Source: an optimization exercise on an open RTL-to-GDS flow (aim: small area). Production flows keep margins and buffers that such runs may drop. Only simulation tests tie the RTL to the original design; equivalence was not proved. Not every run is shown, and edits may drop behaviour that the tests do not exercise.

`flow/design.v`:
```
module fifo (
    input            clk,
    input            rstn,
    input            we,
    input            re,
    input            soft_rst,
    input      [7:0] din,
    output reg [7:0] dout,
    output           full,
    output           empty
);
    reg [3:0] wr_pt, rd_pt;
    reg       wrap;                  
    reg [7:0] mem [15:0];
    wire same = (wr_pt == rd_pt);
    assign empty = same & ~wrap;
    assign full  = same &  wrap;
    wire do_wr = we & ~full;
    wire do_rd = re & ~empty;
    always @(posedge clk) begin
        if (!rstn || soft_rst) begin
            wr_pt <= 4'd0;
            rd_pt <= 4'd0;
            wrap  <= 1'b0;
        end else begin
            if (do_rd) rd_pt <= rd_pt + 4'd1;
            if (do_wr) wr_pt <= wr_pt + 4'd1;
            wrap <= wrap ^ (do_wr & (&wr_pt)) ^ (do_rd & (&rd_pt));
        end
    end
    always @(posedge clk)
        if (do_wr) mem[wr_pt] <= din;
    always @(posedge clk) begin
        if (!rstn || soft_rst)
            dout <= 8'd0;
        else if (do_rd)
            dout <= mem[rd_pt];
    end
endmodule
module fsm (
    input        clk, rstn, pkt_vd,
    input        fifo_full,
    input        fifo_empty0, fifo_empty1, fifo_empty2,
    input        sft_rst,
    input        parity_done, low_pkt_vd,
    input  [1:0] din,
    output       detect_add, ld_state, laf_state,
    output       lfd_state, write_enb_reg, rst_in_reg, busy
);
    localparam decode_address     = 3'b000,
               load_first_data    = 3'b001,
               load_data          = 3'b010,
               wait_till_empty    = 3'b011,
               load_parity        = 3'b100,
               check_parity_error = 3'b101,
               fifo_full_state    = 3'b110,
               load_after_full    = 3'b111;
    reg [2:0] pst, nst;
    always @(posedge clk) begin
        if (!rstn || sft_rst)
            pst <= decode_address;
        else
            pst <= nst;
    end
    reg sel_empty;
    always @(*) begin
        case (din)
            2'd0: sel_empty = fifo_empty0;
            2'd1: sel_empty = fifo_empty1;
            default: sel_empty = fifo_empty2;
        endcase
    end
    always @(*) begin
        nst = decode_address;
        case (pst)
            decode_address:
                if (pkt_vd && din != 2'd3)
                    nst = sel_empty ? load_first_data : wait_till_empty;
            load_first_data:
                nst = load_data;
            load_data:
                nst = fifo_full ? fifo_full_state : (pkt_vd ? load_data : load_parity);
            wait_till_empty:
                nst = (fifo_empty0 || fifo_empty1 || fifo_empty2) ? load_first_data : wait_till_empty;
            load_parity:
                nst = check_parity_error;
            check_parity_error:
                nst = fifo_full ? fifo_full_state : decode_address;
            fifo_full_state:
                nst = fifo_full ? fifo_full_state : load_after_full;
            load_after_full:
                nst = parity_done ? decode_address : (low_pkt_vd ? load_parity : load_data);
        endcase
    end
    assign detect_add    = (pst == decode_address);
    assign lfd_state     = (pst == load_first_data);
    assign ld_state      = (pst == load_data);
    assign laf_state     = (pst == load_after_full);
    assign write_enb_reg = (pst == load_data || pst == load_parity || pst == load_after_full);
    assign rst_in_reg    = (pst == check_parity_error);
    assign busy          = !(pst == load_data || pst == decode_address);
endmodule
module register (
    input        clk, rstn, pkt_vd, fifo_full, rst_in_reg,
    input        detect_addr, ld_state, laf_state,
    input  [7:0] din,
    output reg   parity_done, low_pkt_vd, error,
    output reg [7:0] dout
);
    reg [7:0] fifo_full_reg;
    reg [7:0] pkt_parity_reg;
    reg [7:0] itrnl_parity_reg;
    always @(posedge clk) begin
        if (detect_addr || (ld_state && !fifo_full))
            dout <= din;
        else if (laf_state)
            dout <= fifo_full_reg;
    end
    always @(posedge clk) begin
        if (!rstn)
            fifo_full_reg <= 8'b0;
        else if (ld_state && fifo_full)
            fifo_full_reg <= din;
    end
    always @(posedge clk) begin
        if (!rstn)
            pkt_parity_reg <= 8'b0;
        else if (!pkt_vd && ld_state)
            pkt_parity_reg <= din;
    end
    always @(posedge clk) begin
        if (detect_addr)
            itrnl_parity_reg <= din;
        else if (ld_state && pkt_vd)
            itrnl_parity_reg <= itrnl_parity_reg ^ din;
    end
    always @(posedge clk) begin
        if (!rstn)
            error <= 1'b0;
        else if (parity_done)
            error <= (itrnl_parity_reg != pkt_parity_reg);
    end
    always @(posedge clk) begin
        if (!rstn)
            parity_done <= 1'b0;
        else
            parity_done <= !pkt_vd && ((ld_state && !fifo_full) || laf_state);
    end
    always @(posedge clk) begin
        if (!rstn)
            low_pkt_vd <= 1'b0;
        else if (rst_in_reg)
            low_pkt_vd <= 1'b0;
        else if (ld_state && !pkt_vd)
            low_pkt_vd <= 1'b1;
    end
endmodule
module synchronizer_block (
    input        clk, rstn,
    input        detect_addr, write_enb_reg,
    input        re0, re1, re2,
    input        e0, e1, e2,
    input        f0, f1, f2,
    input  [1:0] din,
    output reg   fifo_full,
    output       vo0, vo1, vo2,
    output       sr0, sr1, sr2,
    output reg [2:0] we
);
    reg [1:0] address;
    reg [4:0] count_0, count_1, count_2;
    always @(posedge clk) begin
        if (!rstn)
            address <= 2'b00;
        else if (detect_addr)
            address <= din;
    end
    always @(*) begin
        we = 3'b000;
        if (write_enb_reg)
            case (address)
                2'b00: we = 3'b001;
                2'b01: we = 3'b010;
                2'b10: we = 3'b100;
                default: we = 3'b000;
            endcase
    end
    always @(*) begin
        case (address)
            2'b00: fifo_full = f0;
            2'b01: fifo_full = f1;
            2'b10: fifo_full = f2;
            default: fifo_full = 1'b0;
        endcase
    end
    assign vo0 = ~e0;
    assign vo1 = ~e1;
    assign vo2 = ~e2;
    assign sr0 = &count_0;
    assign sr1 = &count_1;
    assign sr2 = &count_2;
    always @(posedge clk) begin
        if (!rstn || e0 || re0) count_0 <= 5'd0;
        else                    count_0 <= (count_0 + 5'd1) | {4'd0, sr0};
    end
    always @(posedge clk) begin
        if (!rstn || e1 || re1) count_1 <= 5'd0;
        else                    count_1 <= (count_1 + 5'd1) | {4'd0, sr1};
    end
    always @(posedge clk) begin
        if (!rstn || e2 || re2) count_2 <= 5'd0;
        else                    count_2 <= (count_2 + 5'd1) | {4'd0, sr2};
    end
endmodule
module top_module (
    input         clk, rstn,
    input         pkt_vd,
    input         re0, re1, re2,
    input  [7:0]  din,
    output        vo0, vo1, vo2,
    output        busy, error,
    output [7:0]  dout0, dout1, dout2
);
    wire sr0, sr1, sr2;
    wire parity_done, fifo_full, low_pkt_vd;
    wire fe0, fe1, fe2;
    wire full0, full1, full2;
    wire detect_addr, ld_state, laf_state, write_enb_reg;
    wire lfd_state, rst_int_reg;
    wire [2:0] we;
    wire [7:0] data_out;
    fifo f1 (.clk(clk), .rstn(rstn), .we(we[0]), .re(re0), .soft_rst(sr0),
             .din(data_out), .dout(dout0), .full(full0), .empty(fe0));
    fifo f2 (.clk(clk), .rstn(rstn), .we(we[1]), .re(re1), .soft_rst(sr1),
             .din(data_out), .dout(dout1), .full(full1), .empty(fe1));
    fifo f3 (.clk(clk), .rstn(rstn), .we(we[2]), .re(re2), .soft_rst(sr2),
             .din(data_out), .dout(dout2), .full(full2), .empty(fe2));
    fsm fb (
        .clk(clk), .rstn(rstn), .pkt_vd(pkt_vd), .din(din[1:0]),
        .fifo_full(fifo_full),
        .fifo_empty0(fe0), .fifo_empty1(fe1), .fifo_empty2(fe2),
        .sft_rst(sr0 | sr1 | sr2),
        .parity_done(parity_done), .low_pkt_vd(low_pkt_vd),
        .detect_add(detect_addr), .ld_state(ld_state), .laf_state(laf_state),
        .lfd_state(lfd_state), .write_enb_reg(write_enb_reg),
        .rst_in_reg(rst_int_reg), .busy(busy)
    );
    register r1 (
        .clk(clk), .rstn(rstn), .pkt_vd(pkt_vd), .fifo_full(fifo_full),
        .rst_in_reg(rst_int_reg),
        .detect_addr(detect_addr), .ld_state(ld_state), .laf_state(laf_state),
        .din(din),
        .parity_done(parity_done), .low_pkt_vd(low_pkt_vd), .error(error),
        .dout(data_out)
    );
    synchronizer_block s1 (
        .clk(clk), .rstn(rstn),
        .detect_addr(detect_addr), .write_enb_reg(write_enb_reg),
        .re0(re0), .re1(re1), .re2(re2),
        .e0(fe0), .e1(fe1), .e2(fe2),
        .f0(full0), .f1(full1), .f2(full2),
        .din(din[1:0]),
        .vo0(vo0), .vo1(vo1), .vo2(vo2),
        .sr0(sr0), .sr1(sr1), .sr2(sr2),
        .fifo_full(fifo_full), .we(we)
    );
endmodule
```
`flow/run.sh`:
```
#!/bin/bash
# synth_recipe.tcl (not shown) runs the flow's synth.tcl, then flattens the netlist and writes it again
# the make line also repeats each setting of config.mk as NAME=value (left out here)
make -C /OpenROAD-flow-scripts/flow DESIGN_CONFIG=/design/flow/config.mk WORK_HOME=/design/flow/orfs CLKGATE_MAP_FILE= SYNTH_SCRIPT=/design/flow/synth_recipe.tcl finish
```
`flow/config.mk`:
```
export PLATFORM = sky130hd
export DESIGN_NAME = top_module
export DESIGN_NICKNAME = top_module
export VERILOG_FILES = /design/flow/design.v
export SDC_FILE = /design/flow/constraint.sdc
export NUM_CORES = 4
export LEC_CHECK = 0
export CAP_MARGIN = 20
export CORE_MARGIN = 2
export CORE_UTILIZATION = 40
export SLEW_MARGIN = 20
```
`flow/constraint.sdc`:
```
create_clock -name core_clock -period 5.0 [get_ports {clk}]
set_input_delay 1.0000 -clock core_clock [delete_from_list [all_inputs] [get_ports {clk}]]
set_output_delay 1.0000 -clock core_clock [all_outputs]
set_load 0.01 [all_outputs]
```
Fig. 1: run 1, the metal 1 layer
Bar = 50 um. Supply wires on this layer in grey.
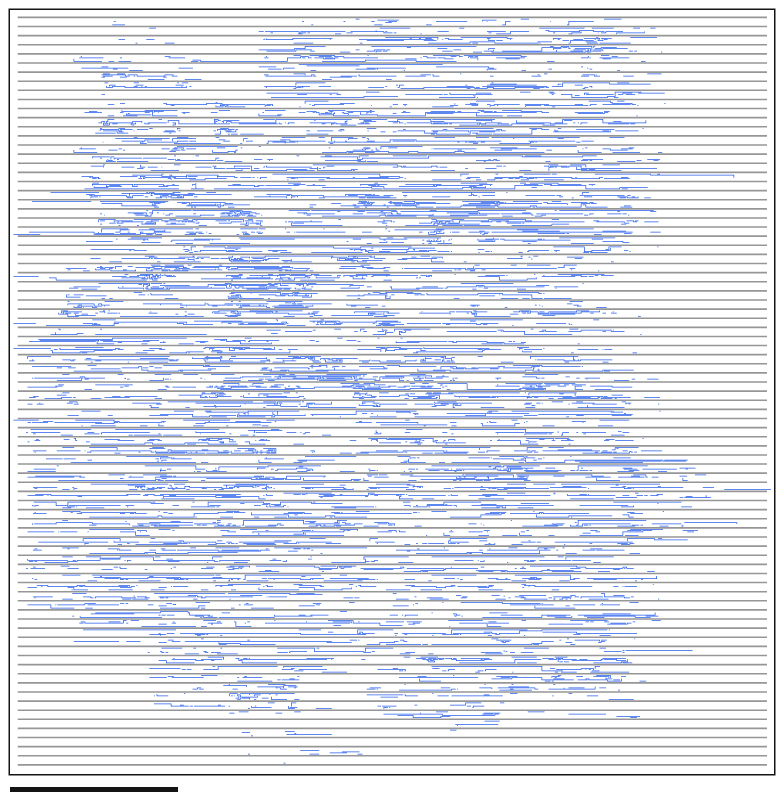
longest straight run: 46.9 um
wire length on this layer: 18600 um
main direction: horizontal
share of all routed wire: 45%

Fig. 2: run 1, signal wires on met2
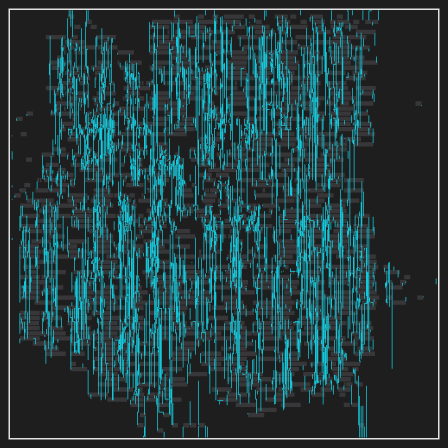
main direction: vertical
longest straight run: 87.0 um
wire length on this layer: 20.2 mm
met2 usage in global routing: 0.2647
Total Routed Length: 41520 um
vias: 10180

Fig. 3: run 1, metal 3
Bar = 50 um.
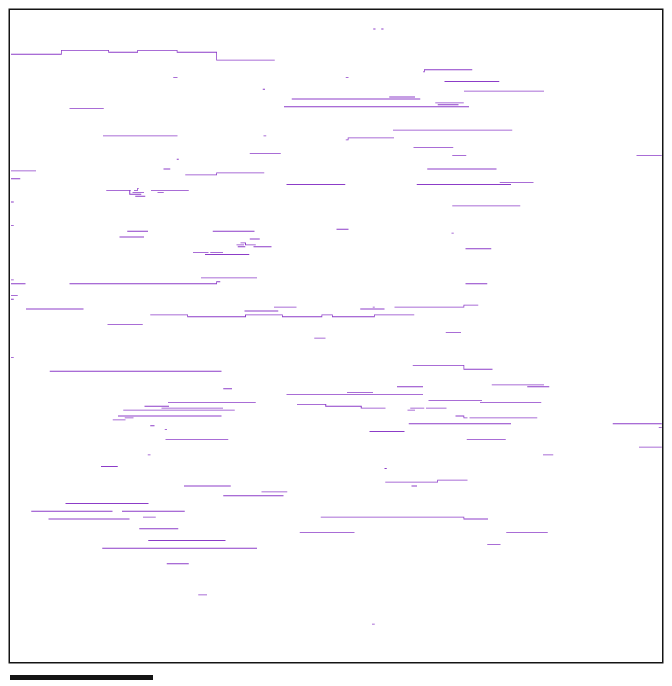
share of all routed wire: 4.7%
main direction: horizontal
longest straight run: 64.4 um
nets with wire on the layer: 80
wire length on this layer: 1940 um
M3 GR Usage: 0.02300

==> out/qor.txt, run 1 <==
Synth Instances - 1172
max cap viols - 0
synth warn - 4
First-pass DRT Iterations - 5
pre-CTS WS - 1.445 ns
hold path startpoint - s1.count_1[0]$_SDFF_PP0_
top_reg_cell synth - edfxtp_1
Final TNS setup - 0 ns
clk root buf - clkbuf_16
top-count cell post-synth - edfxtp_1
final antenna diode count - 0
status - finished clean
Initial Utilization - 0.4024
H-tree depth - 2
Post-synth ARST share - 0
Sequential Area - 13820 um2
ANT nets after route - 0
I/O pin cnt - 43
R2R setup slack - 1.48 ns
Slew HR - 0.3092
Critical Path Fanout Max - 11
reg2reg path depth - 4
synthesis-to-layout area growth - 13.47%
die width - 228.0 um
fmax - 268.8 MHz
max incr delay on CP - 0.79 ns
CTS tree - done
Setup CP Type - reg -> out
Congestion Overflow GR - 0
clk_skew - 0.02838 ns
syn nets - 1207
CTS resizes - 0
critical-path cell list - xnor2_2, and4_1, nand2_1, clkdlybuf4s50_1
layout cell share with drive strength beyond 1 - 0.1984
critical path's slowest cell - dfxtp_1
RSZ-0062 raised after global routing - no
chip height - 228.0 um
Hold Fails Final Rpt - 0
CTS Hold Bufs - 0
Post-CTS Setup Inserts - 0
post-DP HPWL - 26390 um
top cells by count, synth - edfxtp_1 (400), mux4_2 (120), nor2_1 (100), dfxtp_1 (90), nand2_1 (75)
HP Class - reg -> reg
placed cell count - 1842
first-pass GRT wire length - 64450 um
worst setup margin - 1.280 ns
Hold Path Sink - s1.count_1[0]$_SDFF_PP0_
vias in the first global route - 10470
GRT Resource Usage Total - 0.1619
most area-consuming cells after synthesis - edfxtp_1 (60%), mux4_2 (13%), dfxtp_1 (9.0%)
initial antenna violation count - 1
Period minus WS final - 3.720 ns
Die ar. - 51970 um2
slew at the pin closest to its max-slew limit - 1.032 ns
Final period util - 0.7440
mean post-synth cell area - 17.12 um2
WP data arrival - 2.72 ns
share of Yosys cell area claimed by the top area cell type - 0.5987
Final Wtd Congestion - 0.7728
drt via density - 5.267
RR Startpoint - fb.pst[1]$_SDFF_PP0_
Finish-stage setup viols - 0
CP Launch Type - register
CP Capture Type - primary output
largest area contributor in the netlist - edfxtp_1
number of synthesized flops with an enable pin - 400
initial drt markers - 866
area of the multi-input gates - 5896 um2
DRC violations left - 0
# clock sinks - 490
hold path depth - 1
final cell count without fillers - 1932
register area share after synthesis - 0.6885
Clock Pin Slew Worst Setup and Hold Paths - 0.06 ns
largest net degree at the start of global routing - 49
WL per Instance - 21.49 um
CORE AREA - 49860 um2
Layout Nets - 1255
fillers - 4305
mapped cell area - 20060 um2
Bufs on Longest Clock Path - 3
std cell rows - 82
I/O Buffers - 42
WP data required - 4.00 ns
Yosys reg bits - 490
Worst-Skew Late Latency - 0.59 ns
post-synth cell types - 63
total CTS buffers - 48
Largest regs - f1.mem (128), f2.mem (128), f3.mem (128)
worst flop-to-flop path endpoint - f1.mem[3][6]$_DFFE_PP_
Max Slew Vio Count - 0
==> run 1: metal layers <==
metal  routed length, um  vias up  global-route usage
met2               20190      240              0.2647
met5                   0        -                   0
met4                 817        0             0.04984
met1               18570     5209              0.2261
met3                1936       42             0.02300
li1                    -     4684                   -
==> run 1: layout by cell type, fill, tap and decap left out, types with 13 or more instances in the layout <==
| cell | count |
|---|---|
| a21oi_1 | 15 |
| buf_4 | 21 |
| clkbuf_1 | 13 |
| clkbuf_16 | 50 |
| clkdlybuf4s50_1 | 42 |
| clkinv_2 | 13 |
| dfxtp_1 | 87 |
| edfxtp_1 | 400 |
| ha_1 | 21 |
| inv_1 | 22 |
| mux2i_1 | 38 |
| mux4_2 | 120 |
| nand2_1 | 75 |
| nand3_1 | 24 |
| nor2_1 | 100 |
| xnor2_1 | 21 |
| xor2_1 | 26 |
==> run 1: cells by family after synthesis <==
| kind of cell | Yosys count | synth area share |
|---|---|---|
| flip-flops | 490 | 0.6885 |
| AND/OR/NAND/NOR | 277 | 0.06560 |
| multiplexers | 158 | 0.1537 |
| buffers and inverters | 88 | 0.01995 |
| AO/OA/AOI/OAI | 84 | 0.03305 |
| XOR/XNOR | 54 | 0.02619 |
| adder cells (fa/ha/maj) | 21 | 0.01310 |
==> run 1: stage by stage <==
step           hold slack, ns  utilization  instance area, um2
2_1_floorplan          0.4366            -               20060
3_3_place_gp           0.4548       0.4246               21170
3_5_place_dp           0.4611       0.4248               21180
4_1_cts                0.4717       0.4559               22730
5_1_grt                0.5019       0.4566               22770
6_report               0.4688       0.4566               22770
==> run 1: worst max-delay path by stage <==
stage	startpoint	end	slack (ns)
final	f3.rd_pt[3]$_SDFFE_PP0P_	vo2	1.28
after floorplan	f3.rd_pt[0]$_SDFFE_PP0P_	f3.mem[2][0]$_DFFE_PP_	2.56
after CTS	f3.rd_pt[3]$_SDFFE_PP0P_	vo2	1.19
after global placement	fb.pst[1]$_SDFF_PP0_	f1.mem[1][2]$_DFFE_PP_	1.61
after detailed placement	fb.pst[1]$_SDFF_PP0_	f1.mem[0][2]$_DFFE_PP_	1.45
after global routing	f3.rd_pt[3]$_SDFFE_PP0P_	vo2	1.09
==> run 1: area by class of cell <==
cell class	count	share of cell area
inverters	23	0.003792
repair buffers	63	0.02539
clock inverters	22	0.007914
clock buffers	68	0.06012
well taps	672	0.03693
flip-flops and latches	490	0.6069
multi-input cells	594	0.2590
==> run 1: worst max-delay path: cells and delay by family, from the launching register on <==
kind	cells	cell delay, ns
AND/OR/NAND/NOR	2	0.64
flip-flops	1	0.79
buffers and inverters	1	0.51
XOR/XNOR	1	0.20
--- run 2 (diff from run 1) ---
--- a/flow/config.mk
+++ b/flow/config.mk
@@ -10,2 +10,3 @@
 export CORE_UTILIZATION = 40
+export CTS_BUF_LIST = sky130_fd_sc_hd__clkbuf_4
 export SLEW_MARGIN = 20
==> out/qor.txt, run 2 <==
Synth Instances - 1172 (unchanged)
first-pass GRT wire length - 65780 um (+2.1%)
HP Class - reg -> reg
Slew HR - 0.3098 (+0.0005520)
Max Slew Vio Count - 0 (unchanged)
std cell rows - 82 (unchanged)
mean post-synth cell area - 17.12 um2 (unchanged)
WP data arrival - 2.97 ns (+0.25 ns)
DRC violations left - 0 (unchanged)
Period minus WS final - 3.971 ns (+0.2511 ns)
H-tree depth - 3 (+1)
Final period util - 0.7942 (+0.05021)
Post-Place Cell Area - 21180 um2 (unchanged)
Final Wtd Congestion - 0.7728 (unchanged)
CP Launch Type - register
commonest non-fill, non-tap cell in the layout - edfxtp_1
syn nets - 1207 (unchanged)
ANT nets after route - 0 (unchanged)
post-DP HPWL - 26390 um (unchanged)
CP Capture Type - primary output
drt via density - 5.151 (-2.2%)
top_reg_cell synth - edfxtp_1
largest net degree at the start of global routing - 49 (unchanged)
Bufs on Longest Clock Path - 3 (unchanged)
Die ar. - 51970 um2 (unchanged)
# clock sinks - 490 (unchanged)
Final TNS setup - 0 ns (unchanged)
die width - 228.0 um (unchanged)
reg2reg path depth - 4 (unchanged)
number of synthesized flops with an enable pin - 400 (unchanged)
Worst-Skew Late Latency - 0.85 ns (+0.26 ns)
clk root buf - clkbuf_4
post-synth cell types - 63 (unchanged)
CTS resizes - 0 (unchanged)
Top Usage Layer GRT - met2
fin area - 22820 um2 (+0.24%)
Largest regs - f1.mem (128), f2.mem (128), f3.mem (128)
initial antenna violation count - 2 (+1)
max cap viols - 0 (unchanged)
synth warn - 4 (unchanged)
CTS tree - done
max incr delay on CP - 0.79 ns (about the same)
Hold Fails Final Rpt - 0 (unchanged)
Yosys reg bits - 490 (unchanged)
placed cell count - 1842 (unchanged)
top-count cell post-synth - edfxtp_1
Initial Utilization - 0.4024 (unchanged)
Post-synth ARST share - 0 (unchanged)
initial drt markers - 891 (+2.9%)
CORE AREA - 49860 um2 (unchanged)
critical path's slowest cell - dfxtp_1
Clock Pin Slew Worst Setup and Hold Paths - 0.07 ns (about the same)
chip height - 228.0 um (unchanged)
total CTS buffers - 120 (+150%)
First-pass DRT Iterations - 5 (unchanged)
final cell count without fillers - 2064 (+6.8%)
Congestion Overflow GR - 0 (unchanged)
I/O Buffers - 42 (unchanged)
largest area contributor in the netlist - edfxtp_1
most frequent cells in the layout - edfxtp_1 (400), clkbuf_4 (188), mux4_2 (120)
Setup CP Type - reg -> out
synthesis-to-layout area growth - 13.74%
GRT Resource Usage Total - 0.1655 (+0.003587)
Critical Path Fanout Max - 11 (unchanged)
fmax - 251.8 MHz (-6.3%)
most area-consuming cells after synthesis - edfxtp_1 (60%), mux4_2 (13%), dfxtp_1 (9.0%)
M3 GR Usage - 0.03300 (+0.01000)
status - finished clean
I/O pin cnt - 43 (unchanged)
mapped cell area - 20060 um2 (unchanged)
top cells by count, synth - edfxtp_1 (400), mux4_2 (120), nor2_1 (100), dfxtp_1 (90), nand2_1 (75)
hold path depth - 1 (unchanged)
share of Yosys cell area claimed by the top area cell type - 0.5987 (unchanged)
register area share after synthesis - 0.6885 (unchanged)
Layout Nets - 1327 (+5.7%)
layout cell share with drive strength beyond 1 - 0.2689 (+0.07046)
CTS Hold Bufs - 0 (unchanged)
critical-path cell list - xnor2_1, and4_4, nand2_1, clkdlybuf4s50_1
slew at the pin closest to its max-slew limit - 1.027 ns (-0.004920 ns)
Post-CTS Setup Inserts - 0 (unchanged)
RSZ-0062 raised after global routing - no
clk_skew - 0.06585 ns (+0.03747 ns)
WP data required - 4.00 ns (about the same)
Finish-stage setup viols - 0 (unchanged)
vias in the first global route - 11050 (+5.5%)
## run 2: cell families (layout without fill, tap and decap cells)
| logic type | Yosys count | after routing | share of synthesized area |
|---|---|---|---|
| mux | 158 | 158 | 0.1537 |
| xor+xnor | 54 | 54 | 0.02619 |
| fa+ha+maj | 21 | 21 | 0.01310 |
| compound gates | 84 | 84 | 0.03305 |
| buf+inv | 88 | 307 | 0.01995 |
| other cells | 0 | 1 | 0 |
| simple gates | 277 | 277 | 0.06560 |
| flops | 490 | 490 | 0.6885 |
## run 2: final timing paths
| path | start | endpoint | slack [ns] |
|---|---|---|---|
| worst max-delay path | f2.rd_pt[3]$_SDFFE_PP0P_ | vo1 | 1.03 |
| worst min-delay path | s1.count_1[0]$_SDFF_PP0_ | s1.count_1[0]$_SDFF_PP0_ | 0.47 |
| worst max register to register | fb.pst[1]$_SDFF_PP0_ | f1.mem[3][5]$_DFFE_PP_ | 1.46 |
| worst min register to register | s1.count_1[0]$_SDFF_PP0_ | s1.count_1[0]$_SDFF_PP0_ | 0.47 |
## run 2: metrics by stage
step                hold slack, ns  setup slack, ns
CTS                         0.4712           0.8902
floorplan                   0.4366            2.562
finish                      0.4736            1.029
detailed placement          0.4611            1.445
global placement            0.4548            1.612
global route                0.5030           0.8027
## run 2: layout make-up
type | count | area (um2)
fillers | 4415 | 27040
flip-flops and latches | 490 | 13820
multi-input cells | 594 | 5896
clock buffers | 188 | 1411
well taps | 672 | 840.8
repair buffers | 63 | 578.1
clock inverters | 33 | 188.9
inverters | 23 | 86.33
diodes | 1 | 2.502
## run 2: per-layer routing
metal  vias up  part of all wire
met5         -                 0
met3        38             0.050
li1       4920                 -
met1      5377              0.44
met2       296              0.49
met4         0             0.017
## run 2: worst max-delay path, delay by kind of cell (launching register included)
| family | cells | cell delay [ns] |
|---|---|---|
| buffers and inverters | 1 | 0.59 |
| DFF | 1 | 0.79 |
| and+or+nand+nor | 2 | 0.51 |
| xor gates and xnor gates | 1 | 0.23 |
Fig. 4: run 2, routing congestion map
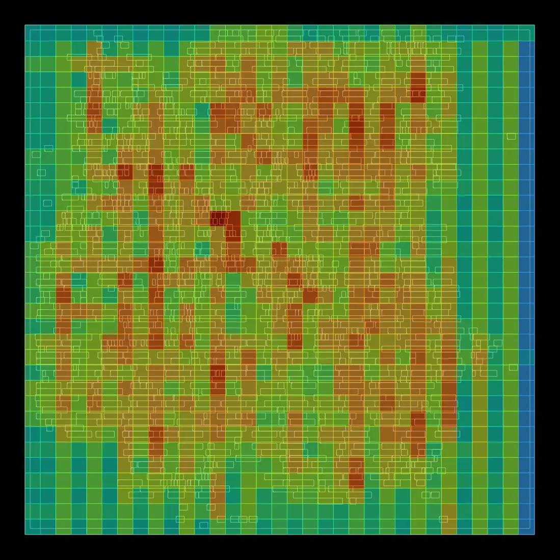
met2 usage in global routing: 0.2680
WL per Instance: 20.33 um
met1 GRT Util: 0.2226
final core area utilization: 0.4577

Fig. 5: run 2, metal 4
Bar = 50 um. Supply wires on this layer in grey.
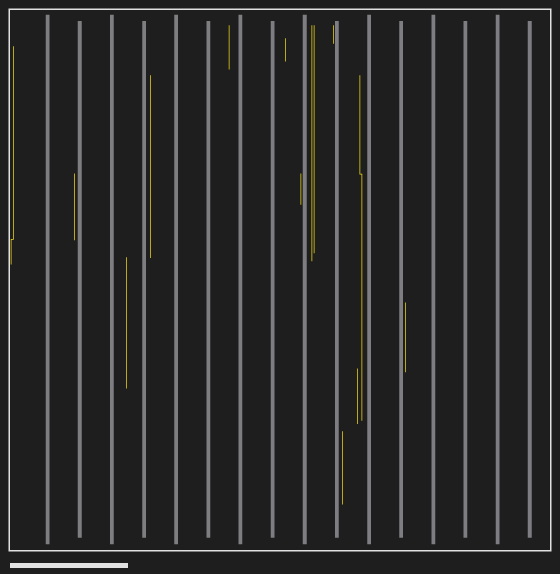
share of all routed wire: 1.7%
longest straight run: 104 um
main direction: vertical
nets with wire on the layer: 10
wire length on this layer: 725 um
vias: 10630
Total Routed Length: 41970 um

--- run 3 (diff from run 2) ---
--- a/flow/config.mk
+++ b/flow/config.mk
@@ -9,4 +9,5 @@
 export CORE_MARGIN = 2
-export CORE_UTILIZATION = 40
-export CTS_BUF_LIST = sky130_fd_sc_hd__clkbuf_4
+export CORE_UTILIZATION = 60
+export CTS_BUF_LIST = sky130_fd_sc_hd__clkbuf_2 sky130_fd_sc_hd__clkbuf_4
+export CTS_CLUSTER_SIZE = 20
 export SLEW_MARGIN = 20
==> out/qor.txt, run 3 <==
DRC violations left - 0 (unchanged)
std cell rows - 66 (-20%)
number of synthesized flops with an enable pin - 400 (unchanged)
Hold Fails Final Rpt - 0 (unchanged)
Finish-stage setup viols - 0 (unchanged)
CP Launch Type - register
most frequent cells in the layout - edfxtp_1 (400), clkbuf_4 (190), mux4_2 (120)
Yosys reg bits - 490 (unchanged)
initial antenna violation count - 1 (-1)
chip height - 186.9 um (-18%)
WP data arrival - 3.20 ns (+0.23 ns)
slew at the pin closest to its max-slew limit - 1.096 ns (+0.06822 ns)
Largest regs - f1.mem (128), f2.mem (128), f3.mem (128)
fmax - 238.4 MHz (-5.3%)
top-count cell post-synth - edfxtp_1
top_reg_cell synth - edfxtp_1
mapped cell area - 20060 um2 (unchanged)
First-pass DRT Iterations - 7 (+2)
I/O Buffers - 42 (unchanged)
Max Slew Vio Count - 0 (unchanged)
Post-synth ARST share - 0 (unchanged)
first-pass GRT wire length - 63900 um (-2.9%)
Critical Path Fanout Max - 18 (+7)
share of Yosys cell area claimed by the top area cell type - 0.5987 (unchanged)
top cells by count, synth - edfxtp_1 (400), mux4_2 (120), nor2_1 (100), dfxtp_1 (90), nand2_1 (75)
WL per Instance - 22.63 um (+11%)
Worst-Skew Late Latency - 0.79 ns (-0.06 ns)
syn nets - 1207 (unchanged)
synthesis-to-layout area growth - 12.19%
CTS tree - done
Final Wtd Congestion - 0.7897 (+2.2%)
Post-CTS Setup Inserts - 0 (unchanged)
HP Class - reg -> reg
CTS Hold Bufs - 0 (unchanged)
ANT nets after route - 0 (unchanged)
Bufs on Longest Clock Path - 3 (unchanged)
clk root buf - clkbuf_4
H-tree depth - 3 (unchanged)
post-DP HPWL - 25330 um (-4.0%)
register area share after synthesis - 0.6885 (unchanged)
Synth Instances - 1172 (unchanged)
Congestion Overflow GR - 0 (unchanged)
status - finished clean
Period minus WS final - 4.195 ns (+0.2243 ns)
Final TNS setup - 0 ns (unchanged)
post-synth cell types - 63 (unchanged)
CP Capture Type - primary output
largest net degree at the start of global routing - 49 (unchanged)
drt via density - 5.888 (+14%)
I/O pin cnt - 43 (unchanged)
Initial Utilization - 0.6136 (+0.2112)
GRT Resource Usage Total - 0.2438 (+0.07833)
vias in the first global route - 10910 (-1.3%)
die width - 186.9 um (-18%)
CORE AREA - 32700 um2 (-34%)
Slew HR - 0.2640 (-0.04583)
[run 3: metrics by stage]
| stage | setup slack [ns] | cell area, um2 | std cells |
|---|---|---|---|
| after floorplan | 2.562 | 20060 | 1172 |
| after global placement | 1.638 | 20920 | 1615 |
| after detailed placement | 1.458 | 20920 | 1615 |
| after CTS | 0.7644 | 22480 | 1832 |
| after global routing | 0.5230 | 22510 | 1833 |
| final | 0.8046 | 22510 | 1833 |
[run 3: path summary, 6_finish.rpt]
path                                  from                       end  slack [ns]  cells after the start
setup / recovery      fb.pst[0]$_SDFF_PP0_                      busy        0.80                      3
hold / removal    s1.count_2[0]$_SDFF_PP0_  s1.count_2[0]$_SDFF_PP0_        0.48                      1
setup reg to reg      fb.pst[1]$_SDFF_PP0_    f1.mem[1][0]$_DFFE_PP_        1.53                      5
hold reg to reg   s1.count_2[0]$_SDFF_PP0_  s1.count_2[0]$_SDFF_PP0_        0.48                      1
[run 3: worst max-delay path, cell delays in order, from the launching register on]
cell and delay, ns:
dfxtp_1 0.44, nor2_1 0.68, clkinv_1 0.65, clkdlybuf4s50_1 0.65
[run 3: final cells by class]
class                      instances  area [um2]
antenna                            1       2.502
clock inverter                    27       131.4
sequential                       490       13820
inverter                          23       86.33
clock buffer                     190        1426
fill                            2294       10190
timing repair buffer              66       600.6
tap                              442       553.0
multi-input combinational        594        5893
[run 3: layer usage]
metal	vias to the layer above	track usage	wire, um
met2	365	0.3742	19840
met5	-	0	0
li1	4931	-	-
met4	0	0.06746	679
met1	5440	0.3592	18150
met3	56	0.05422	2802
[run 3: kinds of logic after synthesis]
logic type / share of synthesized area
xor+xnor: 0.02619
mux: 0.1537
buf+inv: 0.01995
fa+ha+maj: 0.01310
flops: 0.6885
compound gates: 0.03305
simple gates: 0.06560
Fig. 6: run 3, the metal 1 layer
Bar = 50 um. Supply wires on this layer in grey.
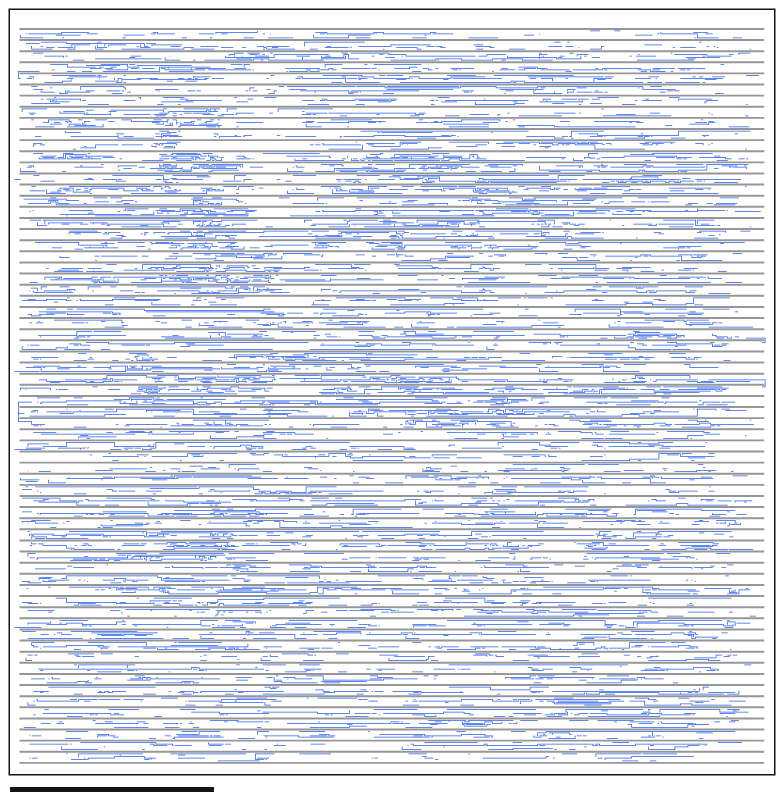
wire length on this layer: 18100 um
main direction: horizontal
share of all routed wire: 44%
nets with wire on the layer: 1267
longest straight run: 48.3 um
Total Routed Length: 41470 um
met1 GRT Util: 0.3592

Fig. 7: run 3, metal 3
Bar = 50 um.
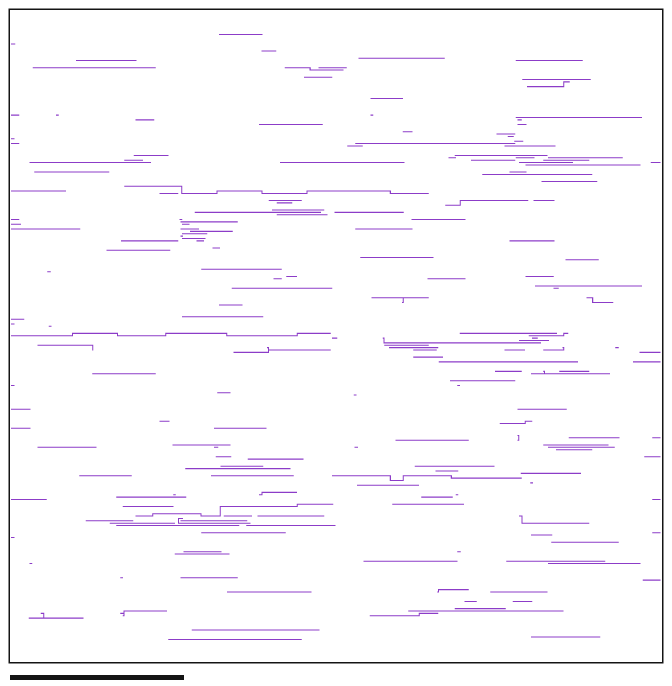
share of all routed wire: 6.8%
wire length on this layer: 2800 um
nets with wire on the layer: 118
longest straight run: 45.5 um
M3 GR Usage: 0.05422
vias: 10790

--- run 4 (diff from run 3) ---
==> flow/flow/run.sh (new file) <==
#!/bin/bash
export CTS_ARGS="-sink_clustering_enable -repair_clock_nets -buf_list sky130_fd_sc_hd__clkbuf_8 -dont_use_dummy_load -sink_clustering_size 20 -sink_clustering_max_diameter 40"
bash standard.sh > standard.log 2>&1
==> flow/standard.sh (new file) <==
#!/bin/bash
# synth_recipe.tcl (not shown) runs the flow's synth.tcl, then flattens the netlist and writes it again
# the make line also repeats each setting of config.mk as NAME=value (left out here)
make -C /OpenROAD-flow-scripts/flow DESIGN_CONFIG=/design/flow/config.mk WORK_HOME=/design/flow/orfs CLKGATE_MAP_FILE= SYNTH_SCRIPT=/design/flow/synth_recipe.tcl "${@:-finish}"
--- a/flow/config.mk
+++ b/flow/config.mk
@@ -7,7 +7,6 @@
 export LEC_CHECK = 0
+export ABC_AREA = 1
 export CAP_MARGIN = 20
 export CORE_MARGIN = 2
-export CORE_UTILIZATION = 60
-export CTS_BUF_LIST = sky130_fd_sc_hd__clkbuf_2 sky130_fd_sc_hd__clkbuf_4
-export CTS_CLUSTER_SIZE = 20
+export CORE_UTILIZATION = 55
 export SLEW_MARGIN = 20
removed: flow/run.sh
==> out/qor.txt, run 4 <==
RR Startpoint - f1.rd_pt[0]$_SDFFE_PP0P_
most area-consuming cells after synthesis - edfxtp_1 (61%), dfxtp_1 (9.1%), nor2_1 (6.4%)
CP dominant cell by count - nand2_1
Period minus WS final - 3.759 ns (-0.4363 ns)
top-count cell post-synth - edfxtp_1
status - finished clean
worst flop-to-flop path endpoint - f1.mem[11][6]$_DFFE_PP_
chip height - 194.0 um (+3.8%)
die width - 194.0 um (+3.8%)
number of synthesized flops with an enable pin - 400 (unchanged)
synthesis-to-layout area growth - 7.746%
clk_skew - 0.03550 ns
Final Wtd Congestion - 0.8826 (+12%)
DRC violations left - 0 (unchanged)
Hold Path Sink - s1.count_1[0]$_SDFF_PP0_
total CTS buffers - 55
Worst-Skew Late Latency - 0.65 ns (-0.14 ns)
CTS tree - done
fin area - 21390 um2 (-5.0%)
CP Launch Type - register
register area share after synthesis - 0.6958 (+0.007377)
I/O pin cnt - 43 (unchanged)
Post-synth ARST share - 0 (unchanged)
I/O Buffers - 42 (unchanged)
mean post-synth cell area - 11.46 um2
Congestion Overflow GR - 0 (unchanged)
Yosys reg bits - 490 (unchanged)
RSZ-0062 raised after global routing - no
ANT nets after route - 0 (unchanged)
Critical Path Fanout Max - 21 (+3)
Final TNS setup - 0 ns (unchanged)
mapped cell area - 19850 um2 (-1.1%)
hold path startpoint - s1.count_1[0]$_SDFF_PP0_
clk root buf - clkbuf_8
Finish-stage setup viols - 0 (unchanged)
Slew HR - 0.2610 (-0.002924)
syn nets - 1768 (+46%)
Initial Utilization - 0.5581 (-0.05545)
critical path's slowest cell - dfxtp_1
WP data arrival - 2.76 ns (-0.44 ns)
H-tree depth - 2 (-1)
WP data required - 4.00 ns
synth warn - 4
initial drt markers - 1252
R2R setup slack - 2.26 ns (+0.73 ns)
Setup CP Type - reg -> out
first-pass GRT wire length - 72640 um (+14%)
reg2reg path depth - 9 (+4)
Post-CTS Setup Inserts - 0 (unchanged)
Synth Instances - 1733 (+48%)
Hold Fails Final Rpt - 0 (unchanged)
First-pass DRT Iterations - 5 (-2)
CTS Hold Bufs - 0 (unchanged)
Clock Pin Slew Worst Setup and Hold Paths - 0.07 ns
Post-Place Cell Area - 20630 um2 (-1.4%)
Bufs on Longest Clock Path - 3 (unchanged)
critical-path cell list - inv_1, nand2_1, nand2_1, nor2_1, nand3_2, clkdlybuf4s50_1
CP Capture Type - primary output
commonest non-fill, non-tap cell in the layout - edfxtp_1
CTS resizes - 0
WL per Instance - 20.98 um (-7.3%)
Die ar. - 37630 um2
fmax - 266.0 MHz (+12%)
slew at the pin closest to its max-slew limit - 1.108 ns (+0.01282 ns)
CORE AREA - 35570 um2 (+8.8%)
# clock sinks - 490
max incr delay on CP - 0.83 ns (+0.15 ns)
post-DP HPWL - 28170 um (+11%)
most frequent cells in the layout - edfxtp_1 (400), nor2_1 (341), o21ai_0 (251)
top cells by count, synth - edfxtp_1 (400), nor2_1 (341), o21ai_0 (251), nand2_1 (152), dfxtp_1 (90)
HP Class - reg -> reg
pre-CTS WS - 1.840 ns (+0.3812 ns)
final antenna diode count - 0 (-1)
vias in the first global route - 12520 (+15%)
GRT Resource Usage Total - 0.2503 (+0.006460)
initial antenna violation count - 0 (-1)
max cap viols - 0
post-synth cell types - 38 (-40%)
share of Yosys cell area claimed by the top area cell type - 0.6051 (+0.006414)
worst setup margin - 1.241 ns (+0.4363 ns)
Max Slew Vio Count - 0 (unchanged)
layout cell share with drive strength beyond 1 - 0.06512
top_reg_cell synth - edfxtp_1
std cell rows - 69 (+4.5%)
largest area contributor in the netlist - edfxtp_1
largest net degree at the start of global routing - 68 (+39%)
hold path depth - 1 (unchanged)
final core area utilization - 0.6013
Largest regs - f1.mem (128), f2.mem (128), f3.mem (128)
drt via density - 5.851 (-0.62%)
Layout Nets - 1803
Final period util - 0.7518
==> run 4: cell families after synthesis <==
kind of cell    synth area share
simple gates              0.1211
flops                     0.6958
compound gates            0.1242
buf+inv                  0.03807
fa+ha+maj                0.01324
xor+xnor                0.007500
==> run 4: worst max-delay path by stage <==
stage	startpoint	end	cells after the start
finish	f2.rd_pt[1]$_SDFFE_PP0P_	vo1	6
global route	f2.rd_pt[1]$_SDFFE_PP0P_	vo1	6
CTS	f2.rd_pt[1]$_SDFFE_PP0P_	vo1	6
detailed placement	rstn	fb.pst[1]$_SDFF_PP0_	10
global placement	rstn	fb.pst[1]$_SDFF_PP0_	10
floorplan	rstn	fb.pst[1]$_SDFF_PP0_	7
==> run 4: per-layer routing <==
layer | vias up | wire length (um) | GRT usage
li1 | 6205 | - | -
met3 | 73 | 2754 | 0.04122
met2 | 397 | 21910 | 0.3938
met1 | 6355 | 21230 | 0.3660
met5 | - | 0 | 0
met4 | 0 | 826 | 0.06453
==> run 4: worst max-delay path, delay by kind of cell, from the launching register on <==
family / cells / cell delay, ns
simple gates: 4 / 0.58
flops: 1 / 0.83
buf+inv: 2 / 0.70
==> run 4: cell type report <==
type	instances	area [um2]
multi-input cells	1059	5283
well taps	461	576.8
fillers	2932	14180
clock buffers	55	757.0
flip-flops and latches	490	13820
repair buffers	64	585.6
inverters	98	370.4
==> run 4: per-stage QoR <==
stage | hold slack [ns] | std cells
after floorplan | 0.4366 | 1733
after global placement | 0.4519 | 2172
after detailed placement | 0.4636 | 2172
after CTS | 0.4741 | 2227
after global routing | 0.4999 | 2227
final | 0.4707 | 2227
Fig. 8: run 4, signal wires on met2
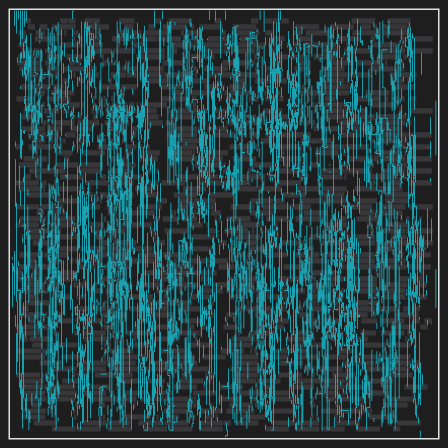
wire length on this layer: 21.9 mm
main direction: vertical
share of all routed wire: 47%
Total Routed Length: 46720 um
vias: 13030
met2 usage in global routing: 0.3938

Fig. 9: run 4, metal 3
Bar = 50 um.
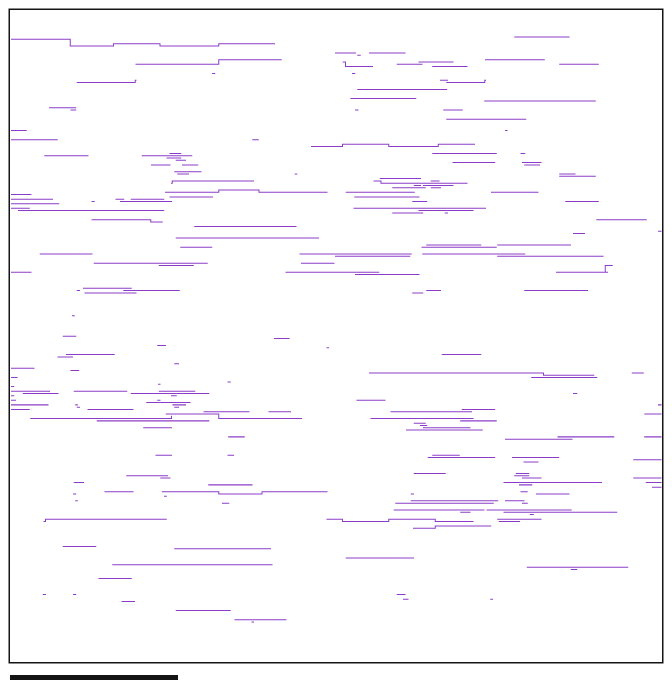
longest straight run: 51.8 um
main direction: horizontal
share of all routed wire: 5.9%
wire length on this layer: 2750 um
M3 GR Usage: 0.04122

--- run 5 (diff from run 4) ---
==> flow/flow/run.sh (replaced) <==
#!/bin/bash
export CTS_ARGS="-sink_clustering_enable -repair_clock_nets -buf_list sky130_fd_sc_hd__clkbuf_8 -dont_use_dummy_load -sink_clustering_size 16 -sink_clustering_max_diameter 50"
bash standard.sh > standard.log 2>&1
--- a/flow/config.mk
+++ b/flow/config.mk
@@ -7,6 +7,5 @@
 export LEC_CHECK = 0
-export ABC_AREA = 1
 export CAP_MARGIN = 20
 export CORE_MARGIN = 2
-export CORE_UTILIZATION = 55
+export CORE_UTILIZATION = 40
 export SLEW_MARGIN = 20
==> out/qor.txt, run 5 <==
status - finished clean
largest area contributor in the netlist - edfxtp_1
H-tree depth - 2 (unchanged)
# clock sinks - 490 (unchanged)
most area-consuming cells after synthesis - edfxtp_1 (60%), mux4_2 (13%), dfxtp_1 (9.0%)
Post-synth ARST share - 0 (unchanged)
max incr delay on CP - 0.81 ns (-0.02 ns)
Max Slew Vio Count - 0 (unchanged)
Die ar. - 51970 um2 (+38%)
WP buf/inv - 1 (-1)
fin area - 21810 um2 (+2.0%)
fmax - 265.2 MHz (-0.30%)
WP data arrival - 2.77 ns (about the same)
critical path's slowest cell - dfxtp_1
Yosys reg bits - 490 (unchanged)
final antenna diode count - 0 (unchanged)
Hold Fails Final Rpt - 0 (unchanged)
HP Class - reg -> reg
fillers - 4372 (+49%)
CP Launch Type - register
share of Yosys cell area claimed by the top area cell type - 0.5987 (-0.006414)
drt via density - 5.346 (-8.6%)
final cell count without fillers - 1885 (-15%)
Largest regs - f1.mem (128), f2.mem (128), f3.mem (128)
placed cell count - 1842 (-15%)
clk_skew - 0.04428 ns (+0.008784 ns)
mapped cell area - 20060 um2 (+1.1%)
post-synth cell types - 63 (+66%)
First-pass DRT Iterations - 5 (unchanged)
top cells by count, synth - edfxtp_1 (400), mux4_2 (120), nor2_1 (100), dfxtp_1 (90), nand2_1 (75)
worst flop-to-flop path endpoint - f1.mem[3][3]$_DFFE_PP_
I/O Buffers - 42 (unchanged)
initial drt markers - 882 (-30%)
WP data required - 4.00 ns (about the same)
slew at the pin closest to its max-slew limit - 1.059 ns (-0.04909 ns)
RR Startpoint - fb.pst[1]$_SDFF_PP0_
GRT Resource Usage Total - 0.1611 (-0.08922)
reg2reg path depth - 4 (-5)
max cap viols - 0 (unchanged)
first-pass GRT wire length - 63840 um (-12%)
Worst path top cell family by delay - flip-flops
chip height - 228.0 um (+18%)
Initial Utilization - 0.4024 (-0.1557)
Final period util - 0.7541 (+0.002274)
post-DP HPWL - 26390 um (-6.3%)
layout cell share with drive strength beyond 1 - 0.1797 (+0.1146)
clk root buf - clkbuf_8
CTS Hold Bufs - 0 (unchanged)
CP Capture Type - primary output
Final TNS setup - 0 ns (unchanged)
RSZ-0062 raised after global routing - no
total CTS buffers - 43 (-22%)
Hold Path Sink - s1.count_1[0]$_SDFF_PP0_
Layout Nets - 1250 (-31%)
Congestion Overflow GR - 0 (unchanged)
vias in the first global route - 10330 (-17%)
I/O pin cnt - 43 (unchanged)
Bufs on Longest Clock Path - 3 (unchanged)
register area share after synthesis - 0.6885 (-0.007377)
Synth Instances - 1172 (-32%)
Post-Place Cell Area - 21180 um2 (+2.7%)
synth warn - 4 (unchanged)
mean post-synth cell area - 17.12 um2 (+49%)
WL per Instance - 21.90 um (+4.4%)
commonest non-fill, non-tap cell in the layout - edfxtp_1
CTS resizes - 0 (unchanged)
Period minus WS final - 3.771 ns (+0.01137 ns)
initial antenna violation count - 1 (+1)
Post-CTS Setup Inserts - 0 (unchanged)
R2R setup slack - 1.52 ns (-0.74 ns)
Hold Worst Slack - 0.4697 ns (-0.001048 ns)
number of synthesized flops with an enable pin - 400 (unchanged)
most frequent cells in the layout - edfxtp_1 (400), mux4_2 (120), nor2_1 (100)
largest net degree at the start of global routing - 49 (-28%)
die width - 228.0 um (+18%)
top-count cell post-synth - edfxtp_1
Slew HR - 0.2911 (+0.03012)
Final Wtd Congestion - 0.7728 (-12%)
CORE AREA - 49860 um2 (+40%)
top_reg_cell synth - edfxtp_1
hold path depth - 1 (unchanged)
Critical Path Fanout Max - 11 (-48%)
hold path startpoint - s1.count_1[0]$_SDFF_PP0_
Worst-Skew Late Latency - 0.63 ns (-0.02 ns)
ANT nets after route - 0 (unchanged)
Setup CP Type - reg -> out
syn nets - 1207 (-32%)
synthesis-to-layout area growth - 8.699%
Clock Pin Slew Worst Setup and Hold Paths - 0.07 ns (about the same)
critical-path cell list - xnor2_2, and4_1, nand2_1, clkdlybuf4s50_1
Finish-stage setup viols - 0 (unchanged)
CTS tree - done
std cell rows - 82 (+19%)
DRC violations left - 0 (unchanged)
==> run 5: cell types whose count changed in the layout (fill, tap and decap cells not counted), sizes merged, moves of 12 or more <==
cell	previous run	this run
a21oi	49	15
nand3	55	27
o221ai	36	1
mux2i	0	38
inv	92	22
xnor2	0	28
nor2	350	100
nand2	161	75
o22ai	51	1
o21ai	254	11
a21boi	0	12
clkbuf	55	43
mux4	0	120
a31oi	23	1
==> run 5: worst max-delay path by stage <==
| stage | slack (ns) | from | cells past startpoint | end |
|---|---|---|---|---|
| after floorplan | 2.56 | f3.rd_pt[0]$_SDFFE_PP0P_ | 7 | f3.mem[2][0]$_DFFE_PP_ |
| after global placement | 1.61 | fb.pst[1]$_SDFF_PP0_ | 5 | f1.mem[1][2]$_DFFE_PP_ |
| after detailed placement | 1.45 | fb.pst[1]$_SDFF_PP0_ | 5 | f1.mem[0][2]$_DFFE_PP_ |
| after CTS | 1.13 | f3.rd_pt[3]$_SDFFE_PP0P_ | 4 | vo2 |
| after global routing | 1.05 | f3.rd_pt[3]$_SDFFE_PP0P_ | 4 | vo2 |
| final | 1.23 | f3.rd_pt[3]$_SDFFE_PP0P_ | 4 | vo2 |
==> run 5: cells by family (layout without fill, tap and decap cells) <==
family	after synthesis	count (layout)	share of synthesized area
flip-flops	490	490	0.6885
AND/OR/NAND/NOR	277	277	0.06560
multiplexers	158	158	0.1537
buffers and inverters	88	129	0.01995
AO/OA/AOI/OAI	84	84	0.03305
XOR/XNOR	54	54	0.02619
adder cells (fa/ha/maj)	21	21	0.01310
==> run 5: through the flow <==
step | worst slack [ns] | utilization
after floorplan | 2.562 | -
after global placement | 1.612 | 0.4246
after detailed placement | 1.445 | 0.4248
after CTS | 1.131 | 0.4367
after global routing | 1.045 | 0.4374
final | 1.229 | 0.4374
==> run 5: cell type report <==
cell class | instances | area [um2] | area share
Sequential cell | 490 | 13820 | 0.6335
Clock buffer | 43 | 591.8 | 0.02714
Timing Repair Buffer | 63 | 578.1 | 0.02650
Multi-Input combinational cell | 594 | 5896 | 0.2703
Tap cell | 672 | 840.8 | 0.03855
Inverter | 23 | 86.33 | 0.003958
==> run 5: metal layers <==
| metal | GRT usage | vias to the layer above | routed length, um |
|---|---|---|---|
| met5 | 0 | - | 0 |
| met4 | 0.05147 | 0 | 1021 |
| met3 | 0.02200 | 60 | 1642 |
| met2 | 0.2626 | 216 | 19920 |
| met1 | 0.2253 | 5184 | 18680 |
| li1 | - | 4618 | - |
Fig. 10: run 5, metal 4
Bar = 50 um. Supply wires on this layer in grey.
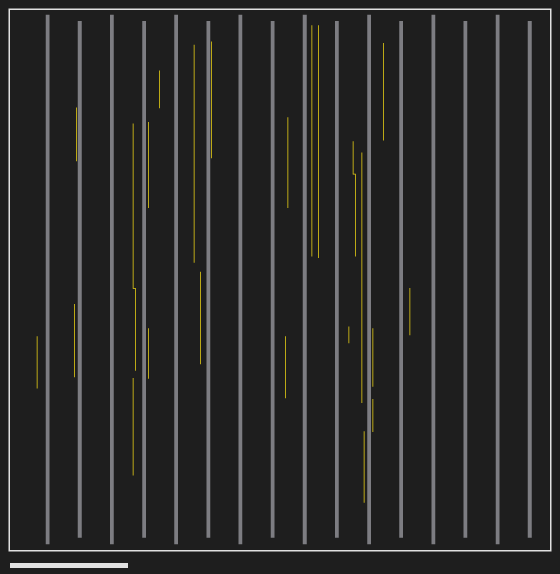
share of all routed wire: 2.5%
nets with wire on the layer: 9
wire length on this layer: 1020 um
main direction: vertical
vias: 10080
Total Routed Length: 41270 um

Fig. 11: run 5, the metal 1 layer
Bar = 50 um. Supply wires on this layer in grey.
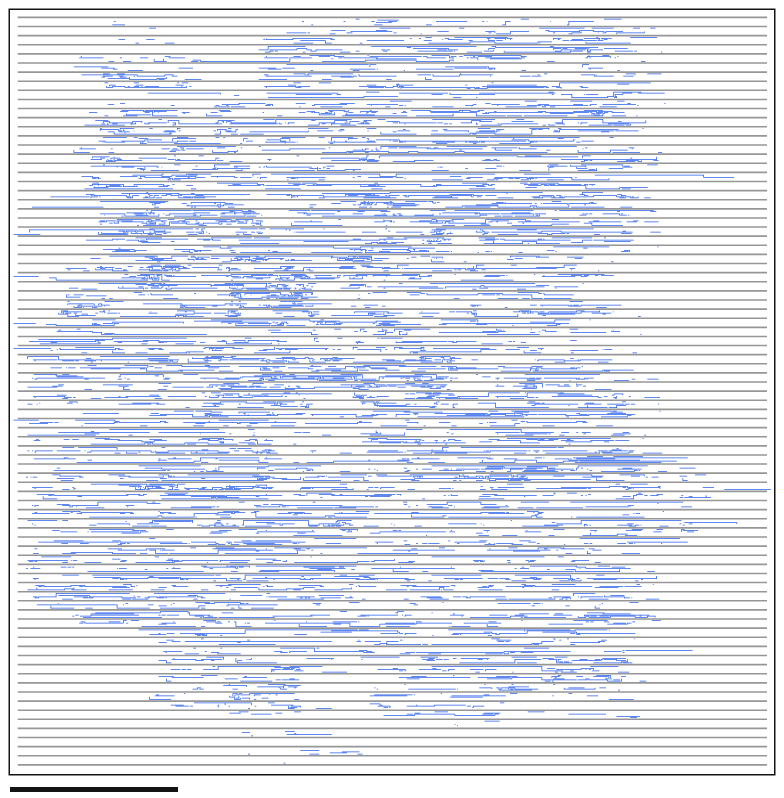
nets with wire on the layer: 1203
main direction: horizontal
longest straight run: 47.1 um
share of all routed wire: 45%

--- run 6 (diff from run 5) ---
==> flow/flow/run.sh (replaced) <==
#!/bin/bash
# The standard layout (standard.sh) with three changes:
#  - synthesis maps logic with an area-oriented ABC script (flow/area.abc);
#    the rest of the synthesis script, and so every register, is the standard flow's own;
#  - clock tree: no dummy loads, clkbuf_8 sink clusters;
#  - port buffers use the smallest buffer cell.
set -euo pipefail
HERE=$(pwd)
cat flow/abc_override.tcl synth_recipe.tcl > my_synth.tcl
sed "s#SYNTH_SCRIPT=[^ ]*#SYNTH_SCRIPT=$HERE/my_synth.tcl#" standard.sh > my_standard.sh
export MY_ABC_SCRIPT=$HERE/flow/area.abc
export CTS_ARGS="-sink_clustering_enable -repair_clock_nets -buf_list sky130_fd_sc_hd__clkbuf_8 -dont_use_dummy_load -sink_clustering_size 16 -sink_clustering_max_diameter 50"
export BUFFER_PORTS_ARGS="-buffer_cell sky130_fd_sc_hd__buf_1"
bash my_standard.sh > standard.log 2>&1
==> flow/flow/abc_override.tcl (new file) <==
# Map the combinational logic with an area-oriented ABC script (flow/area.abc)
# instead of ORFS's delay-driven one. Everything else in synthesis is unchanged.
proc abc {args} {
  set i [lsearch -exact $args -script]
  if { $i >= 0 } { set args [lreplace $args $i [expr {$i + 1}] -script $::env(MY_ABC_SCRIPT)] }
  set i [lsearch -exact $args -D]
  if { $i >= 0 } { set args [lreplace $args $i [expr {$i + 1}]] }
  yosys abc {*}$args
}
==> flow/flow/area.abc (new file) <==
strash
dch
map -a
mfs2
strash
dch
map -a
topo
--- a/flow/config.mk
+++ b/flow/config.mk
@@ -9,3 +9,3 @@
 export CORE_MARGIN = 2
-export CORE_UTILIZATION = 40
+export CORE_UTILIZATION = 65
 export SLEW_MARGIN = 20
==> out/qor.txt, run 6 <==
status - finished clean
Die ar. - 30700 um2 (-41%)
Final TNS setup - 0 ns (unchanged)
CTS Hold Bufs - 0 (unchanged)
top-count cell post-synth - edfxtp_1
mapped cell area - 19060 um2 (-5.0%)
Largest regs - f1.mem (128), f2.mem (128), f3.mem (128)
hold path depth - 2 (+1)
Worst path top cell family by delay - buffers and inverters
Synth Instances - 1530 (+31%)
clk_skew - 0.04660 ns (+0.002317 ns)
Hold Fails Final Rpt - 0 (unchanged)
I/O pin cnt - 43 (unchanged)
Final Wtd Congestion - 0.8450 (+9.3%)
initial drt markers - 1543 (+75%)
# clock sinks - 490 (unchanged)
CP Capture Type - primary output
Post-synth ARST share - 0 (unchanged)
WP data arrival - 2.86 ns (+0.09 ns)
CORE AREA - 28780 um2 (-42%)
RSZ-0062 raised after global routing - no
share of Yosys cell area claimed by the top area cell type - 0.6303 (+0.03164)
critical path's slowest cell - dfxtp_1
post-synth cell types - 24 (-62%)
ANT nets after route - 0 (unchanged)
Period minus WS final - 3.862 ns (+0.09100 ns)
initial antenna violation count - 0 (-1)
number of synthesized flops with an enable pin - 400 (unchanged)
vias in the first global route - 12120 (+17%)
critical path depth - 8 (+4)
DRC violations left - 0 (unchanged)
slew at the pin closest to its max-slew limit - 1.011 ns (-0.04857 ns)
first-pass GRT wire length - 67280 um (+5.4%)
Layout Nets - 1677 (+34%)
total CTS buffers - 41 (-4.7%)
top_reg_cell synth - edfxtp_1
Finish-stage setup viols - 0 (unchanged)
CTS resizes - 0 (unchanged)
Setup CP Type - reg -> out
Critical Path Fanout Max - 16 (+5)
max incr delay on CP - 0.47 ns (-0.34 ns)
fmax - 259.0 MHz (-2.4%)
Final period util - 0.7723 (+0.01820)
First-pass DRT Iterations - 5 (unchanged)
Bufs on Longest Clock Path - 3 (unchanged)
register area share after synthesis - 0.7248 (+0.03639)
Slew HR - 0.3236 (+0.03250)
Max Slew Vio Count - 0 (unchanged)
post-DP HPWL - 25910 um (-1.8%)
most area-consuming cells after synthesis - edfxtp_1 (63%), dfxtp_1 (9.5%), o21ai_0 (7.1%)
layout cell share with drive strength beyond 1 - 0.04512 (-0.1346)
CTS tree - done
drt via density - 6.247 (+17%)
fin area - 20470 um2 (-6.1%)
WP data required - 4.00 ns (about the same)
WP buf/inv - 3 (+2)
H-tree depth - 2 (unchanged)
Initial Utilization - 0.6622 (+0.2598)
synthesis-to-layout area growth - 7.412%
Clock Pin Slew Worst Setup and Hold Paths - 0.10 ns (+0.03 ns)
commonest non-fill, non-tap cell in the layout - edfxtp_1
std cell rows - 62 (-24%)
CP Launch Type - register
[run 6: changes by cell type after synthesis, sizes merged, moves of 32 or more]
| cell | change |
|---|---|
| a21oi | +38 |
| buf | -33 |
| clkbuf | -32 |
| clkinv | +85 |
| mux2i | -38 |
| mux4 | -120 |
| nor2 | +196 |
| o21ai | +261 |
| o22ai | +69 |
[run 6: logic make-up (layout without fill, tap and decap cells)]
kind of cell,Yosys count,in the layout,share of synthesized area
compound gates,505,505,0.1525
xor+xnor,16,16,0.007353
fa+ha+maj,21,21,0.01379
buf+inv,86,196,0.01694
flops,490,490,0.7248
simple gates,412,412,0.08463
[run 6: final timing paths]
check / start / endpoint / slack, ns
worst max-delay path: f3.rd_pt[2]$_SDFFE_PP0P_ / vo2 / 1.14
worst min-delay path: s1.count_0[3]$_SDFF_PP0_ / s1.count_0[3]$_SDFF_PP0_ / 0.47
worst max register to register: f1.rd_pt[0]$_SDFFE_PP0P_ / f1.wrap$_SDFF_PP0_ / 1.72
worst min register to register: s1.count_0[3]$_SDFF_PP0_ / s1.count_0[3]$_SDFF_PP0_ / 0.47
[run 6: metal layers]
layer | routed length (um) | vias to the layer above | GRT usage
li1 | - | 5948 | -
met1 | 18690 | 6072 | 0.4311
met2 | 19760 | 550 | 0.4421
met3 | 3612 | 73 | 0.03742
met4 | 996 | 0 | 0.07639
met5 | 0 | - | 0
[run 6: area by class of cell]
class,count,area (um2)
clock buffers,41,564.3
fillers,2055,8310
inverters,86,322.8
multi-input cells,954,4923
flip-flops and latches,490,13820
well taps,384,480.5
repair buffers,69,360.3
[run 6: stage by stage]
step / hold slack (ns) / setup WS, ns / instances / utilization
detailed placement: 0.4621 / 1.607 / 1983 / 0.6915
finish: 0.4689 / 1.138 / 2024 / 0.7112
global placement: 0.4569 / 1.782 / 1983 / 0.6915
floorplan: 0.4477 / 1.722 / 1530 / -
CTS: 0.4728 / 1.122 / 2024 / 0.7111
global route: 0.4906 / 0.8989 / 2024 / 0.7112
[run 6: tightest hold or removal path, stage by stage, from the launching register on]
cell	delay, ns
dfxtp_1	0.31
nand2_1	0.06
a21oi_1	0.05
Fig. 12: run 6, metal 3
Bar = 50 um.
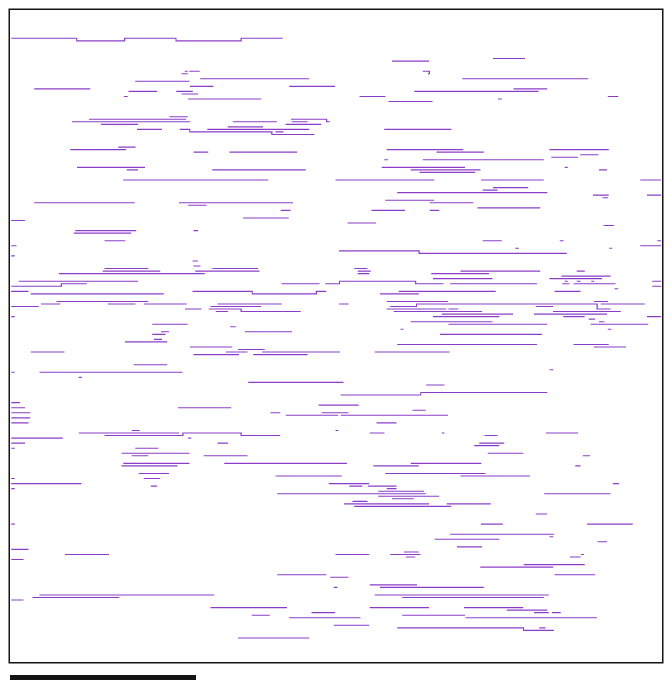
wire length on this layer: 3610 um
share of all routed wire: 8.4%
nets with wire on the layer: 185
main direction: horizontal
Total Routed Length: 43060 um
M3 GR Usage: 0.03742
vias: 12640

Fig. 13: run 6, routing congestion map
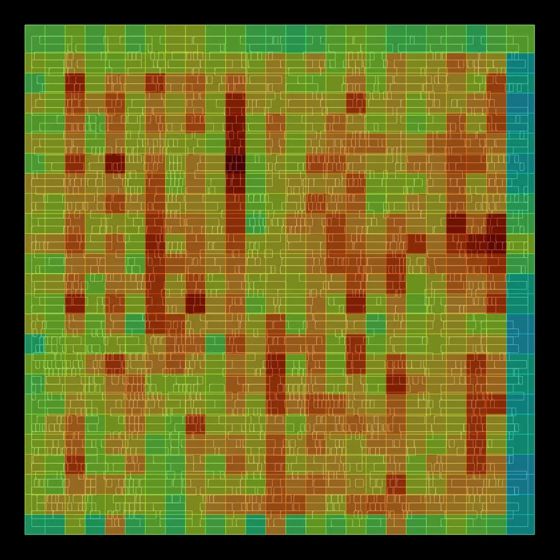
WL per Instance: 21.27 um
met2 usage in global routing: 0.4421
GRT Resource Usage Total: 0.2845
met1 GRT Util: 0.4311
final core area utilization: 0.7112

--- run 7 (diff from run 6) ---
--- a/flow/config.mk
+++ b/flow/config.mk
@@ -9,3 +9,3 @@
 export CORE_MARGIN = 2
-export CORE_UTILIZATION = 65
+export CORE_UTILIZATION = 40
 export SLEW_MARGIN = 20
==> out/qor.txt, run 7 <==
status - finished clean
pre-CTS WS - 1.559 ns (-0.04882 ns)
Final Wtd Congestion - 0.8576 (+1.5%)
max incr delay on CP - 0.50 ns (+0.03 ns)
largest net degree at the start of global routing - 71
RSZ-0062 raised after global routing - no
Setup CP Type - reg -> out
CTS resizes - 0 (unchanged)
CP Launch Type - register
reg2reg path depth - 13
Hold Worst Slack - 0.4683 ns (-0.0005560 ns)
total CTS buffers - 44 (+7.3%)
number of synthesized flops with an enable pin - 400 (unchanged)
mean post-synth cell area - 12.46 um2
ANT nets after route - 0 (unchanged)
GRT Resource Usage Total - 0.1803 (-0.1042)
fmax - 244.5 MHz (-5.6%)
Post-synth ARST share - 0 (unchanged)
Yosys reg bits - 490
hold path startpoint - s1.count_1[3]$_SDFF_PP0_
Die ar. - 49400 um2 (+61%)
Max Slew Vio Count - 0 (unchanged)
die width - 222.3 um
register area share after synthesis - 0.7248 (unchanged)
post-synth cell types - 24 (unchanged)
Final TNS setup - 0 ns (unchanged)
Worst path top cell family by delay - buffers and inverters
WP data arrival - 3.09 ns (+0.23 ns)
R2R setup slack - 1.60 ns (-0.12 ns)
slew at the pin closest to its max-slew limit - 1.057 ns (+0.04640 ns)
First-pass DRT Iterations - 5 (unchanged)
CORE AREA - 46750 um2 (+62%)
Critical Path Fanout Max - 17 (+1)
final antenna diode count - 0
Bufs on Longest Clock Path - 3 (unchanged)
# clock sinks - 490 (unchanged)
Congestion Overflow GR - 0
RR Startpoint - f1.rd_pt[1]$_SDFFE_PP0P_
Initial Utilization - 0.4076 (-0.2546)
Post-CTS Setup Inserts - 0
worst setup margin - 0.9103 ns (-0.2282 ns)
CTS Hold Bufs - 0 (unchanged)
top_reg_cell synth - edfxtp_1
post-DP HPWL - 26240 um (+1.3%)
Slew HR - 0.2926 (-0.03105)
CTS tree - done
largest area contributor in the netlist - edfxtp_1
I/O Buffers - 42
mapped cell area - 19060 um2 (unchanged)
clk_skew - 0.03687 ns (-0.009732 ns)
Worst-Skew Late Latency - 0.62 ns
H-tree depth - 2 (unchanged)
hold path depth - 2 (unchanged)
CP Capture Type - primary output
Final period util - 0.8179 (+0.04563)
I/O pin cnt - 43 (unchanged)
WP buf/inv - 3 (unchanged)
fillers - 4304 (+110%)
vias in the first global route - 11920 (-1.7%)
CP dominant cell by count - clkinv_1
Hold Path Sink - s1.count_1[3]$_SDFF_PP0_
synth warn - 4
chip height - 222.3 um
initial antenna violation count - 0 (unchanged)
top-count cell post-synth - edfxtp_1
max cap viols - 0
Hold Fails Final Rpt - 0 (unchanged)
most frequent cells in the layout - edfxtp_1 (400), nor2_1 (294), o21ai_0 (272)
synthesis-to-layout area growth - 8.942%
layout cell share with drive strength beyond 1 - 0.04454 (-0.0005826)
Largest regs - f1.mem (128), f2.mem (128), f3.mem (128)
worst flop-to-flop path endpoint - f1.wrap$_SDFF_PP0_
Layout Nets - 1676 (-0.060%)
clk root buf - clkbuf_8
drt via density - 5.561 (-11%)
commonest non-fill, non-tap cell in the layout - edfxtp_1
initial drt markers - 1045 (-32%)
critical path's slowest cell - clkinv_1
Period minus WS final - 4.090 ns (+0.2282 ns)
Synth Instances - 1530 (unchanged)
WP data required - 4.00 ns (about the same)
most area-consuming cells after synthesis - edfxtp_1 (63%), dfxtp_1 (9.5%), o21ai_0 (7.1%)
critical path depth - 8 (unchanged)
syn nets - 1565
HP Class - reg -> reg
DRC violations left - 0 (unchanged)
Clock Pin Slew Worst Setup and Hold Paths - 0.07 ns (-0.03 ns)
share of Yosys cell area claimed by the top area cell type - 0.6303 (unchanged)
first-pass GRT wire length - 69630 um (+3.5%)
top cells by count, synth - edfxtp_1 (400), nor2_1 (296), o21ai_0 (272), dfxtp_1 (90), clkinv_1 (86)
critical-path cell list - clkinv_1, nand2_1, nand4_1, a221oi_1, o21ai_0, nor2_1, clkinv_1, buf_1
std cell rows - 79 (+27%)
WL per Instance - 19.76 um (-7.1%)
Finish-stage setup viols - 0 (unchanged)
## run 7: cell counts after synthesis
No cell type changed its count.
## run 7: tightest hold or removal path: cells and delay by family (launching register included)
family | cells | cell delay (ns)
and+or+nand+nor | 1 | 0.06
AOI/OAI and AO/OA | 1 | 0.05
DFF | 1 | 0.31
## run 7: through the flow
stage | instances | cell area [um2] | utilization
after global placement | 2202 | 20150 | 0.4310
after global routing | 2246 | 20760 | 0.4441
after CTS | 2246 | 20760 | 0.4439
after detailed placement | 2202 | 20150 | 0.4310
after floorplan | 1530 | 19060 | -
final | 2246 | 20760 | 0.4441
## run 7: kinds of logic (layout without fill, tap and decap cells)
logic type / Yosys count / in the layout / synth area share
compound gates: 505 / 505 / 0.1525
flops: 490 / 490 / 0.7248
simple gates: 412 / 412 / 0.08463
buf+inv: 86 / 195 / 0.01694
fa+ha+maj: 21 / 21 / 0.01379
xor+xnor: 16 / 16 / 0.007353
## run 7: final cells by class
class,instances,area (um2),share of cell area
clock buffer,44,605.6,0.02917
sequential,490,13820,0.6655
timing repair buffer,65,330.3,0.01591
multi-input combinational,954,4926,0.2373
tap,607,759.5,0.03658
inverter,86,322.8,0.01555
## run 7: metal layers
metal / up-vias / track usage / share of wire
met1: 6077 / 0.2547 / 0.45
met3: 71 / 0.03637 / 0.069
li1: 5953 / - / -
met2: 390 / 0.2835 / 0.46
met4: 0 / 0.05057 / 0.023
met5: - / 0 / 0
## run 7: worst max path at each step
stage                                     to  slack [ns]                     start
global route                             vo1        0.62  f2.rd_pt[2]$_SDFFE_PP0P_
detailed placement  f3.wr_pt[2]$_SDFFE_PP0P_        1.56                      rstn
global placement    f3.wr_pt[2]$_SDFFE_PP0P_        1.63                      rstn
floorplan            f1.dout[7]$_SDFFE_PP0P_        1.72  f1.rd_pt[0]$_SDFFE_PP0P_
finish                                   vo1        0.91  f2.rd_pt[2]$_SDFFE_PP0P_
CTS                                      vo1        0.93  f2.rd_pt[2]$_SDFFE_PP0P_
Fig. 14: run 7, metal 4
Bar = 50 um. Supply wires on this layer in grey.
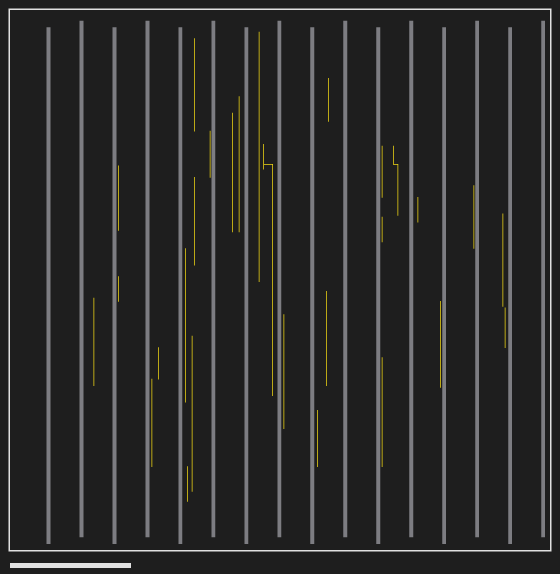
nets with wire on the layer: 16
main direction: vertical
vias: 12490
Total Routed Length: 44390 um

Fig. 15: run 7, metal 3
Bar = 50 um.
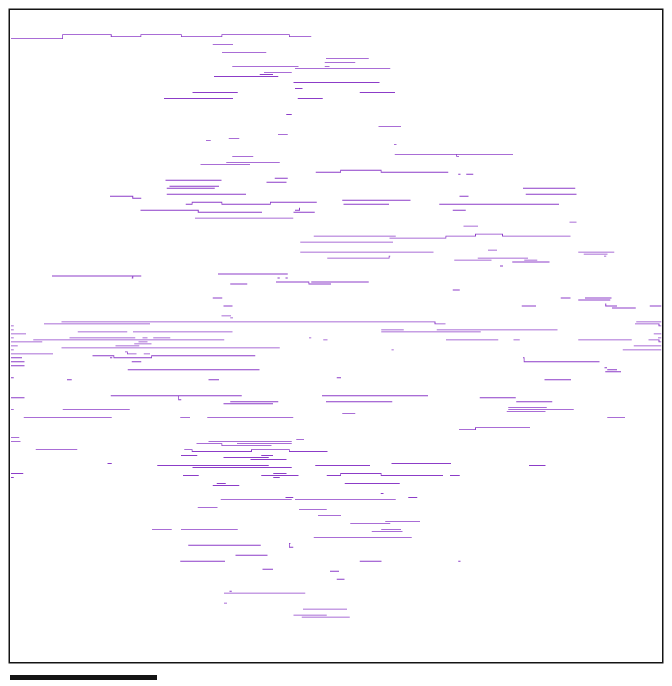
longest straight run: 127 um
nets with wire on the layer: 128
share of all routed wire: 6.9%
wire length on this layer: 3080 um
M3 GR Usage: 0.03637

--- run 8 (diff from run 7) ---
--- a/flow/design.v
+++ b/flow/design.v
@@ -11,8 +11,7 @@
 );
-    reg [3:0] wr_pt, rd_pt;
-    reg       wrap;                  
+    reg [4:0] last;
     reg [7:0] mem [15:0];
-    wire same = (wr_pt == rd_pt);
-    assign empty = same & ~wrap;
-    assign full  = same &  wrap;
+    integer i;
+    assign empty = last[4];
+    assign full  = (last == 5'd15);
     wire do_wr = we & ~full;
@@ -20,14 +19,15 @@
     always @(posedge clk) begin
-        if (!rstn || soft_rst) begin
-            wr_pt <= 4'd0;
-            rd_pt <= 4'd0;
-            wrap  <= 1'b0;
-        end else begin
-            if (do_rd) rd_pt <= rd_pt + 4'd1;
-            if (do_wr) wr_pt <= wr_pt + 4'd1;
-            wrap <= wrap ^ (do_wr & (&wr_pt)) ^ (do_rd & (&rd_pt));
+        if (!rstn || soft_rst)
+            last <= 5'b11111;
+        else if (do_wr && !do_rd)
+            last <= last + 5'd1;
+        else if (do_rd && !do_wr)
+            last <= last - 5'd1;
+    end
+    always @(posedge clk)
+        if (do_wr) begin
+            mem[0] <= din;
+            for (i = 1; i < 16; i = i + 1)
+                mem[i] <= mem[i-1];
         end
-    end
-    always @(posedge clk)
-        if (do_wr) mem[wr_pt] <= din;
     always @(posedge clk) begin
@@ -36,3 +36,3 @@
         else if (do_rd)
-            dout <= mem[rd_pt];
+            dout <= mem[last[3:0]];
     end
==> out/qor.txt, run 8 <==
clk root buf - clkbuf_8
Initial Utilization - 0.4044 (-0.003222)
Period minus WS final - 3.669 ns (-0.4211 ns)
Final TNS setup - 0 ns (unchanged)
top_reg_cell synth - edfxtp_1
Hold Worst Slack - 0.4013 ns (-0.06703 ns)
M1 wire length - 17460 um (-12%)
status - finished clean
Final period util - 0.7337 (-0.08422)
commonest non-fill, non-tap cell in the layout - edfxtp_1
Yosys reg bits - 478 (-2.4%)
Sequential Area - 13570 um2 (-1.8%)
syn nets - 1277 (-18%)
post-DP HPWL - 24850 um (-5.3%)
Largest regs - f1.mem (128), f2.mem (128), f3.mem (128)
std cell rows - 77 (-2.5%)
I/O Buffers - 42 (unchanged)
CORE AREA - 44120 um2 (-5.6%)
largest area contributor in the netlist - edfxtp_1
Post-CTS Setup Inserts - 0 (unchanged)
area of the multi-input gates - 3999 um2 (-19%)
Max Slew Vio Count - 0 (unchanged)
register area share after synthesis - 0.7607 (+0.03584)
RR Startpoint - f3.last[0]$_SDFFE_PP1P_
CTS Hold Bufs - 0 (unchanged)
top-count cell post-synth - edfxtp_1
total CTS buffers - 43 (-2.3%)
CTS tree - done
CP Capture Type - register
Worst-Skew Late Latency - 0.64 ns (+0.02 ns)
clk_skew - 0.1028 ns (+0.06591 ns)
WL per Instance - 19.51 um (-1.3%)
I/O pin cnt - 43 (unchanged)
final core area utilization - 0.4432 (-0.0008520)
Hold Fails Final Rpt - 0 (unchanged)
number of synthesized flops with an enable pin - 400 (unchanged)
fin area - 19560 um2 (-5.8%)
initial drt markers - 1283 (+23%)
fmax - 272.6 MHz (+11%)
fillers - 4054 (-5.8%)
most frequent cells in the layout - edfxtp_1 (400), a22oi_1 (124), nor2_1 (121)
CP Launch Point - f3.last[0]$_SDFFE_PP1P_
R2R setup slack - 1.33 ns (-0.27 ns)
CTS resizes - 0 (unchanged)
First-pass DRT Iterations - 5 (unchanged)
worst setup margin - 1.331 ns (+0.4211 ns)
Slew HR - 0.2665 (-0.02606)
Bufs on Longest Clock Path - 3 (unchanged)
post-synth cell types - 29 (+21%)
Clock Pin Slew Worst Setup and Hold Paths - 0.09 ns (+0.02 ns)
Post-Place Cell Area - 18960 um2 (-5.9%)
most area-consuming cells after synthesis - edfxtp_1 (67%), dfxtp_1 (8.8%), a22oi_1 (5.2%)
Setup CP Type - reg -> reg
uppermost routed layer - met4
met3 wire length - 2301 um (-25%)
layout cell share with drive strength beyond 1 - 0.06054 (+0.01600)
metal2 WL - 17010 um (-17%)
H-tree depth - 2 (unchanged)
RSZ-0062 raised after global routing - no
mean post-synth cell area - 14.37 um2 (+15%)
first-pass GRT wire length - 59640 um (-14%)
pre-CTS WS - 1.403 ns (-0.1561 ns)
die width - 215.2 um (-3.2%)
ANT nets after route - 0 (unchanged)
Post-synth ARST share - 0 (unchanged)
synthesis-to-layout area growth - 9.600%
HP Class - reg -> reg
chip height - 215.2 um (-3.2%)
top cells by count, synth - edfxtp_1 (400), nor2_1 (125), a22oi_1 (124), clkinv_1 (104), nand2_1 (95)
max cap viols - 0 (unchanged)
GRT Resource Usage Total - 0.1632 (-0.01707)
Final Wtd Congestion - 0.8288 (-3.4%)
Critical Path Fanout Max - 8 (-9)
mapped cell area - 17840 um2 (-6.4%)
Layout Nets - 1375 (-18%)
initial antenna violation count - 1 (+1)
Synth Instances - 1242 (-19%)
CP Launch Type - register
DRC violations left - 0 (unchanged)
slew at the pin closest to its max-slew limit - 1.096 ns (+0.03895 ns)
WP data required - 5.47 ns (+1.47 ns)
drt via density - 5.466 (-1.7%)
# clock sinks - 478 (-2.4%)
synth warn - 5 (+1)
vias in the first global route - 10400 (-13%)
Finish-stage setup viols - 0 (unchanged)
Die ar. - 46310 um2 (-6.3%)
Congestion Overflow GR - 0 (unchanged)
largest net degree at the start of global routing - 78 (+9.9%)
share of Yosys cell area claimed by the top area cell type - 0.6732 (+0.04287)
hold path startpoint - f2.mem[8][3]$_DFFE_PP_
WP data arrival - 4.14 ns (+1.05 ns)
## run 8: cell count changes after synthesis, moves of 18 or more
cell / change
a22oi_1: +100
nand2_1: +23
o22ai_1: -68
o21ai_0: -208
a221oi_1: +20
o221ai_1: -28
nor2_1: -171
clkinv_1: +18
## run 8: final timing paths
kind / to / cells past startpoint
max: f3.last[4]$_SDFFE_PP1P_ / 17
min: f2.mem[9][3]$_DFFE_PP_ / 0
max reg2reg: f3.last[4]$_SDFFE_PP1P_ / 17
min reg2reg: f2.mem[9][3]$_DFFE_PP_ / 0
## run 8: per-layer routing
layer | vias up | global-route usage
met5 | - | 0
met3 | 69 | 0.03171
met2 | 325 | 0.2477
met1 | 5193 | 0.2347
met4 | 0 | 0.05816
li1 | 4968 | -
## run 8: worst max-delay path, cell delays in order, from the launching register on
cell and delay [ns]:
dfxtp_1 0.41, clkinv_1 0.15, nor2_1 0.31, clkinv_1 0.19, nor2_1 0.62, clkinv_1 0.15
nor2_1 0.25, nor4_4 0.06, ha_1 0.27, fa_1 0.47, nor2_4 0.12, o21ai_2 0.07
nand2_1 0.06, nand2_1 0.04, nand2_1 0.05, a31oi_1 0.05, a21oi_1 0.15, o21ai_1 0.07
## run 8: cells by family (layout without fill, tap and decap cells)
group | count (synthesis) | after routing | share of synthesized area
other | 0 | 1 | 0
adders and majority gates | 21 | 21 | 0.01599
DFF | 478 | 478 | 0.7607
and+or+nand+nor | 285 | 285 | 0.06584
AOI/OAI and AO/OA | 340 | 340 | 0.1287
xor gates and xnor gates | 14 | 14 | 0.006872
buffers and inverters | 104 | 200 | 0.02188
## run 8: cell type report
type,count,share of cell area
Antenna cell,1,0.0001280
Clock buffer,43,0.03026
Inverter,104,0.02086
Multi-Input combinational cell,660,0.2045
Sequential cell,478,0.6941
Tap cell,592,0.03788
Timing Repair Buffer,53,0.01228
## run 8: per-stage QoR
| step | std cells |
|---|---|
| 2_1_floorplan | 1242 |
| 3_5_place_dp | 1887 |
| 3_3_place_gp | 1887 |
| 5_1_grt | 1931 |
| 4_1_cts | 1930 |
| 6_report | 1931 |
Fig. 16: run 8, signal wires on met2
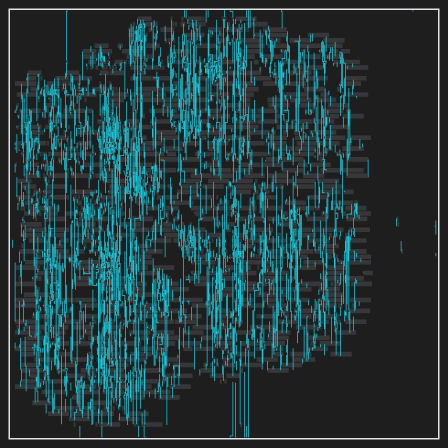
wire length on this layer: 17000 um
main direction: vertical

Fig. 17: run 8, metal 3
Bar = 50 um.
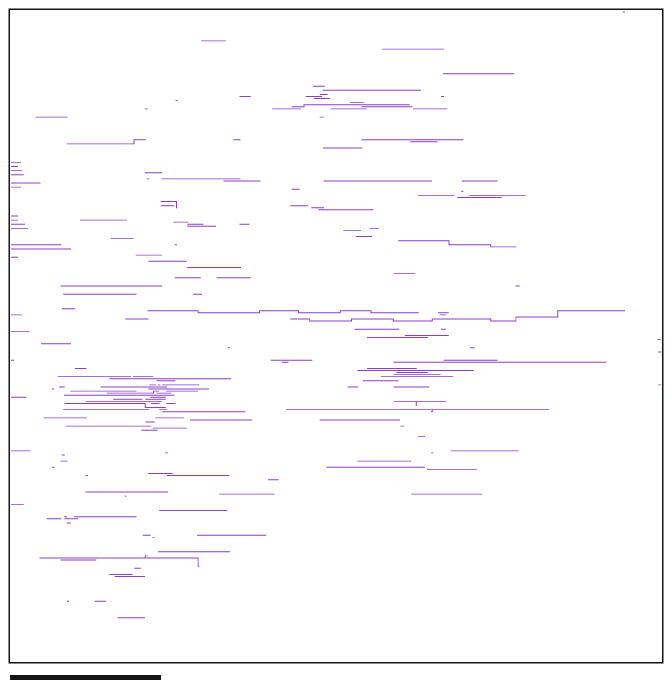
share of all routed wire: 6.1%
nets with wire on the layer: 117
longest straight run: 86.5 um
wire length on this layer: 2300 um
vias: 10560
Total Routed Length: 37670 um

--- run 9 (diff from run 8) ---
==> flow/flow/area.abc (replaced) <==
strash
&get -n
&st
&dch
&nf -a -R 1000
&put
mfs2 -a
strash
&get -n
&st
&dch
&nf -a -R 1000
&put
==> out/qor.txt, run 9 <==
Largest regs - f1.mem (128), f2.mem (128), f3.mem (128)
CORE AREA - 43270 um2 (-1.9%)
M3 GR Usage - 0.03295 (+0.001247)
die width - 213.6 um (-0.72%)
worst flop-to-flop path endpoint - f2.last[4]$_SDFFE_PP1P_
ANT nets after route - 0 (unchanged)
Synth Instances - 1116 (-10%)
CTS resizes - 0 (unchanged)
initial drt markers - 1132 (-12%)
WL per Instance - 20.78 um (+6.5%)
synth warn - 5 (unchanged)
WP buf/inv - 2 (-1)
Post-Place Cell Area - 18840 um2 (-0.63%)
reg2reg path depth - 12 (-5)
top_reg_cell synth - edfxtp_1
initial antenna violation count - 0 (-1)
most area-consuming cells after synthesis - edfxtp_1 (68%), dfxtp_1 (8.9%), a222oi_1 (3.2%)
max cap viols - 0 (unchanged)
most frequent cells in the layout - edfxtp_1 (400), nor2_1 (88), dfxtp_1 (70)
R2R setup slack - 1.74 ns (+0.41 ns)
std cell rows - 76 (-1.3%)
first-pass GRT wire length - 58320 um (-2.2%)
top-count cell post-synth - edfxtp_1
critical-path cell list - nand2_1, nor3_1, nor3_4, buf_4, ha_1, clkinv_2, ha_1, a21o_1, a21oi_2, xnor2_1, or3_1, nand3_1
largest net degree at the start of global routing - 92 (+18%)
Hold Path Sink - f1.mem[3][7]$_DFFE_PP_
Period minus WS final - 3.258 ns (-0.4105 ns)
WP data required - 5.56 ns (+0.09 ns)
largest area contributor in the netlist - edfxtp_1
I/O pin cnt - 43 (unchanged)
# clock sinks - 478 (unchanged)
chip height - 213.6 um (-0.72%)
clk_skew - 0.05336 ns (-0.04943 ns)
clk root buf - clkbuf_8
max incr delay on CP - 0.58 ns (-0.04 ns)
Worst path top cell family by delay - simple AND/OR/NAND/NOR gates
Sequential Area - 13590 um2 (+0.12%)
met2 usage in global routing - 0.2501 (+0.002370)
First-pass DRT Iterations - 6 (+1)
DRC violations left - 0 (unchanged)
mean post-synth cell area - 15.75 um2 (+9.7%)
Top Usage Layer GRT - met2
top cells by count, synth - edfxtp_1 (400), nor2_1 (90), dfxtp_1 (78), o21ai_0 (66), nand2_1 (64)
RR Startpoint - f2.last[0]$_SDFFE_PP1P_
total CTS buffers - 43 (unchanged)
commonest non-fill, non-tap cell in the layout - edfxtp_1
Post-CTS Setup Inserts - 0 (unchanged)
Slew HR - 0.2764 (+0.009913)
slew at the pin closest to its max-slew limit - 1.081 ns (-0.01481 ns)
register area share after synthesis - 0.7720 (+0.01137)
Hold Fails Final Rpt - 0 (unchanged)
Layout Nets - 1263 (-8.1%)
HP Class - reg -> reg
final antenna diode count - 0 (-1)
vias in the first global route - 9986 (-4.0%)
Hold Worst Slack - 0.4177 ns (+0.01643 ns)
Initial Utilization - 0.4063 (+0.001949)
layout cell share with drive strength beyond 1 - 0.08401 (+0.02347)
post-DP HPWL - 24270 um (-2.3%)
GRT Resource Usage Total - 0.1671 (+0.003865)
Critical Path Fanout Max - 48 (+40)
status - finished clean
CP dominant cell by count - ha_1
Congestion Overflow GR - 0 (unchanged)
mapped cell area - 17580 um2 (-1.5%)
post-synth cell types - 36 (+24%)
share of Yosys cell area claimed by the top area cell type - 0.6832 (+0.01006)
Finish-stage setup viols - 0 (unchanged)
fillers - 3825 (-5.6%)
Final period util - 0.6516 (-0.08211)
number of synthesized flops with an enable pin - 400 (unchanged)
CTS tree - done
Final TNS setup - 0 ns (unchanged)
Worst-Skew Late Latency - 0.61 ns (-0.03 ns)
drt via density - 5.653 (+3.4%)
CP Launch Type - register
Yosys reg bits - 478 (unchanged)
CTS Hold Bufs - 0 (unchanged)
Max Slew Vio Count - 0 (unchanged)
CP Capture Type - register
Clock Pin Slew Worst Setup and Hold Paths - 0.10 ns (about the same)
Setup CP Type - reg -> reg
critical path's slowest cell - dfxtp_1
syn nets - 1151 (-9.9%)
RSZ-0062 raised after global routing - no
hold path startpoint - f1.mem[2][7]$_DFFE_PP_
hold path depth - 0 (unchanged)
met1 GRT Util - 0.2395 (+0.004777)
fin area - 19440 um2 (-0.60%)
I/O Buffers - 42 (unchanged)
Bufs on Longest Clock Path - 3 (unchanged)
fmax - 306.9 MHz (+13%)
Die ar. - 45640 um2 (-1.4%)
H-tree depth - 2 (unchanged)
area of the multi-input gates - 4099 um2 (+2.5%)
synthesis-to-layout area growth - 10.58%
Post-synth ARST share - 0 (unchanged)
Final Wtd Congestion - 0.7988 (-3.6%)
WP data arrival - 3.82 ns (-0.32 ns)
-- run 9: changes by cell type in the layout (fill, tap and decap cells not counted), sizes merged, moves of 16 or more --
cell | before | now
a21oi | 68 | 52
a222oi | 0 | 57
a22oi | 124 | 52
clkinv | 104 | 20
nand2 | 95 | 64
nor2 | 125 | 90
nor3 | 9 | 25
xnor2 | 3 | 19
-- run 9: per-stage QoR --
step                utilization  cells  worst slack, ns
floorplan                     -   1116          -0.5959
global placement         0.4354   1767            1.278
detailed placement       0.4355   1768            1.243
CTS                      0.4492   1811            1.735
global route             0.4493   1811            1.482
finish                   0.4493   1811            1.742
-- run 9: metal layers --
layer	vias to the layer above	part of all wire	routed length, um
met3	76	0.063	2359
met5	-	0	0
li1	4740	-	-
met2	351	0.45	16880
met4	0	0.034	1286
met1	5071	0.45	17110
-- run 9: layout make-up --
type | instances | share of cell area
sequential | 478 | 0.6991
inverter | 20 | 0.004119
multi-input combinational | 618 | 0.2109
tap | 585 | 0.03765
clock buffer | 43 | 0.03044
timing repair buffer | 67 | 0.01783
-- run 9: kinds of logic (layout without fill, tap and decap cells) --
| group | after synthesis | count (layout) | share of synthesized area |
|---|---|---|---|
| simple gates | 267 | 267 | 0.06946 |
| mux | 9 | 9 | 0.005694 |
| buf+inv | 20 | 130 | 0.004270 |
| xor+xnor | 30 | 30 | 0.01495 |
| fa+ha+maj | 21 | 21 | 0.01623 |
| compound gates | 291 | 291 | 0.1174 |
| flops | 478 | 478 | 0.7720 |
-- run 9: worst max-delay path by stage --
stage | startpoint | end | depth (start not counted)
3_5_place_dp | re2 | f3.last[4]$_SDFFE_PP1P_ | 12
4_1_cts | f2.last[0]$_SDFFE_PP1P_ | f2.last[4]$_SDFFE_PP1P_ | 12
2_1_floorplan | fb.pst[0]$_SDFF_PP0_ | f2.last[4]$_SDFFE_PP1P_ | 13
6_report | f2.last[0]$_SDFFE_PP1P_ | f2.last[4]$_SDFFE_PP1P_ | 12
5_1_grt | f2.last[0]$_SDFFE_PP1P_ | f2.last[4]$_SDFFE_PP1P_ | 12
3_3_place_gp | re2 | f3.last[4]$_SDFFE_PP1P_ | 12
-- run 9: worst register-to-register path, stage by stage, from the launching register on --
cell,delay (ns)
dfxtp_1,0.58
nand2_1,0.23
nor3_1,0.54
nor3_4,0.04
buf_4,0.33
ha_1,0.33
clkinv_2,0.09
ha_1,0.26
a21o_1,0.20
a21oi_2,0.14
xnor2_1,0.08
or3_1,0.31
nand3_1,0.08
Fig. 18: run 9, the metal 1 layer
Bar = 50 um. Supply wires on this layer in grey.
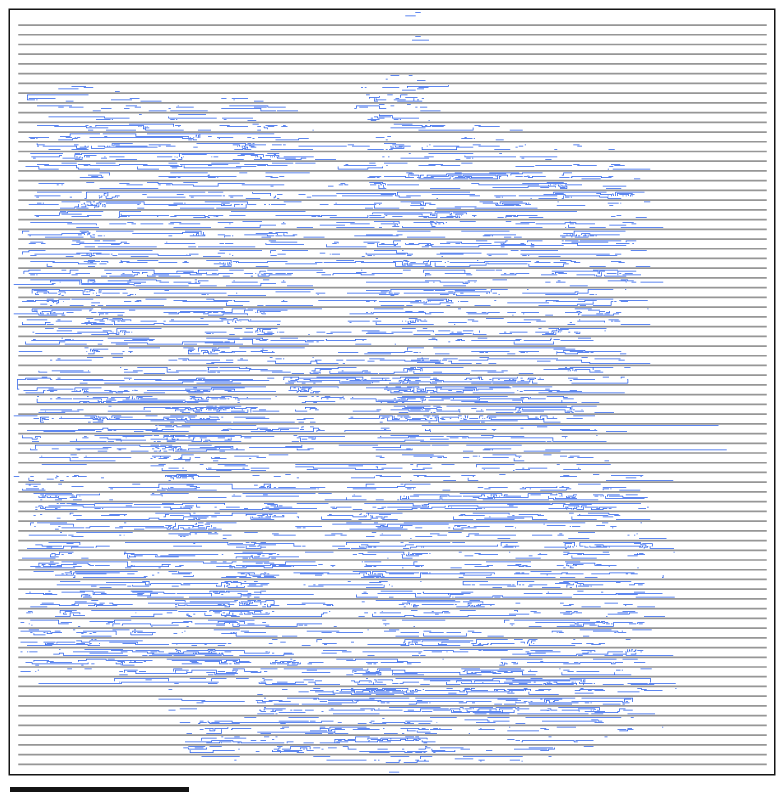
main direction: horizontal
wire length on this layer: 17100 um
share of all routed wire: 45%

Fig. 19: run 9, metal 4
Bar = 50 um. Supply wires on this layer in grey.
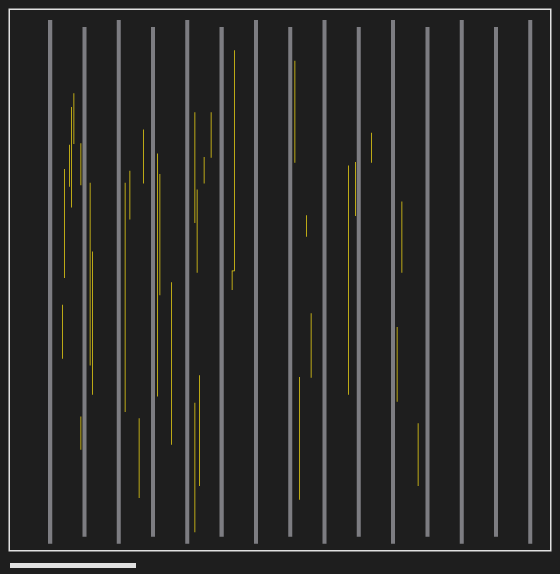
nets with wire on the layer: 18
wire length on this layer: 1290 um
longest straight run: 95.9 um
share of all routed wire: 3.4%
main direction: vertical
Total Routed Length: 37640 um
vias: 10240

--- run 10 (diff from run 9) ---
--- a/flow/flow/run.sh
+++ b/flow/flow/run.sh
@@ -11,3 +11,3 @@
 export MY_ABC_SCRIPT=$HERE/flow/area.abc
-export CTS_ARGS="-sink_clustering_enable -repair_clock_nets -buf_list sky130_fd_sc_hd__clkbuf_8 -dont_use_dummy_load -sink_clustering_size 16 -sink_clustering_max_diameter 50"
+export CTS_ARGS="-sink_clustering_enable -repair_clock_nets -buf_list sky130_fd_sc_hd__clkbuf_16 -dont_use_dummy_load -sink_clustering_size 30 -sink_clustering_max_diameter 70"
 export BUFFER_PORTS_ARGS="-buffer_cell sky130_fd_sc_hd__buf_1"
==> out/qor.txt, run 10 <==
WP data arrival - 3.73 ns (-0.09 ns)
worst setup margin - 1.776 ns (+0.03443 ns)
chip height - 213.6 um (unchanged)
Max Slew Vio Count - 0 (unchanged)
mean post-synth cell area - 15.75 um2 (unchanged)
share of Yosys cell area claimed by the top area cell type - 0.6832 (unchanged)
# clock sinks - 478 (unchanged)
DRC violations left - 0 (unchanged)
CTS tree - done
WP data required - 5.51 ns (-0.05 ns)
clk root buf - clkbuf_16
Layout Nets - 1249 (-1.1%)
WL per Instance - 20.72 um (-0.32%)
most frequent cells in the layout - edfxtp_1 (400), nor2_1 (88), dfxtp_1 (70)
I/O pin cnt - 43 (unchanged)
Hold Fails Final Rpt - 0 (unchanged)
Final period util - 0.6447 (-0.006886)
GRT Resource Usage Total - 0.1637 (-0.003383)
die width - 213.6 um (unchanged)
Worst-Skew Late Latency - 0.59 ns (-0.02 ns)
initial drt markers - 1055 (-6.8%)
Largest regs - f1.mem (128), f2.mem (128), f3.mem (128)
max cap viols - 0 (unchanged)
most area-consuming cells after synthesis - edfxtp_1 (68%), dfxtp_1 (8.9%), a222oi_1 (3.2%)
fillers - 3798 (-0.71%)
RSZ-0062 raised after global routing - no
initial antenna violation count - 0 (unchanged)
Clock Pin Slew Worst Setup and Hold Paths - 0.10 ns (about the same)
First-pass DRT Iterations - 7 (+1)
CP Launch Type - register
Post-CTS Setup Inserts - 0 (unchanged)
ANT nets after route - 0 (unchanged)
clk_skew - 0.05661 ns (+0.003254 ns)
Sequential Area - 13590 um2 (unchanged)
Setup CP Type - reg -> reg
post-synth cell types - 36 (unchanged)
Hold Worst Slack - 0.4143 ns (-0.003436 ns)
largest area contributor in the netlist - edfxtp_1
top_reg_cell synth - edfxtp_1
CTS resizes - 0 (unchanged)
Finish-stage setup viols - 0 (unchanged)
final core area utilization - 0.4524 (+0.003094)
mux contribution to synthesized area - 0.005694 (unchanged)
Die ar. - 45640 um2 (unchanged)
HP Class - reg -> reg
pre-CTS WS - 1.243 ns (unchanged)
number of synthesized flops with an enable pin - 400 (unchanged)
top cells by count, synth - edfxtp_1 (400), nor2_1 (90), dfxtp_1 (78), o21ai_0 (66), nand2_1 (64)
syn nets - 1151 (unchanged)
register area share after synthesis - 0.7720 (unchanged)
Critical Path Fanout Max - 48 (unchanged)
Post-synth ARST share - 0 (unchanged)
vias in the first global route - 9884 (-1.0%)
Bufs on Longest Clock Path - 3 (unchanged)
CORE AREA - 43270 um2 (unchanged)
mapped cell area - 17580 um2 (unchanged)
fin area - 19570 um2 (+0.69%)
std cell rows - 76 (unchanged)
Slew HR - 0.2990 (+0.02257)
XOR/XNOR share of the synthesized area - 0.01495 (unchanged)
post-DP HPWL - 24270 um (unchanged)
total CTS buffers - 29 (-33%)
slew at the pin closest to its max-slew limit - 1.048 ns (-0.03372 ns)
commonest non-fill, non-tap cell in the layout - edfxtp_1
synth warn - 5 (unchanged)
Post-Synth Simple-Gate Area - 0.06946 (unchanged)
top-count cell post-synth - edfxtp_1
Period minus WS final - 3.224 ns (-0.03443 ns)
CP Capture Type - register
area of the multi-input gates - 4099 um2 (unchanged)
final antenna diode count - 0 (unchanged)
adder-cell share of the synthesized area - 0.01623 (unchanged)
CTS Hold Bufs - 0 (unchanged)
Congestion Overflow GR - 0 (unchanged)
Post-Place Cell Area - 18840 um2 (unchanged)
H-tree depth - 1 (-1)
Final Wtd Congestion - 0.7988 (unchanged)
Final TNS setup - 0 ns (unchanged)
synthesis-to-layout area growth - 11.34%
largest family of logic cells by synthesized area - compound AO/OA/AOI/OAI gates
placed cell count - 1768 (unchanged)
Yosys reg bits - 478 (unchanged)
final cell count without fillers - 1797 (-0.77%)
status - finished clean
layout cell share with drive strength beyond 1 - 0.07343 (-0.01058)
drt via density - 5.695 (+0.74%)
fmax - 310.2 MHz (+1.1%)
Synth Instances - 1116 (unchanged)
largest net degree at the start of global routing - 92 (unchanged)
I/O Buffers - 42 (unchanged)
Initial Utilization - 0.4063 (unchanged)
first-pass GRT wire length - 58080 um (-0.41%)
Synth Area in Compound Gates - 0.1174 (unchanged)
run 10: cell counts after synthesis:
No cell type changed its count.
run 10: layer usage:
layer | track usage | part of all wire
met1 | 0.2409 | 0.45
met2 | 0.2528 | 0.45
met3 | 0.02636 | 0.068
met4 | 0.04622 | 0.027
met5 | 0 | 0
run 10: critical path: stages (launching register included):
cell and delay [ns]:
dfxtp_1 0.57, nand2_1 0.23, nor3_1 0.54, nor3_4 0.04, buf_4 0.32, ha_1 0.33
clkinv_2 0.09, ha_1 0.26, a21o_1 0.20, a21oi_2 0.14, xnor2_1 0.08, or3_1 0.31
nand3_1 0.08
run 10: worst paths after layout:
path | cells after the start | startpoint | end | slack [ns]
max | 12 | f2.last[0]$_SDFFE_PP1P_ | f2.last[4]$_SDFFE_PP1P_ | 1.78
max reg2reg | 12 | f2.last[0]$_SDFFE_PP1P_ | f2.last[4]$_SDFFE_PP1P_ | 1.78
min reg2reg | 0 | f3.mem[6][7]$_DFFE_PP_ | f3.mem[7][7]$_DFFE_PP_ | 0.41
min | 0 | f3.mem[6][7]$_DFFE_PP_ | f3.mem[7][7]$_DFFE_PP_ | 0.41
run 10: cell type report:
type	instances	area share
multi-input combinational	618	0.2094
timing repair buffer	67	0.01771
tap	585	0.03739
inverter	20	0.004091
clock buffer	29	0.03707
sequential	478	0.6943
run 10: kinds of logic (layout without fill, tap and decap cells):
group / count (synthesis) / count (layout)
compound gates: 291 / 291
xor+xnor: 30 / 30
fa+ha+maj: 21 / 21
buf+inv: 20 / 116
flops: 478 / 478
mux: 9 / 9
simple gates: 267 / 267
Fig. 20: run 10, signal wires on met2
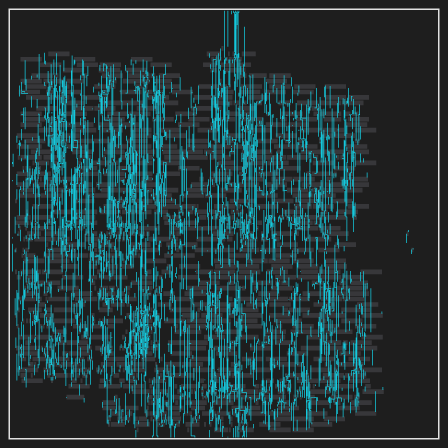
nets with wire on the layer: 1072
main direction: vertical
wire length on this layer: 16800 um
Total Routed Length: 37230 um
vias: 10230

Fig. 21: run 10, metal 4
Bar = 50 um. Supply wires on this layer in grey.
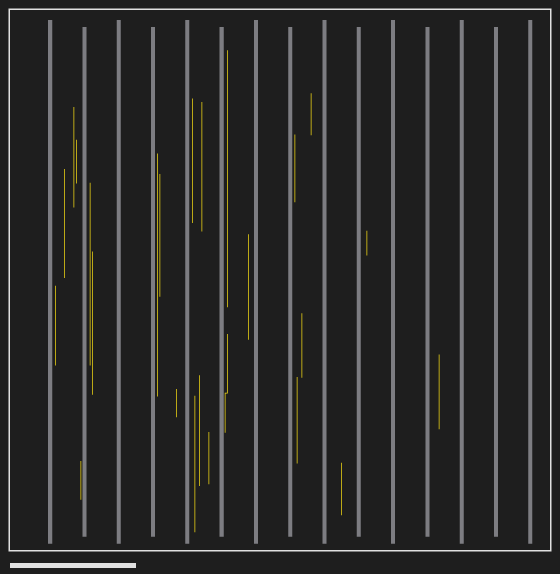
main direction: vertical
longest straight run: 101 um
nets with wire on the layer: 16
share of all routed wire: 2.7%

--- run 11 (diff from run 10) ---
--- a/flow/design.v
+++ b/flow/design.v
@@ -198,8 +198,8 @@
     assign vo2 = ~e2;
-    assign sr0 = &count_0;
-    assign sr1 = &count_1;
-    assign sr2 = &count_2;
+    assign sr0 = (count_0 == 5'b10000);
+    assign sr1 = (count_1 == 5'b10000);
+    assign sr2 = (count_2 == 5'b10000);
     always @(posedge clk) begin
         if (!rstn || e0 || re0) count_0 <= 5'd0;
-        else                    count_0 <= (count_0 + 5'd1) | {4'd0, sr0};
+        else count_0 <= {count_0[3:0], count_0[4] ^ count_0[1] ^ ~|count_0};
     end
@@ -207,3 +207,3 @@
         if (!rstn || e1 || re1) count_1 <= 5'd0;
-        else                    count_1 <= (count_1 + 5'd1) | {4'd0, sr1};
+        else count_1 <= {count_1[3:0], count_1[4] ^ count_1[1] ^ ~|count_1};
     end
@@ -211,3 +211,3 @@
         if (!rstn || e2 || re2) count_2 <= 5'd0;
-        else                    count_2 <= (count_2 + 5'd1) | {4'd0, sr2};
+        else count_2 <= {count_2[3:0], count_2[4] ^ count_2[1] ^ ~|count_2};
     end
--- a/flow/flow/run.sh
+++ b/flow/flow/run.sh
@@ -11,3 +11,3 @@
 export MY_ABC_SCRIPT=$HERE/flow/area.abc
-export CTS_ARGS="-sink_clustering_enable -repair_clock_nets -buf_list sky130_fd_sc_hd__clkbuf_16 -dont_use_dummy_load -sink_clustering_size 30 -sink_clustering_max_diameter 70"
+export CTS_ARGS="-sink_clustering_enable -repair_clock_nets -buf_list sky130_fd_sc_hd__clkbuf_4 -dont_use_dummy_load -sink_clustering_size 10 -sink_clustering_max_diameter 40"
 export BUFFER_PORTS_ARGS="-buffer_cell sky130_fd_sc_hd__buf_1"
--- a/flow/config.mk
+++ b/flow/config.mk
@@ -7,5 +7,5 @@
 export LEC_CHECK = 0
-export CAP_MARGIN = 20
+export CAP_MARGIN = 0
 export CORE_MARGIN = 2
 export CORE_UTILIZATION = 40
-export SLEW_MARGIN = 20
+export SLEW_MARGIN = 0
==> out/qor.txt, run 11 <==
CORE AREA - 43080 um2 (-0.44%)
largest net degree at the start of global routing - 87 (-5.4%)
Post-CTS Setup Inserts - 0 (unchanged)
max incr delay on CP - 0.76 ns (+0.19 ns)
Post-synth ARST share - 0 (unchanged)
placed cell count - 1745 (-1.3%)
layout cell share with drive strength beyond 1 - 0.1075 (+0.03406)
RSZ-0062 raised after global routing - no
CTS tree - done
fmax - 324.4 MHz (+4.6%)
Critical Path Fanout Max - 64 (+33%)
clk_skew - 0.06156 ns (+0.004949 ns)
Final Wtd Congestion - 0.8055 (+0.84%)
reg2reg path depth - 5 (-7)
Slew HR - 0.1996 (-0.09942)
hold path depth - 0 (unchanged)
WP data arrival - 3.40 ns (-0.33 ns)
Largest regs - f1.mem (128), f2.mem (128), f3.mem (128)
Layout Nets - 1259 (+0.80%)
RR Startpoint - f3.last[0]$_SDFFE_PP1P_
CP Capture Type - register
number of synthesized flops with an enable pin - 400 (unchanged)
clk root buf - clkbuf_4
mapped cell area - 17480 um2 (-0.57%)
Finish-stage setup viols - 0 (unchanged)
hold path startpoint - f1.mem[8][2]$_DFFE_PP_
vias in the first global route - 10190 (+3.1%)
final core area utilization - 0.4475 (-0.004886)
ANT nets after route - 0 (unchanged)
slew at the pin closest to its max-slew limit - 1.191 ns (+0.1438 ns)
die width - 213.1 um (-0.28%)
met1 GRT Util - 0.2537 (+0.01285)
Final period util - 0.6165 (-0.02822)
WL per Instance - 21.75 um (+5.0%)
CP Launch Type - register
I/O Buffers - 42 (unchanged)
First-pass DRT Iterations - 6 (-1)
critical-path cell list - nand2_1, o31ai_1, nor3_4, buf_4, buf_4
max cap viols - 0 (unchanged)
syn nets - 1120 (-2.7%)
worst flop-to-flop path endpoint - f3.mem[14][3]$_DFFE_PP_
post-synth cell types - 38 (+5.6%)
largest area contributor in the netlist - edfxtp_1
Initial Utilization - 0.4058 (-0.0005297)
CTS resizes - 0 (unchanged)
Bufs on Longest Clock Path - 3 (unchanged)
synth warn - 5 (unchanged)
chip height - 213.1 um (-0.28%)
Period minus WS final - 3.083 ns (-0.1411 ns)
critical path's slowest cell - buf_4
mean post-synth cell area - 16.02 um2 (+1.7%)
initial antenna violation count - 2 (+2)
H-tree depth - 3 (+2)
top cells by count, synth - edfxtp_1 (400), nor2_1 (91), dfxtp_1 (78), nand2_1 (67), a222oi_1 (62)
synthesis-to-layout area growth - 10.28%
Clock Pin Slew Worst Setup and Hold Paths - 0.09 ns (about the same)
Congestion Overflow GR - 0 (unchanged)
commonest non-fill, non-tap cell in the layout - edfxtp_1
status - finished clean
Hold Fails Final Rpt - 0 (unchanged)
most area-consuming cells after synthesis - edfxtp_1 (69%), dfxtp_1 (8.9%), a222oi_1 (3.6%)
total CTS buffers - 68 (+130%)
top_reg_cell synth - edfxtp_1
vias - 10400 (+1.6%)
post-DP HPWL - 24530 um (+1.1%)
Max Slew Vio Count - 0 (unchanged)
most frequent cells in the layout - edfxtp_1 (400), nor2_1 (89), dfxtp_1 (70)
Yosys reg bits - 478 (unchanged)
drt via density - 5.727 (+0.57%)
std cell rows - 76 (unchanged)
Synth Instances - 1091 (-2.2%)
final cell count without fillers - 1815 (+1.0%)
DRC violations left - 0 (unchanged)
M3 GR Usage - 0.03868 (+0.01232)
register area share after synthesis - 0.7765 (+0.004421)
CTS Hold Bufs - 0 (unchanged)
initial drt markers - 1297 (+23%)
CP dominant cell by count - buf_4
GRT Resource Usage Total - 0.1776 (+0.01392)
Setup CP Type - reg -> reg
Hold Path Sink - f1.mem[9][2]$_DFFE_PP_
Worst-Skew Late Latency - 0.74 ns (+0.15 ns)
first-pass GRT wire length - 60860 um (+4.8%)
Die ar. - 45390 um2 (-0.56%)
share of Yosys cell area claimed by the top area cell type - 0.6871 (+0.003912)
WP data required - 5.32 ns (-0.19 ns)
Total Routed Length - 39480 um (+6.0%)
I/O pin cnt - 43 (unchanged)
# clock sinks - 478 (unchanged)
HP Class - reg -> reg
Hold Worst Slack - 0.4127 ns (-0.001548 ns)
top-count cell post-synth - edfxtp_1
R2R setup slack - 1.92 ns (+0.14 ns)
[run 11: changes by cell type after synthesis, moves of 5 or more]
cell      before  now
ha_1          18   12
clkinv_1      20   14
and3_1         9    2
a222oi_1      57   62
a21oi_1       52   43
and2_0         0   15
o21ai_0       66   48
nand3_1       29   18
a22oi_1       52   46
a221oi_1      23   16
[run 11: how the worst max path moves through the flow]
stage	slack (ns)	start	end
after global placement	1.38	re2	f3.last[4]$_SDFFE_PP1P_
after global routing	1.63	f1.last[1]$_SDFFE_PP1P_	f1.last[4]$_SDFFE_PP1P_
after floorplan	-0.64	fb.pst[0]$_SDFF_PP0_	f3.last[4]$_SDFFE_PP1P_
after CTS	1.91	fb.pst[0]$_SDFF_PP0_	f3.mem[14][3]$_DFFE_PP_
after detailed placement	1.29	re2	f3.last[4]$_SDFFE_PP1P_
final	1.92	f3.last[0]$_SDFFE_PP1P_	f3.mem[14][3]$_DFFE_PP_
[run 11: cell families after synthesis]
logic type,count (synthesis),share of synthesized area
xor gates and xnor gates,34,0.01704
adders and majority gates,15,0.01202
AOI/OAI and AO/OA,266,0.1112
and+or+nand+nor,270,0.07165
DFF,478,0.7765
muxes,14,0.008661
buffers and inverters,14,0.003006
[run 11: metal layers]
layer  wire length (um)  vias to the layer above
li1                   -                     4729
met4               1173                        0
met1              17360                     5136
met5                  0                        -
met3               3191                       84
met2              17760                      446
[run 11: per-stage QoR]
step | TNS, ns | area, um2 | setup slack [ns]
3_3_place_gp | 0 | 18760 | 1.377
6_report | 0 | 19280 | 1.917
3_5_place_dp | 0 | 18760 | 1.292
2_1_floorplan | -4.156 | 17650 | -0.6355
5_1_grt | 0 | 19270 | 1.628
4_1_cts | 0 | 19270 | 1.907
[run 11: final cells by class]
type	instances	area, um2
tap	585	732.0
inverter	14	57.56
clock buffer	68	510.5
timing repair buffer	69	360.3
sequential	478	13590
antenna	2	5.005
multi-input combinational	599	4024
fill	3807	23800
[run 11: worst max-delay path: cells and delay by family, from the launching register on]
kind | cells | cell delay (ns)
AO/OA/AOI/OAI | 1 | 0.15
AND/OR/NAND/NOR | 2 | 0.55
flip-flops | 1 | 0.47
buffers and inverters | 2 | 1.45
Fig. 22: run 11, the metal 1 layer
Bar = 50 um. Supply wires on this layer in grey.
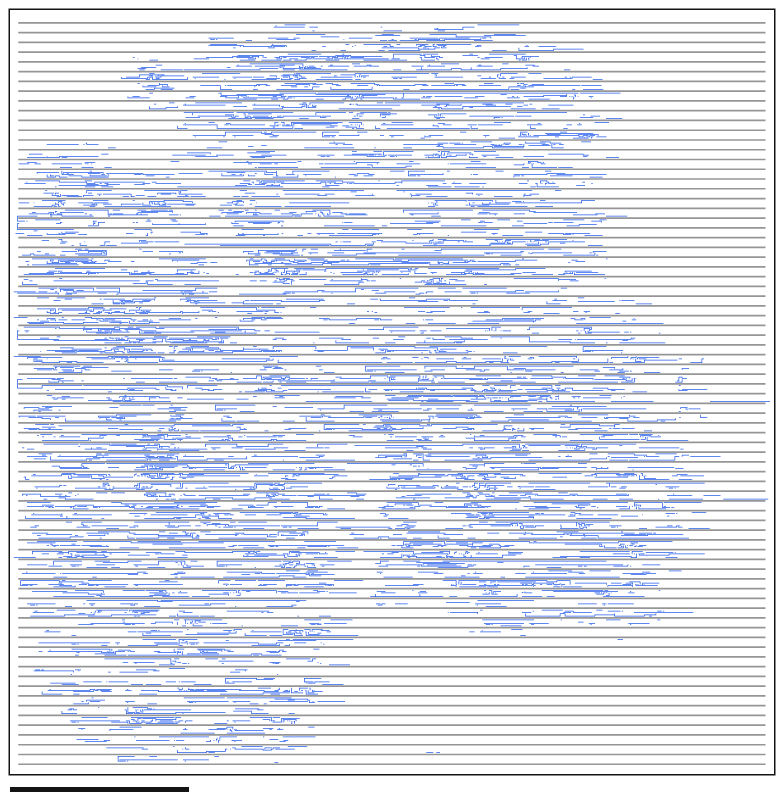
wire length on this layer: 17400 um
main direction: horizontal
longest straight run: 72.7 um

Fig. 23: run 11, routing congestion map
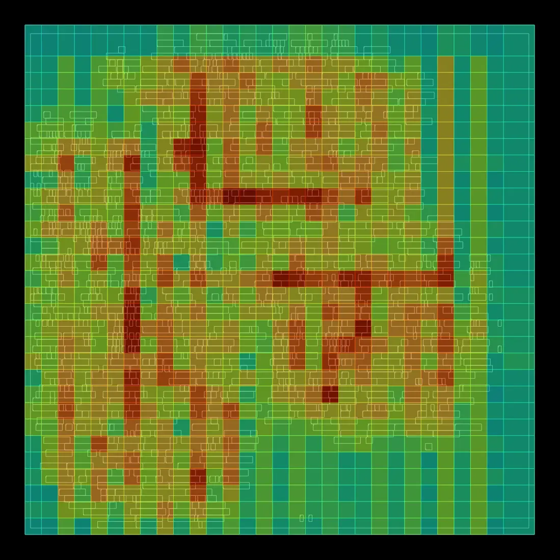
Top Usage Layer GRT: met2
met2 usage in global routing: 0.2645


## Gallery

Metal 4.
Bar = 50 um. Supply wires on this layer in grey.
Plate I
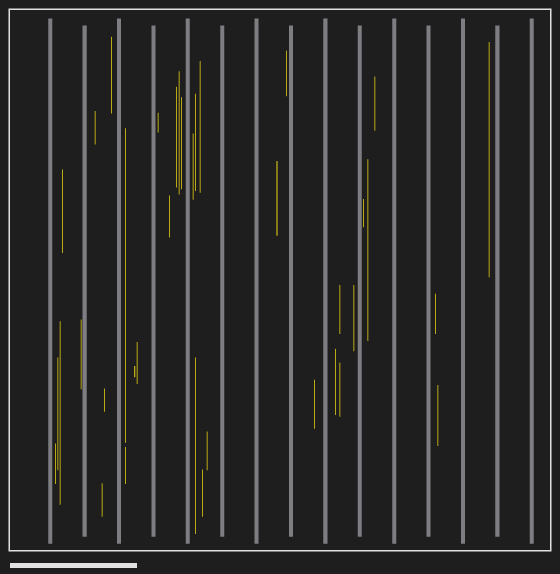
Plate II
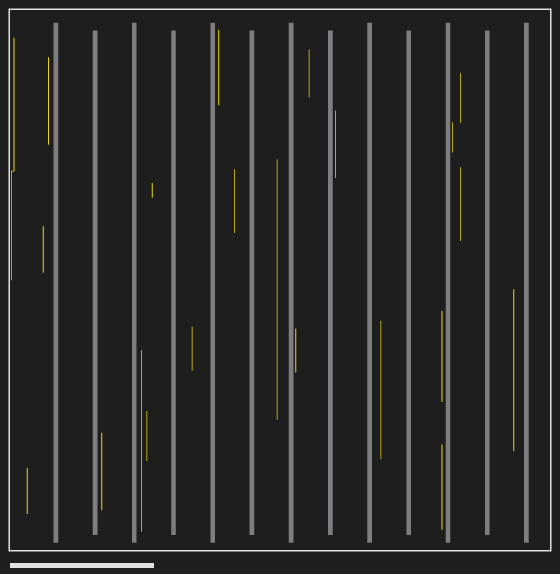
Plate III
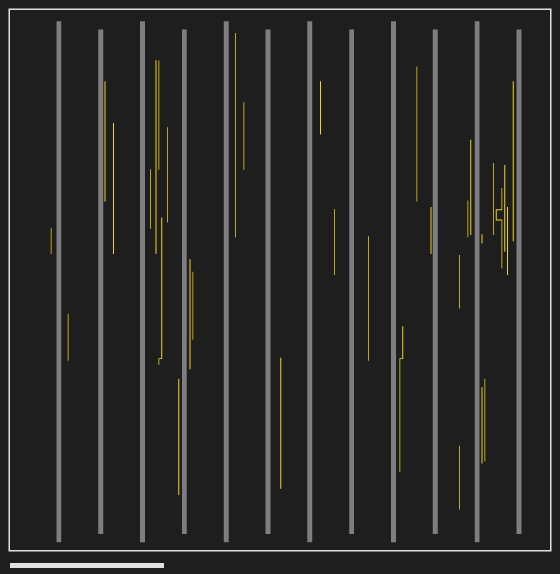
Plate IV
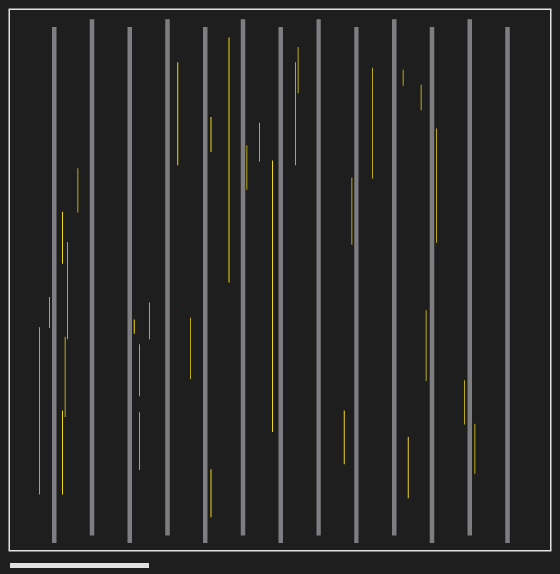
Plate I comes from run 11.
Plate IV comes from run 4.
Plate II comes from run 3.
Plate III comes from run 6.


==> gallery <==
Routing congestion map.
shot_01.png
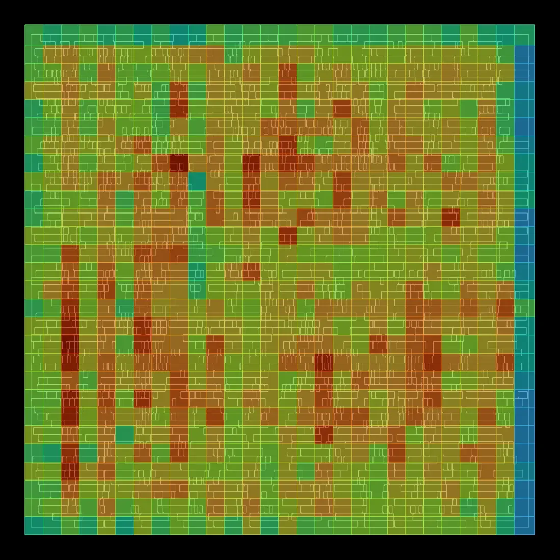
shot_02.png
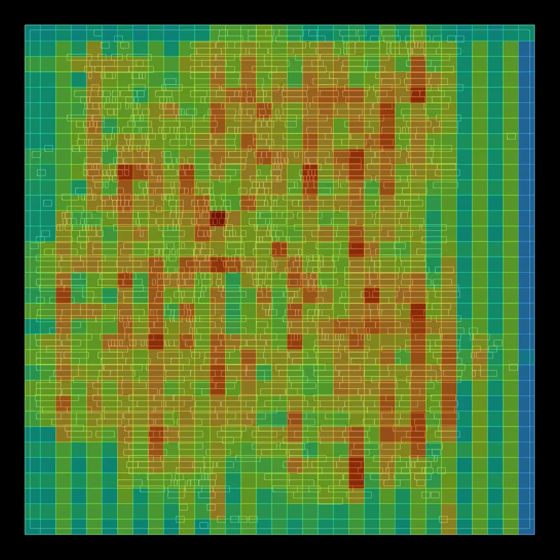
shot_03.png
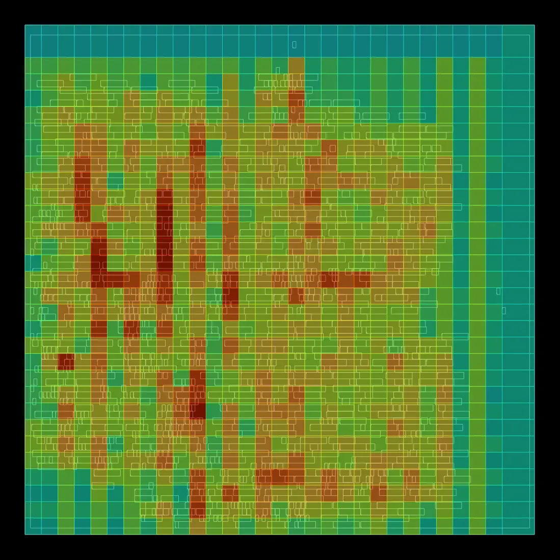
shot_04.png
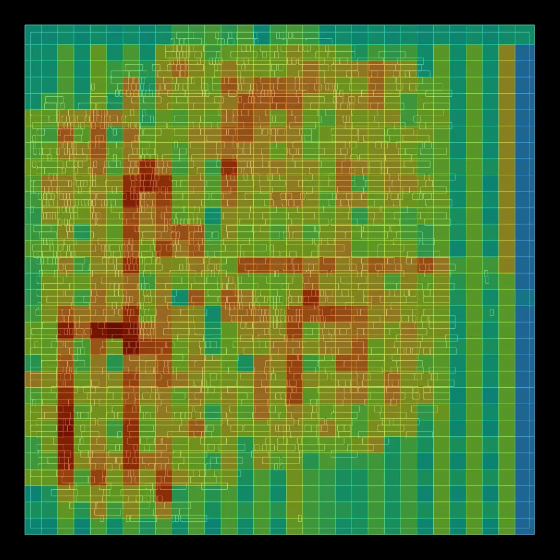
shot_05.png
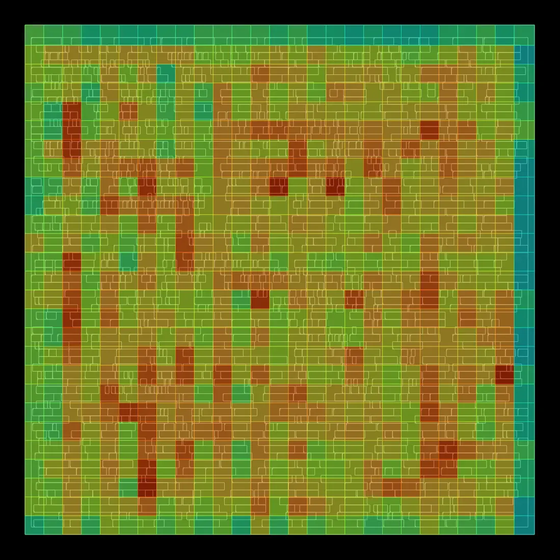
shot_06.png
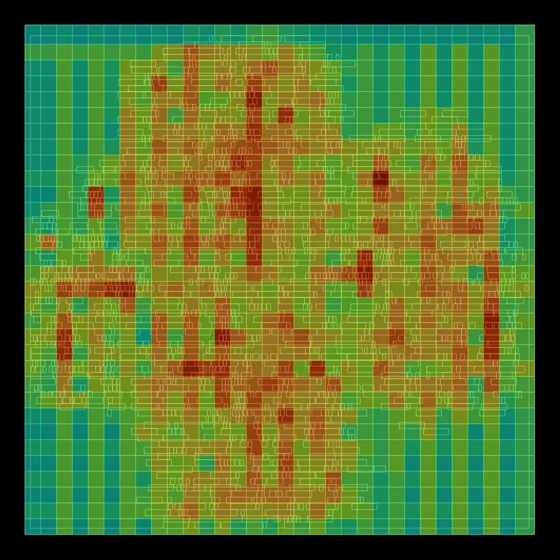
shot_01.png comes from run 4.
shot_06.png comes from run 7.
shot_03.png comes from run 10.
shot_05.png comes from run 3.
shot_04.png comes from run 8.
shot_02.png comes from run 5.

-- afterwards: timing with drivers on the ports --
Ports are ideal in the flow. The routed layouts listed here were re-timed in OpenROAD. Step 1: set_driving_cell puts a clkbuf_16 on clk and a buf_2 on each other input, an assumption about the parent block. Step 2 adds t to the input delays and takes it off the output delays; t is the mean of the earliest and latest rising clock arrival at the registers after step 1. Input paths then give back, and output paths get back, about the clock's delay inside the block. a / b / c = ideal / step 1 / step 2; a / b = the first two.
| run | shift t [ns] | slack for setup (ns) | worst data-port slew with drivers (ns) |
|---|---|---|---|
| run 1 | 0.630 | 1.280 / 1.227 / 1.476 | 0.03 |
| run 2 | 0.861 | 1.029 / 0.982 / 1.460 | 0.03 |
| run 3 | 0.811 | 0.805 / 0.760 / 1.535 | 0.04 |
| run 4 | 0.677 | 1.241 / 1.192 / 1.838 | 0.04 |
| run 5 | 0.653 | 1.229 / 1.179 / 1.524 | 0.03 |
| run 6 | 0.617 | 1.138 / 1.093 / 1.710 | 0.03 |
| run 7 | 0.653 | 0.910 / 0.859 / 1.479 | 0.04 |
| run 8 | 0.640 | 1.331 / 1.331 / 1.331 | 0.03 |
| run 9 | 0.637 | 1.742 / 1.742 / 1.210 | 0.05 |
| run 10 | 0.610 | 1.776 / 1.776 / 1.262 | 0.05 |
| run 11 | 0.764 | 1.917 / 1.917 / 1.276 | 0.07 |
After both steps setup and hold are still met in every run listed. For run 11, which loses most, drivers alone change the setup slack by 0.000 ns; drivers and shift together by -0.641 ns.
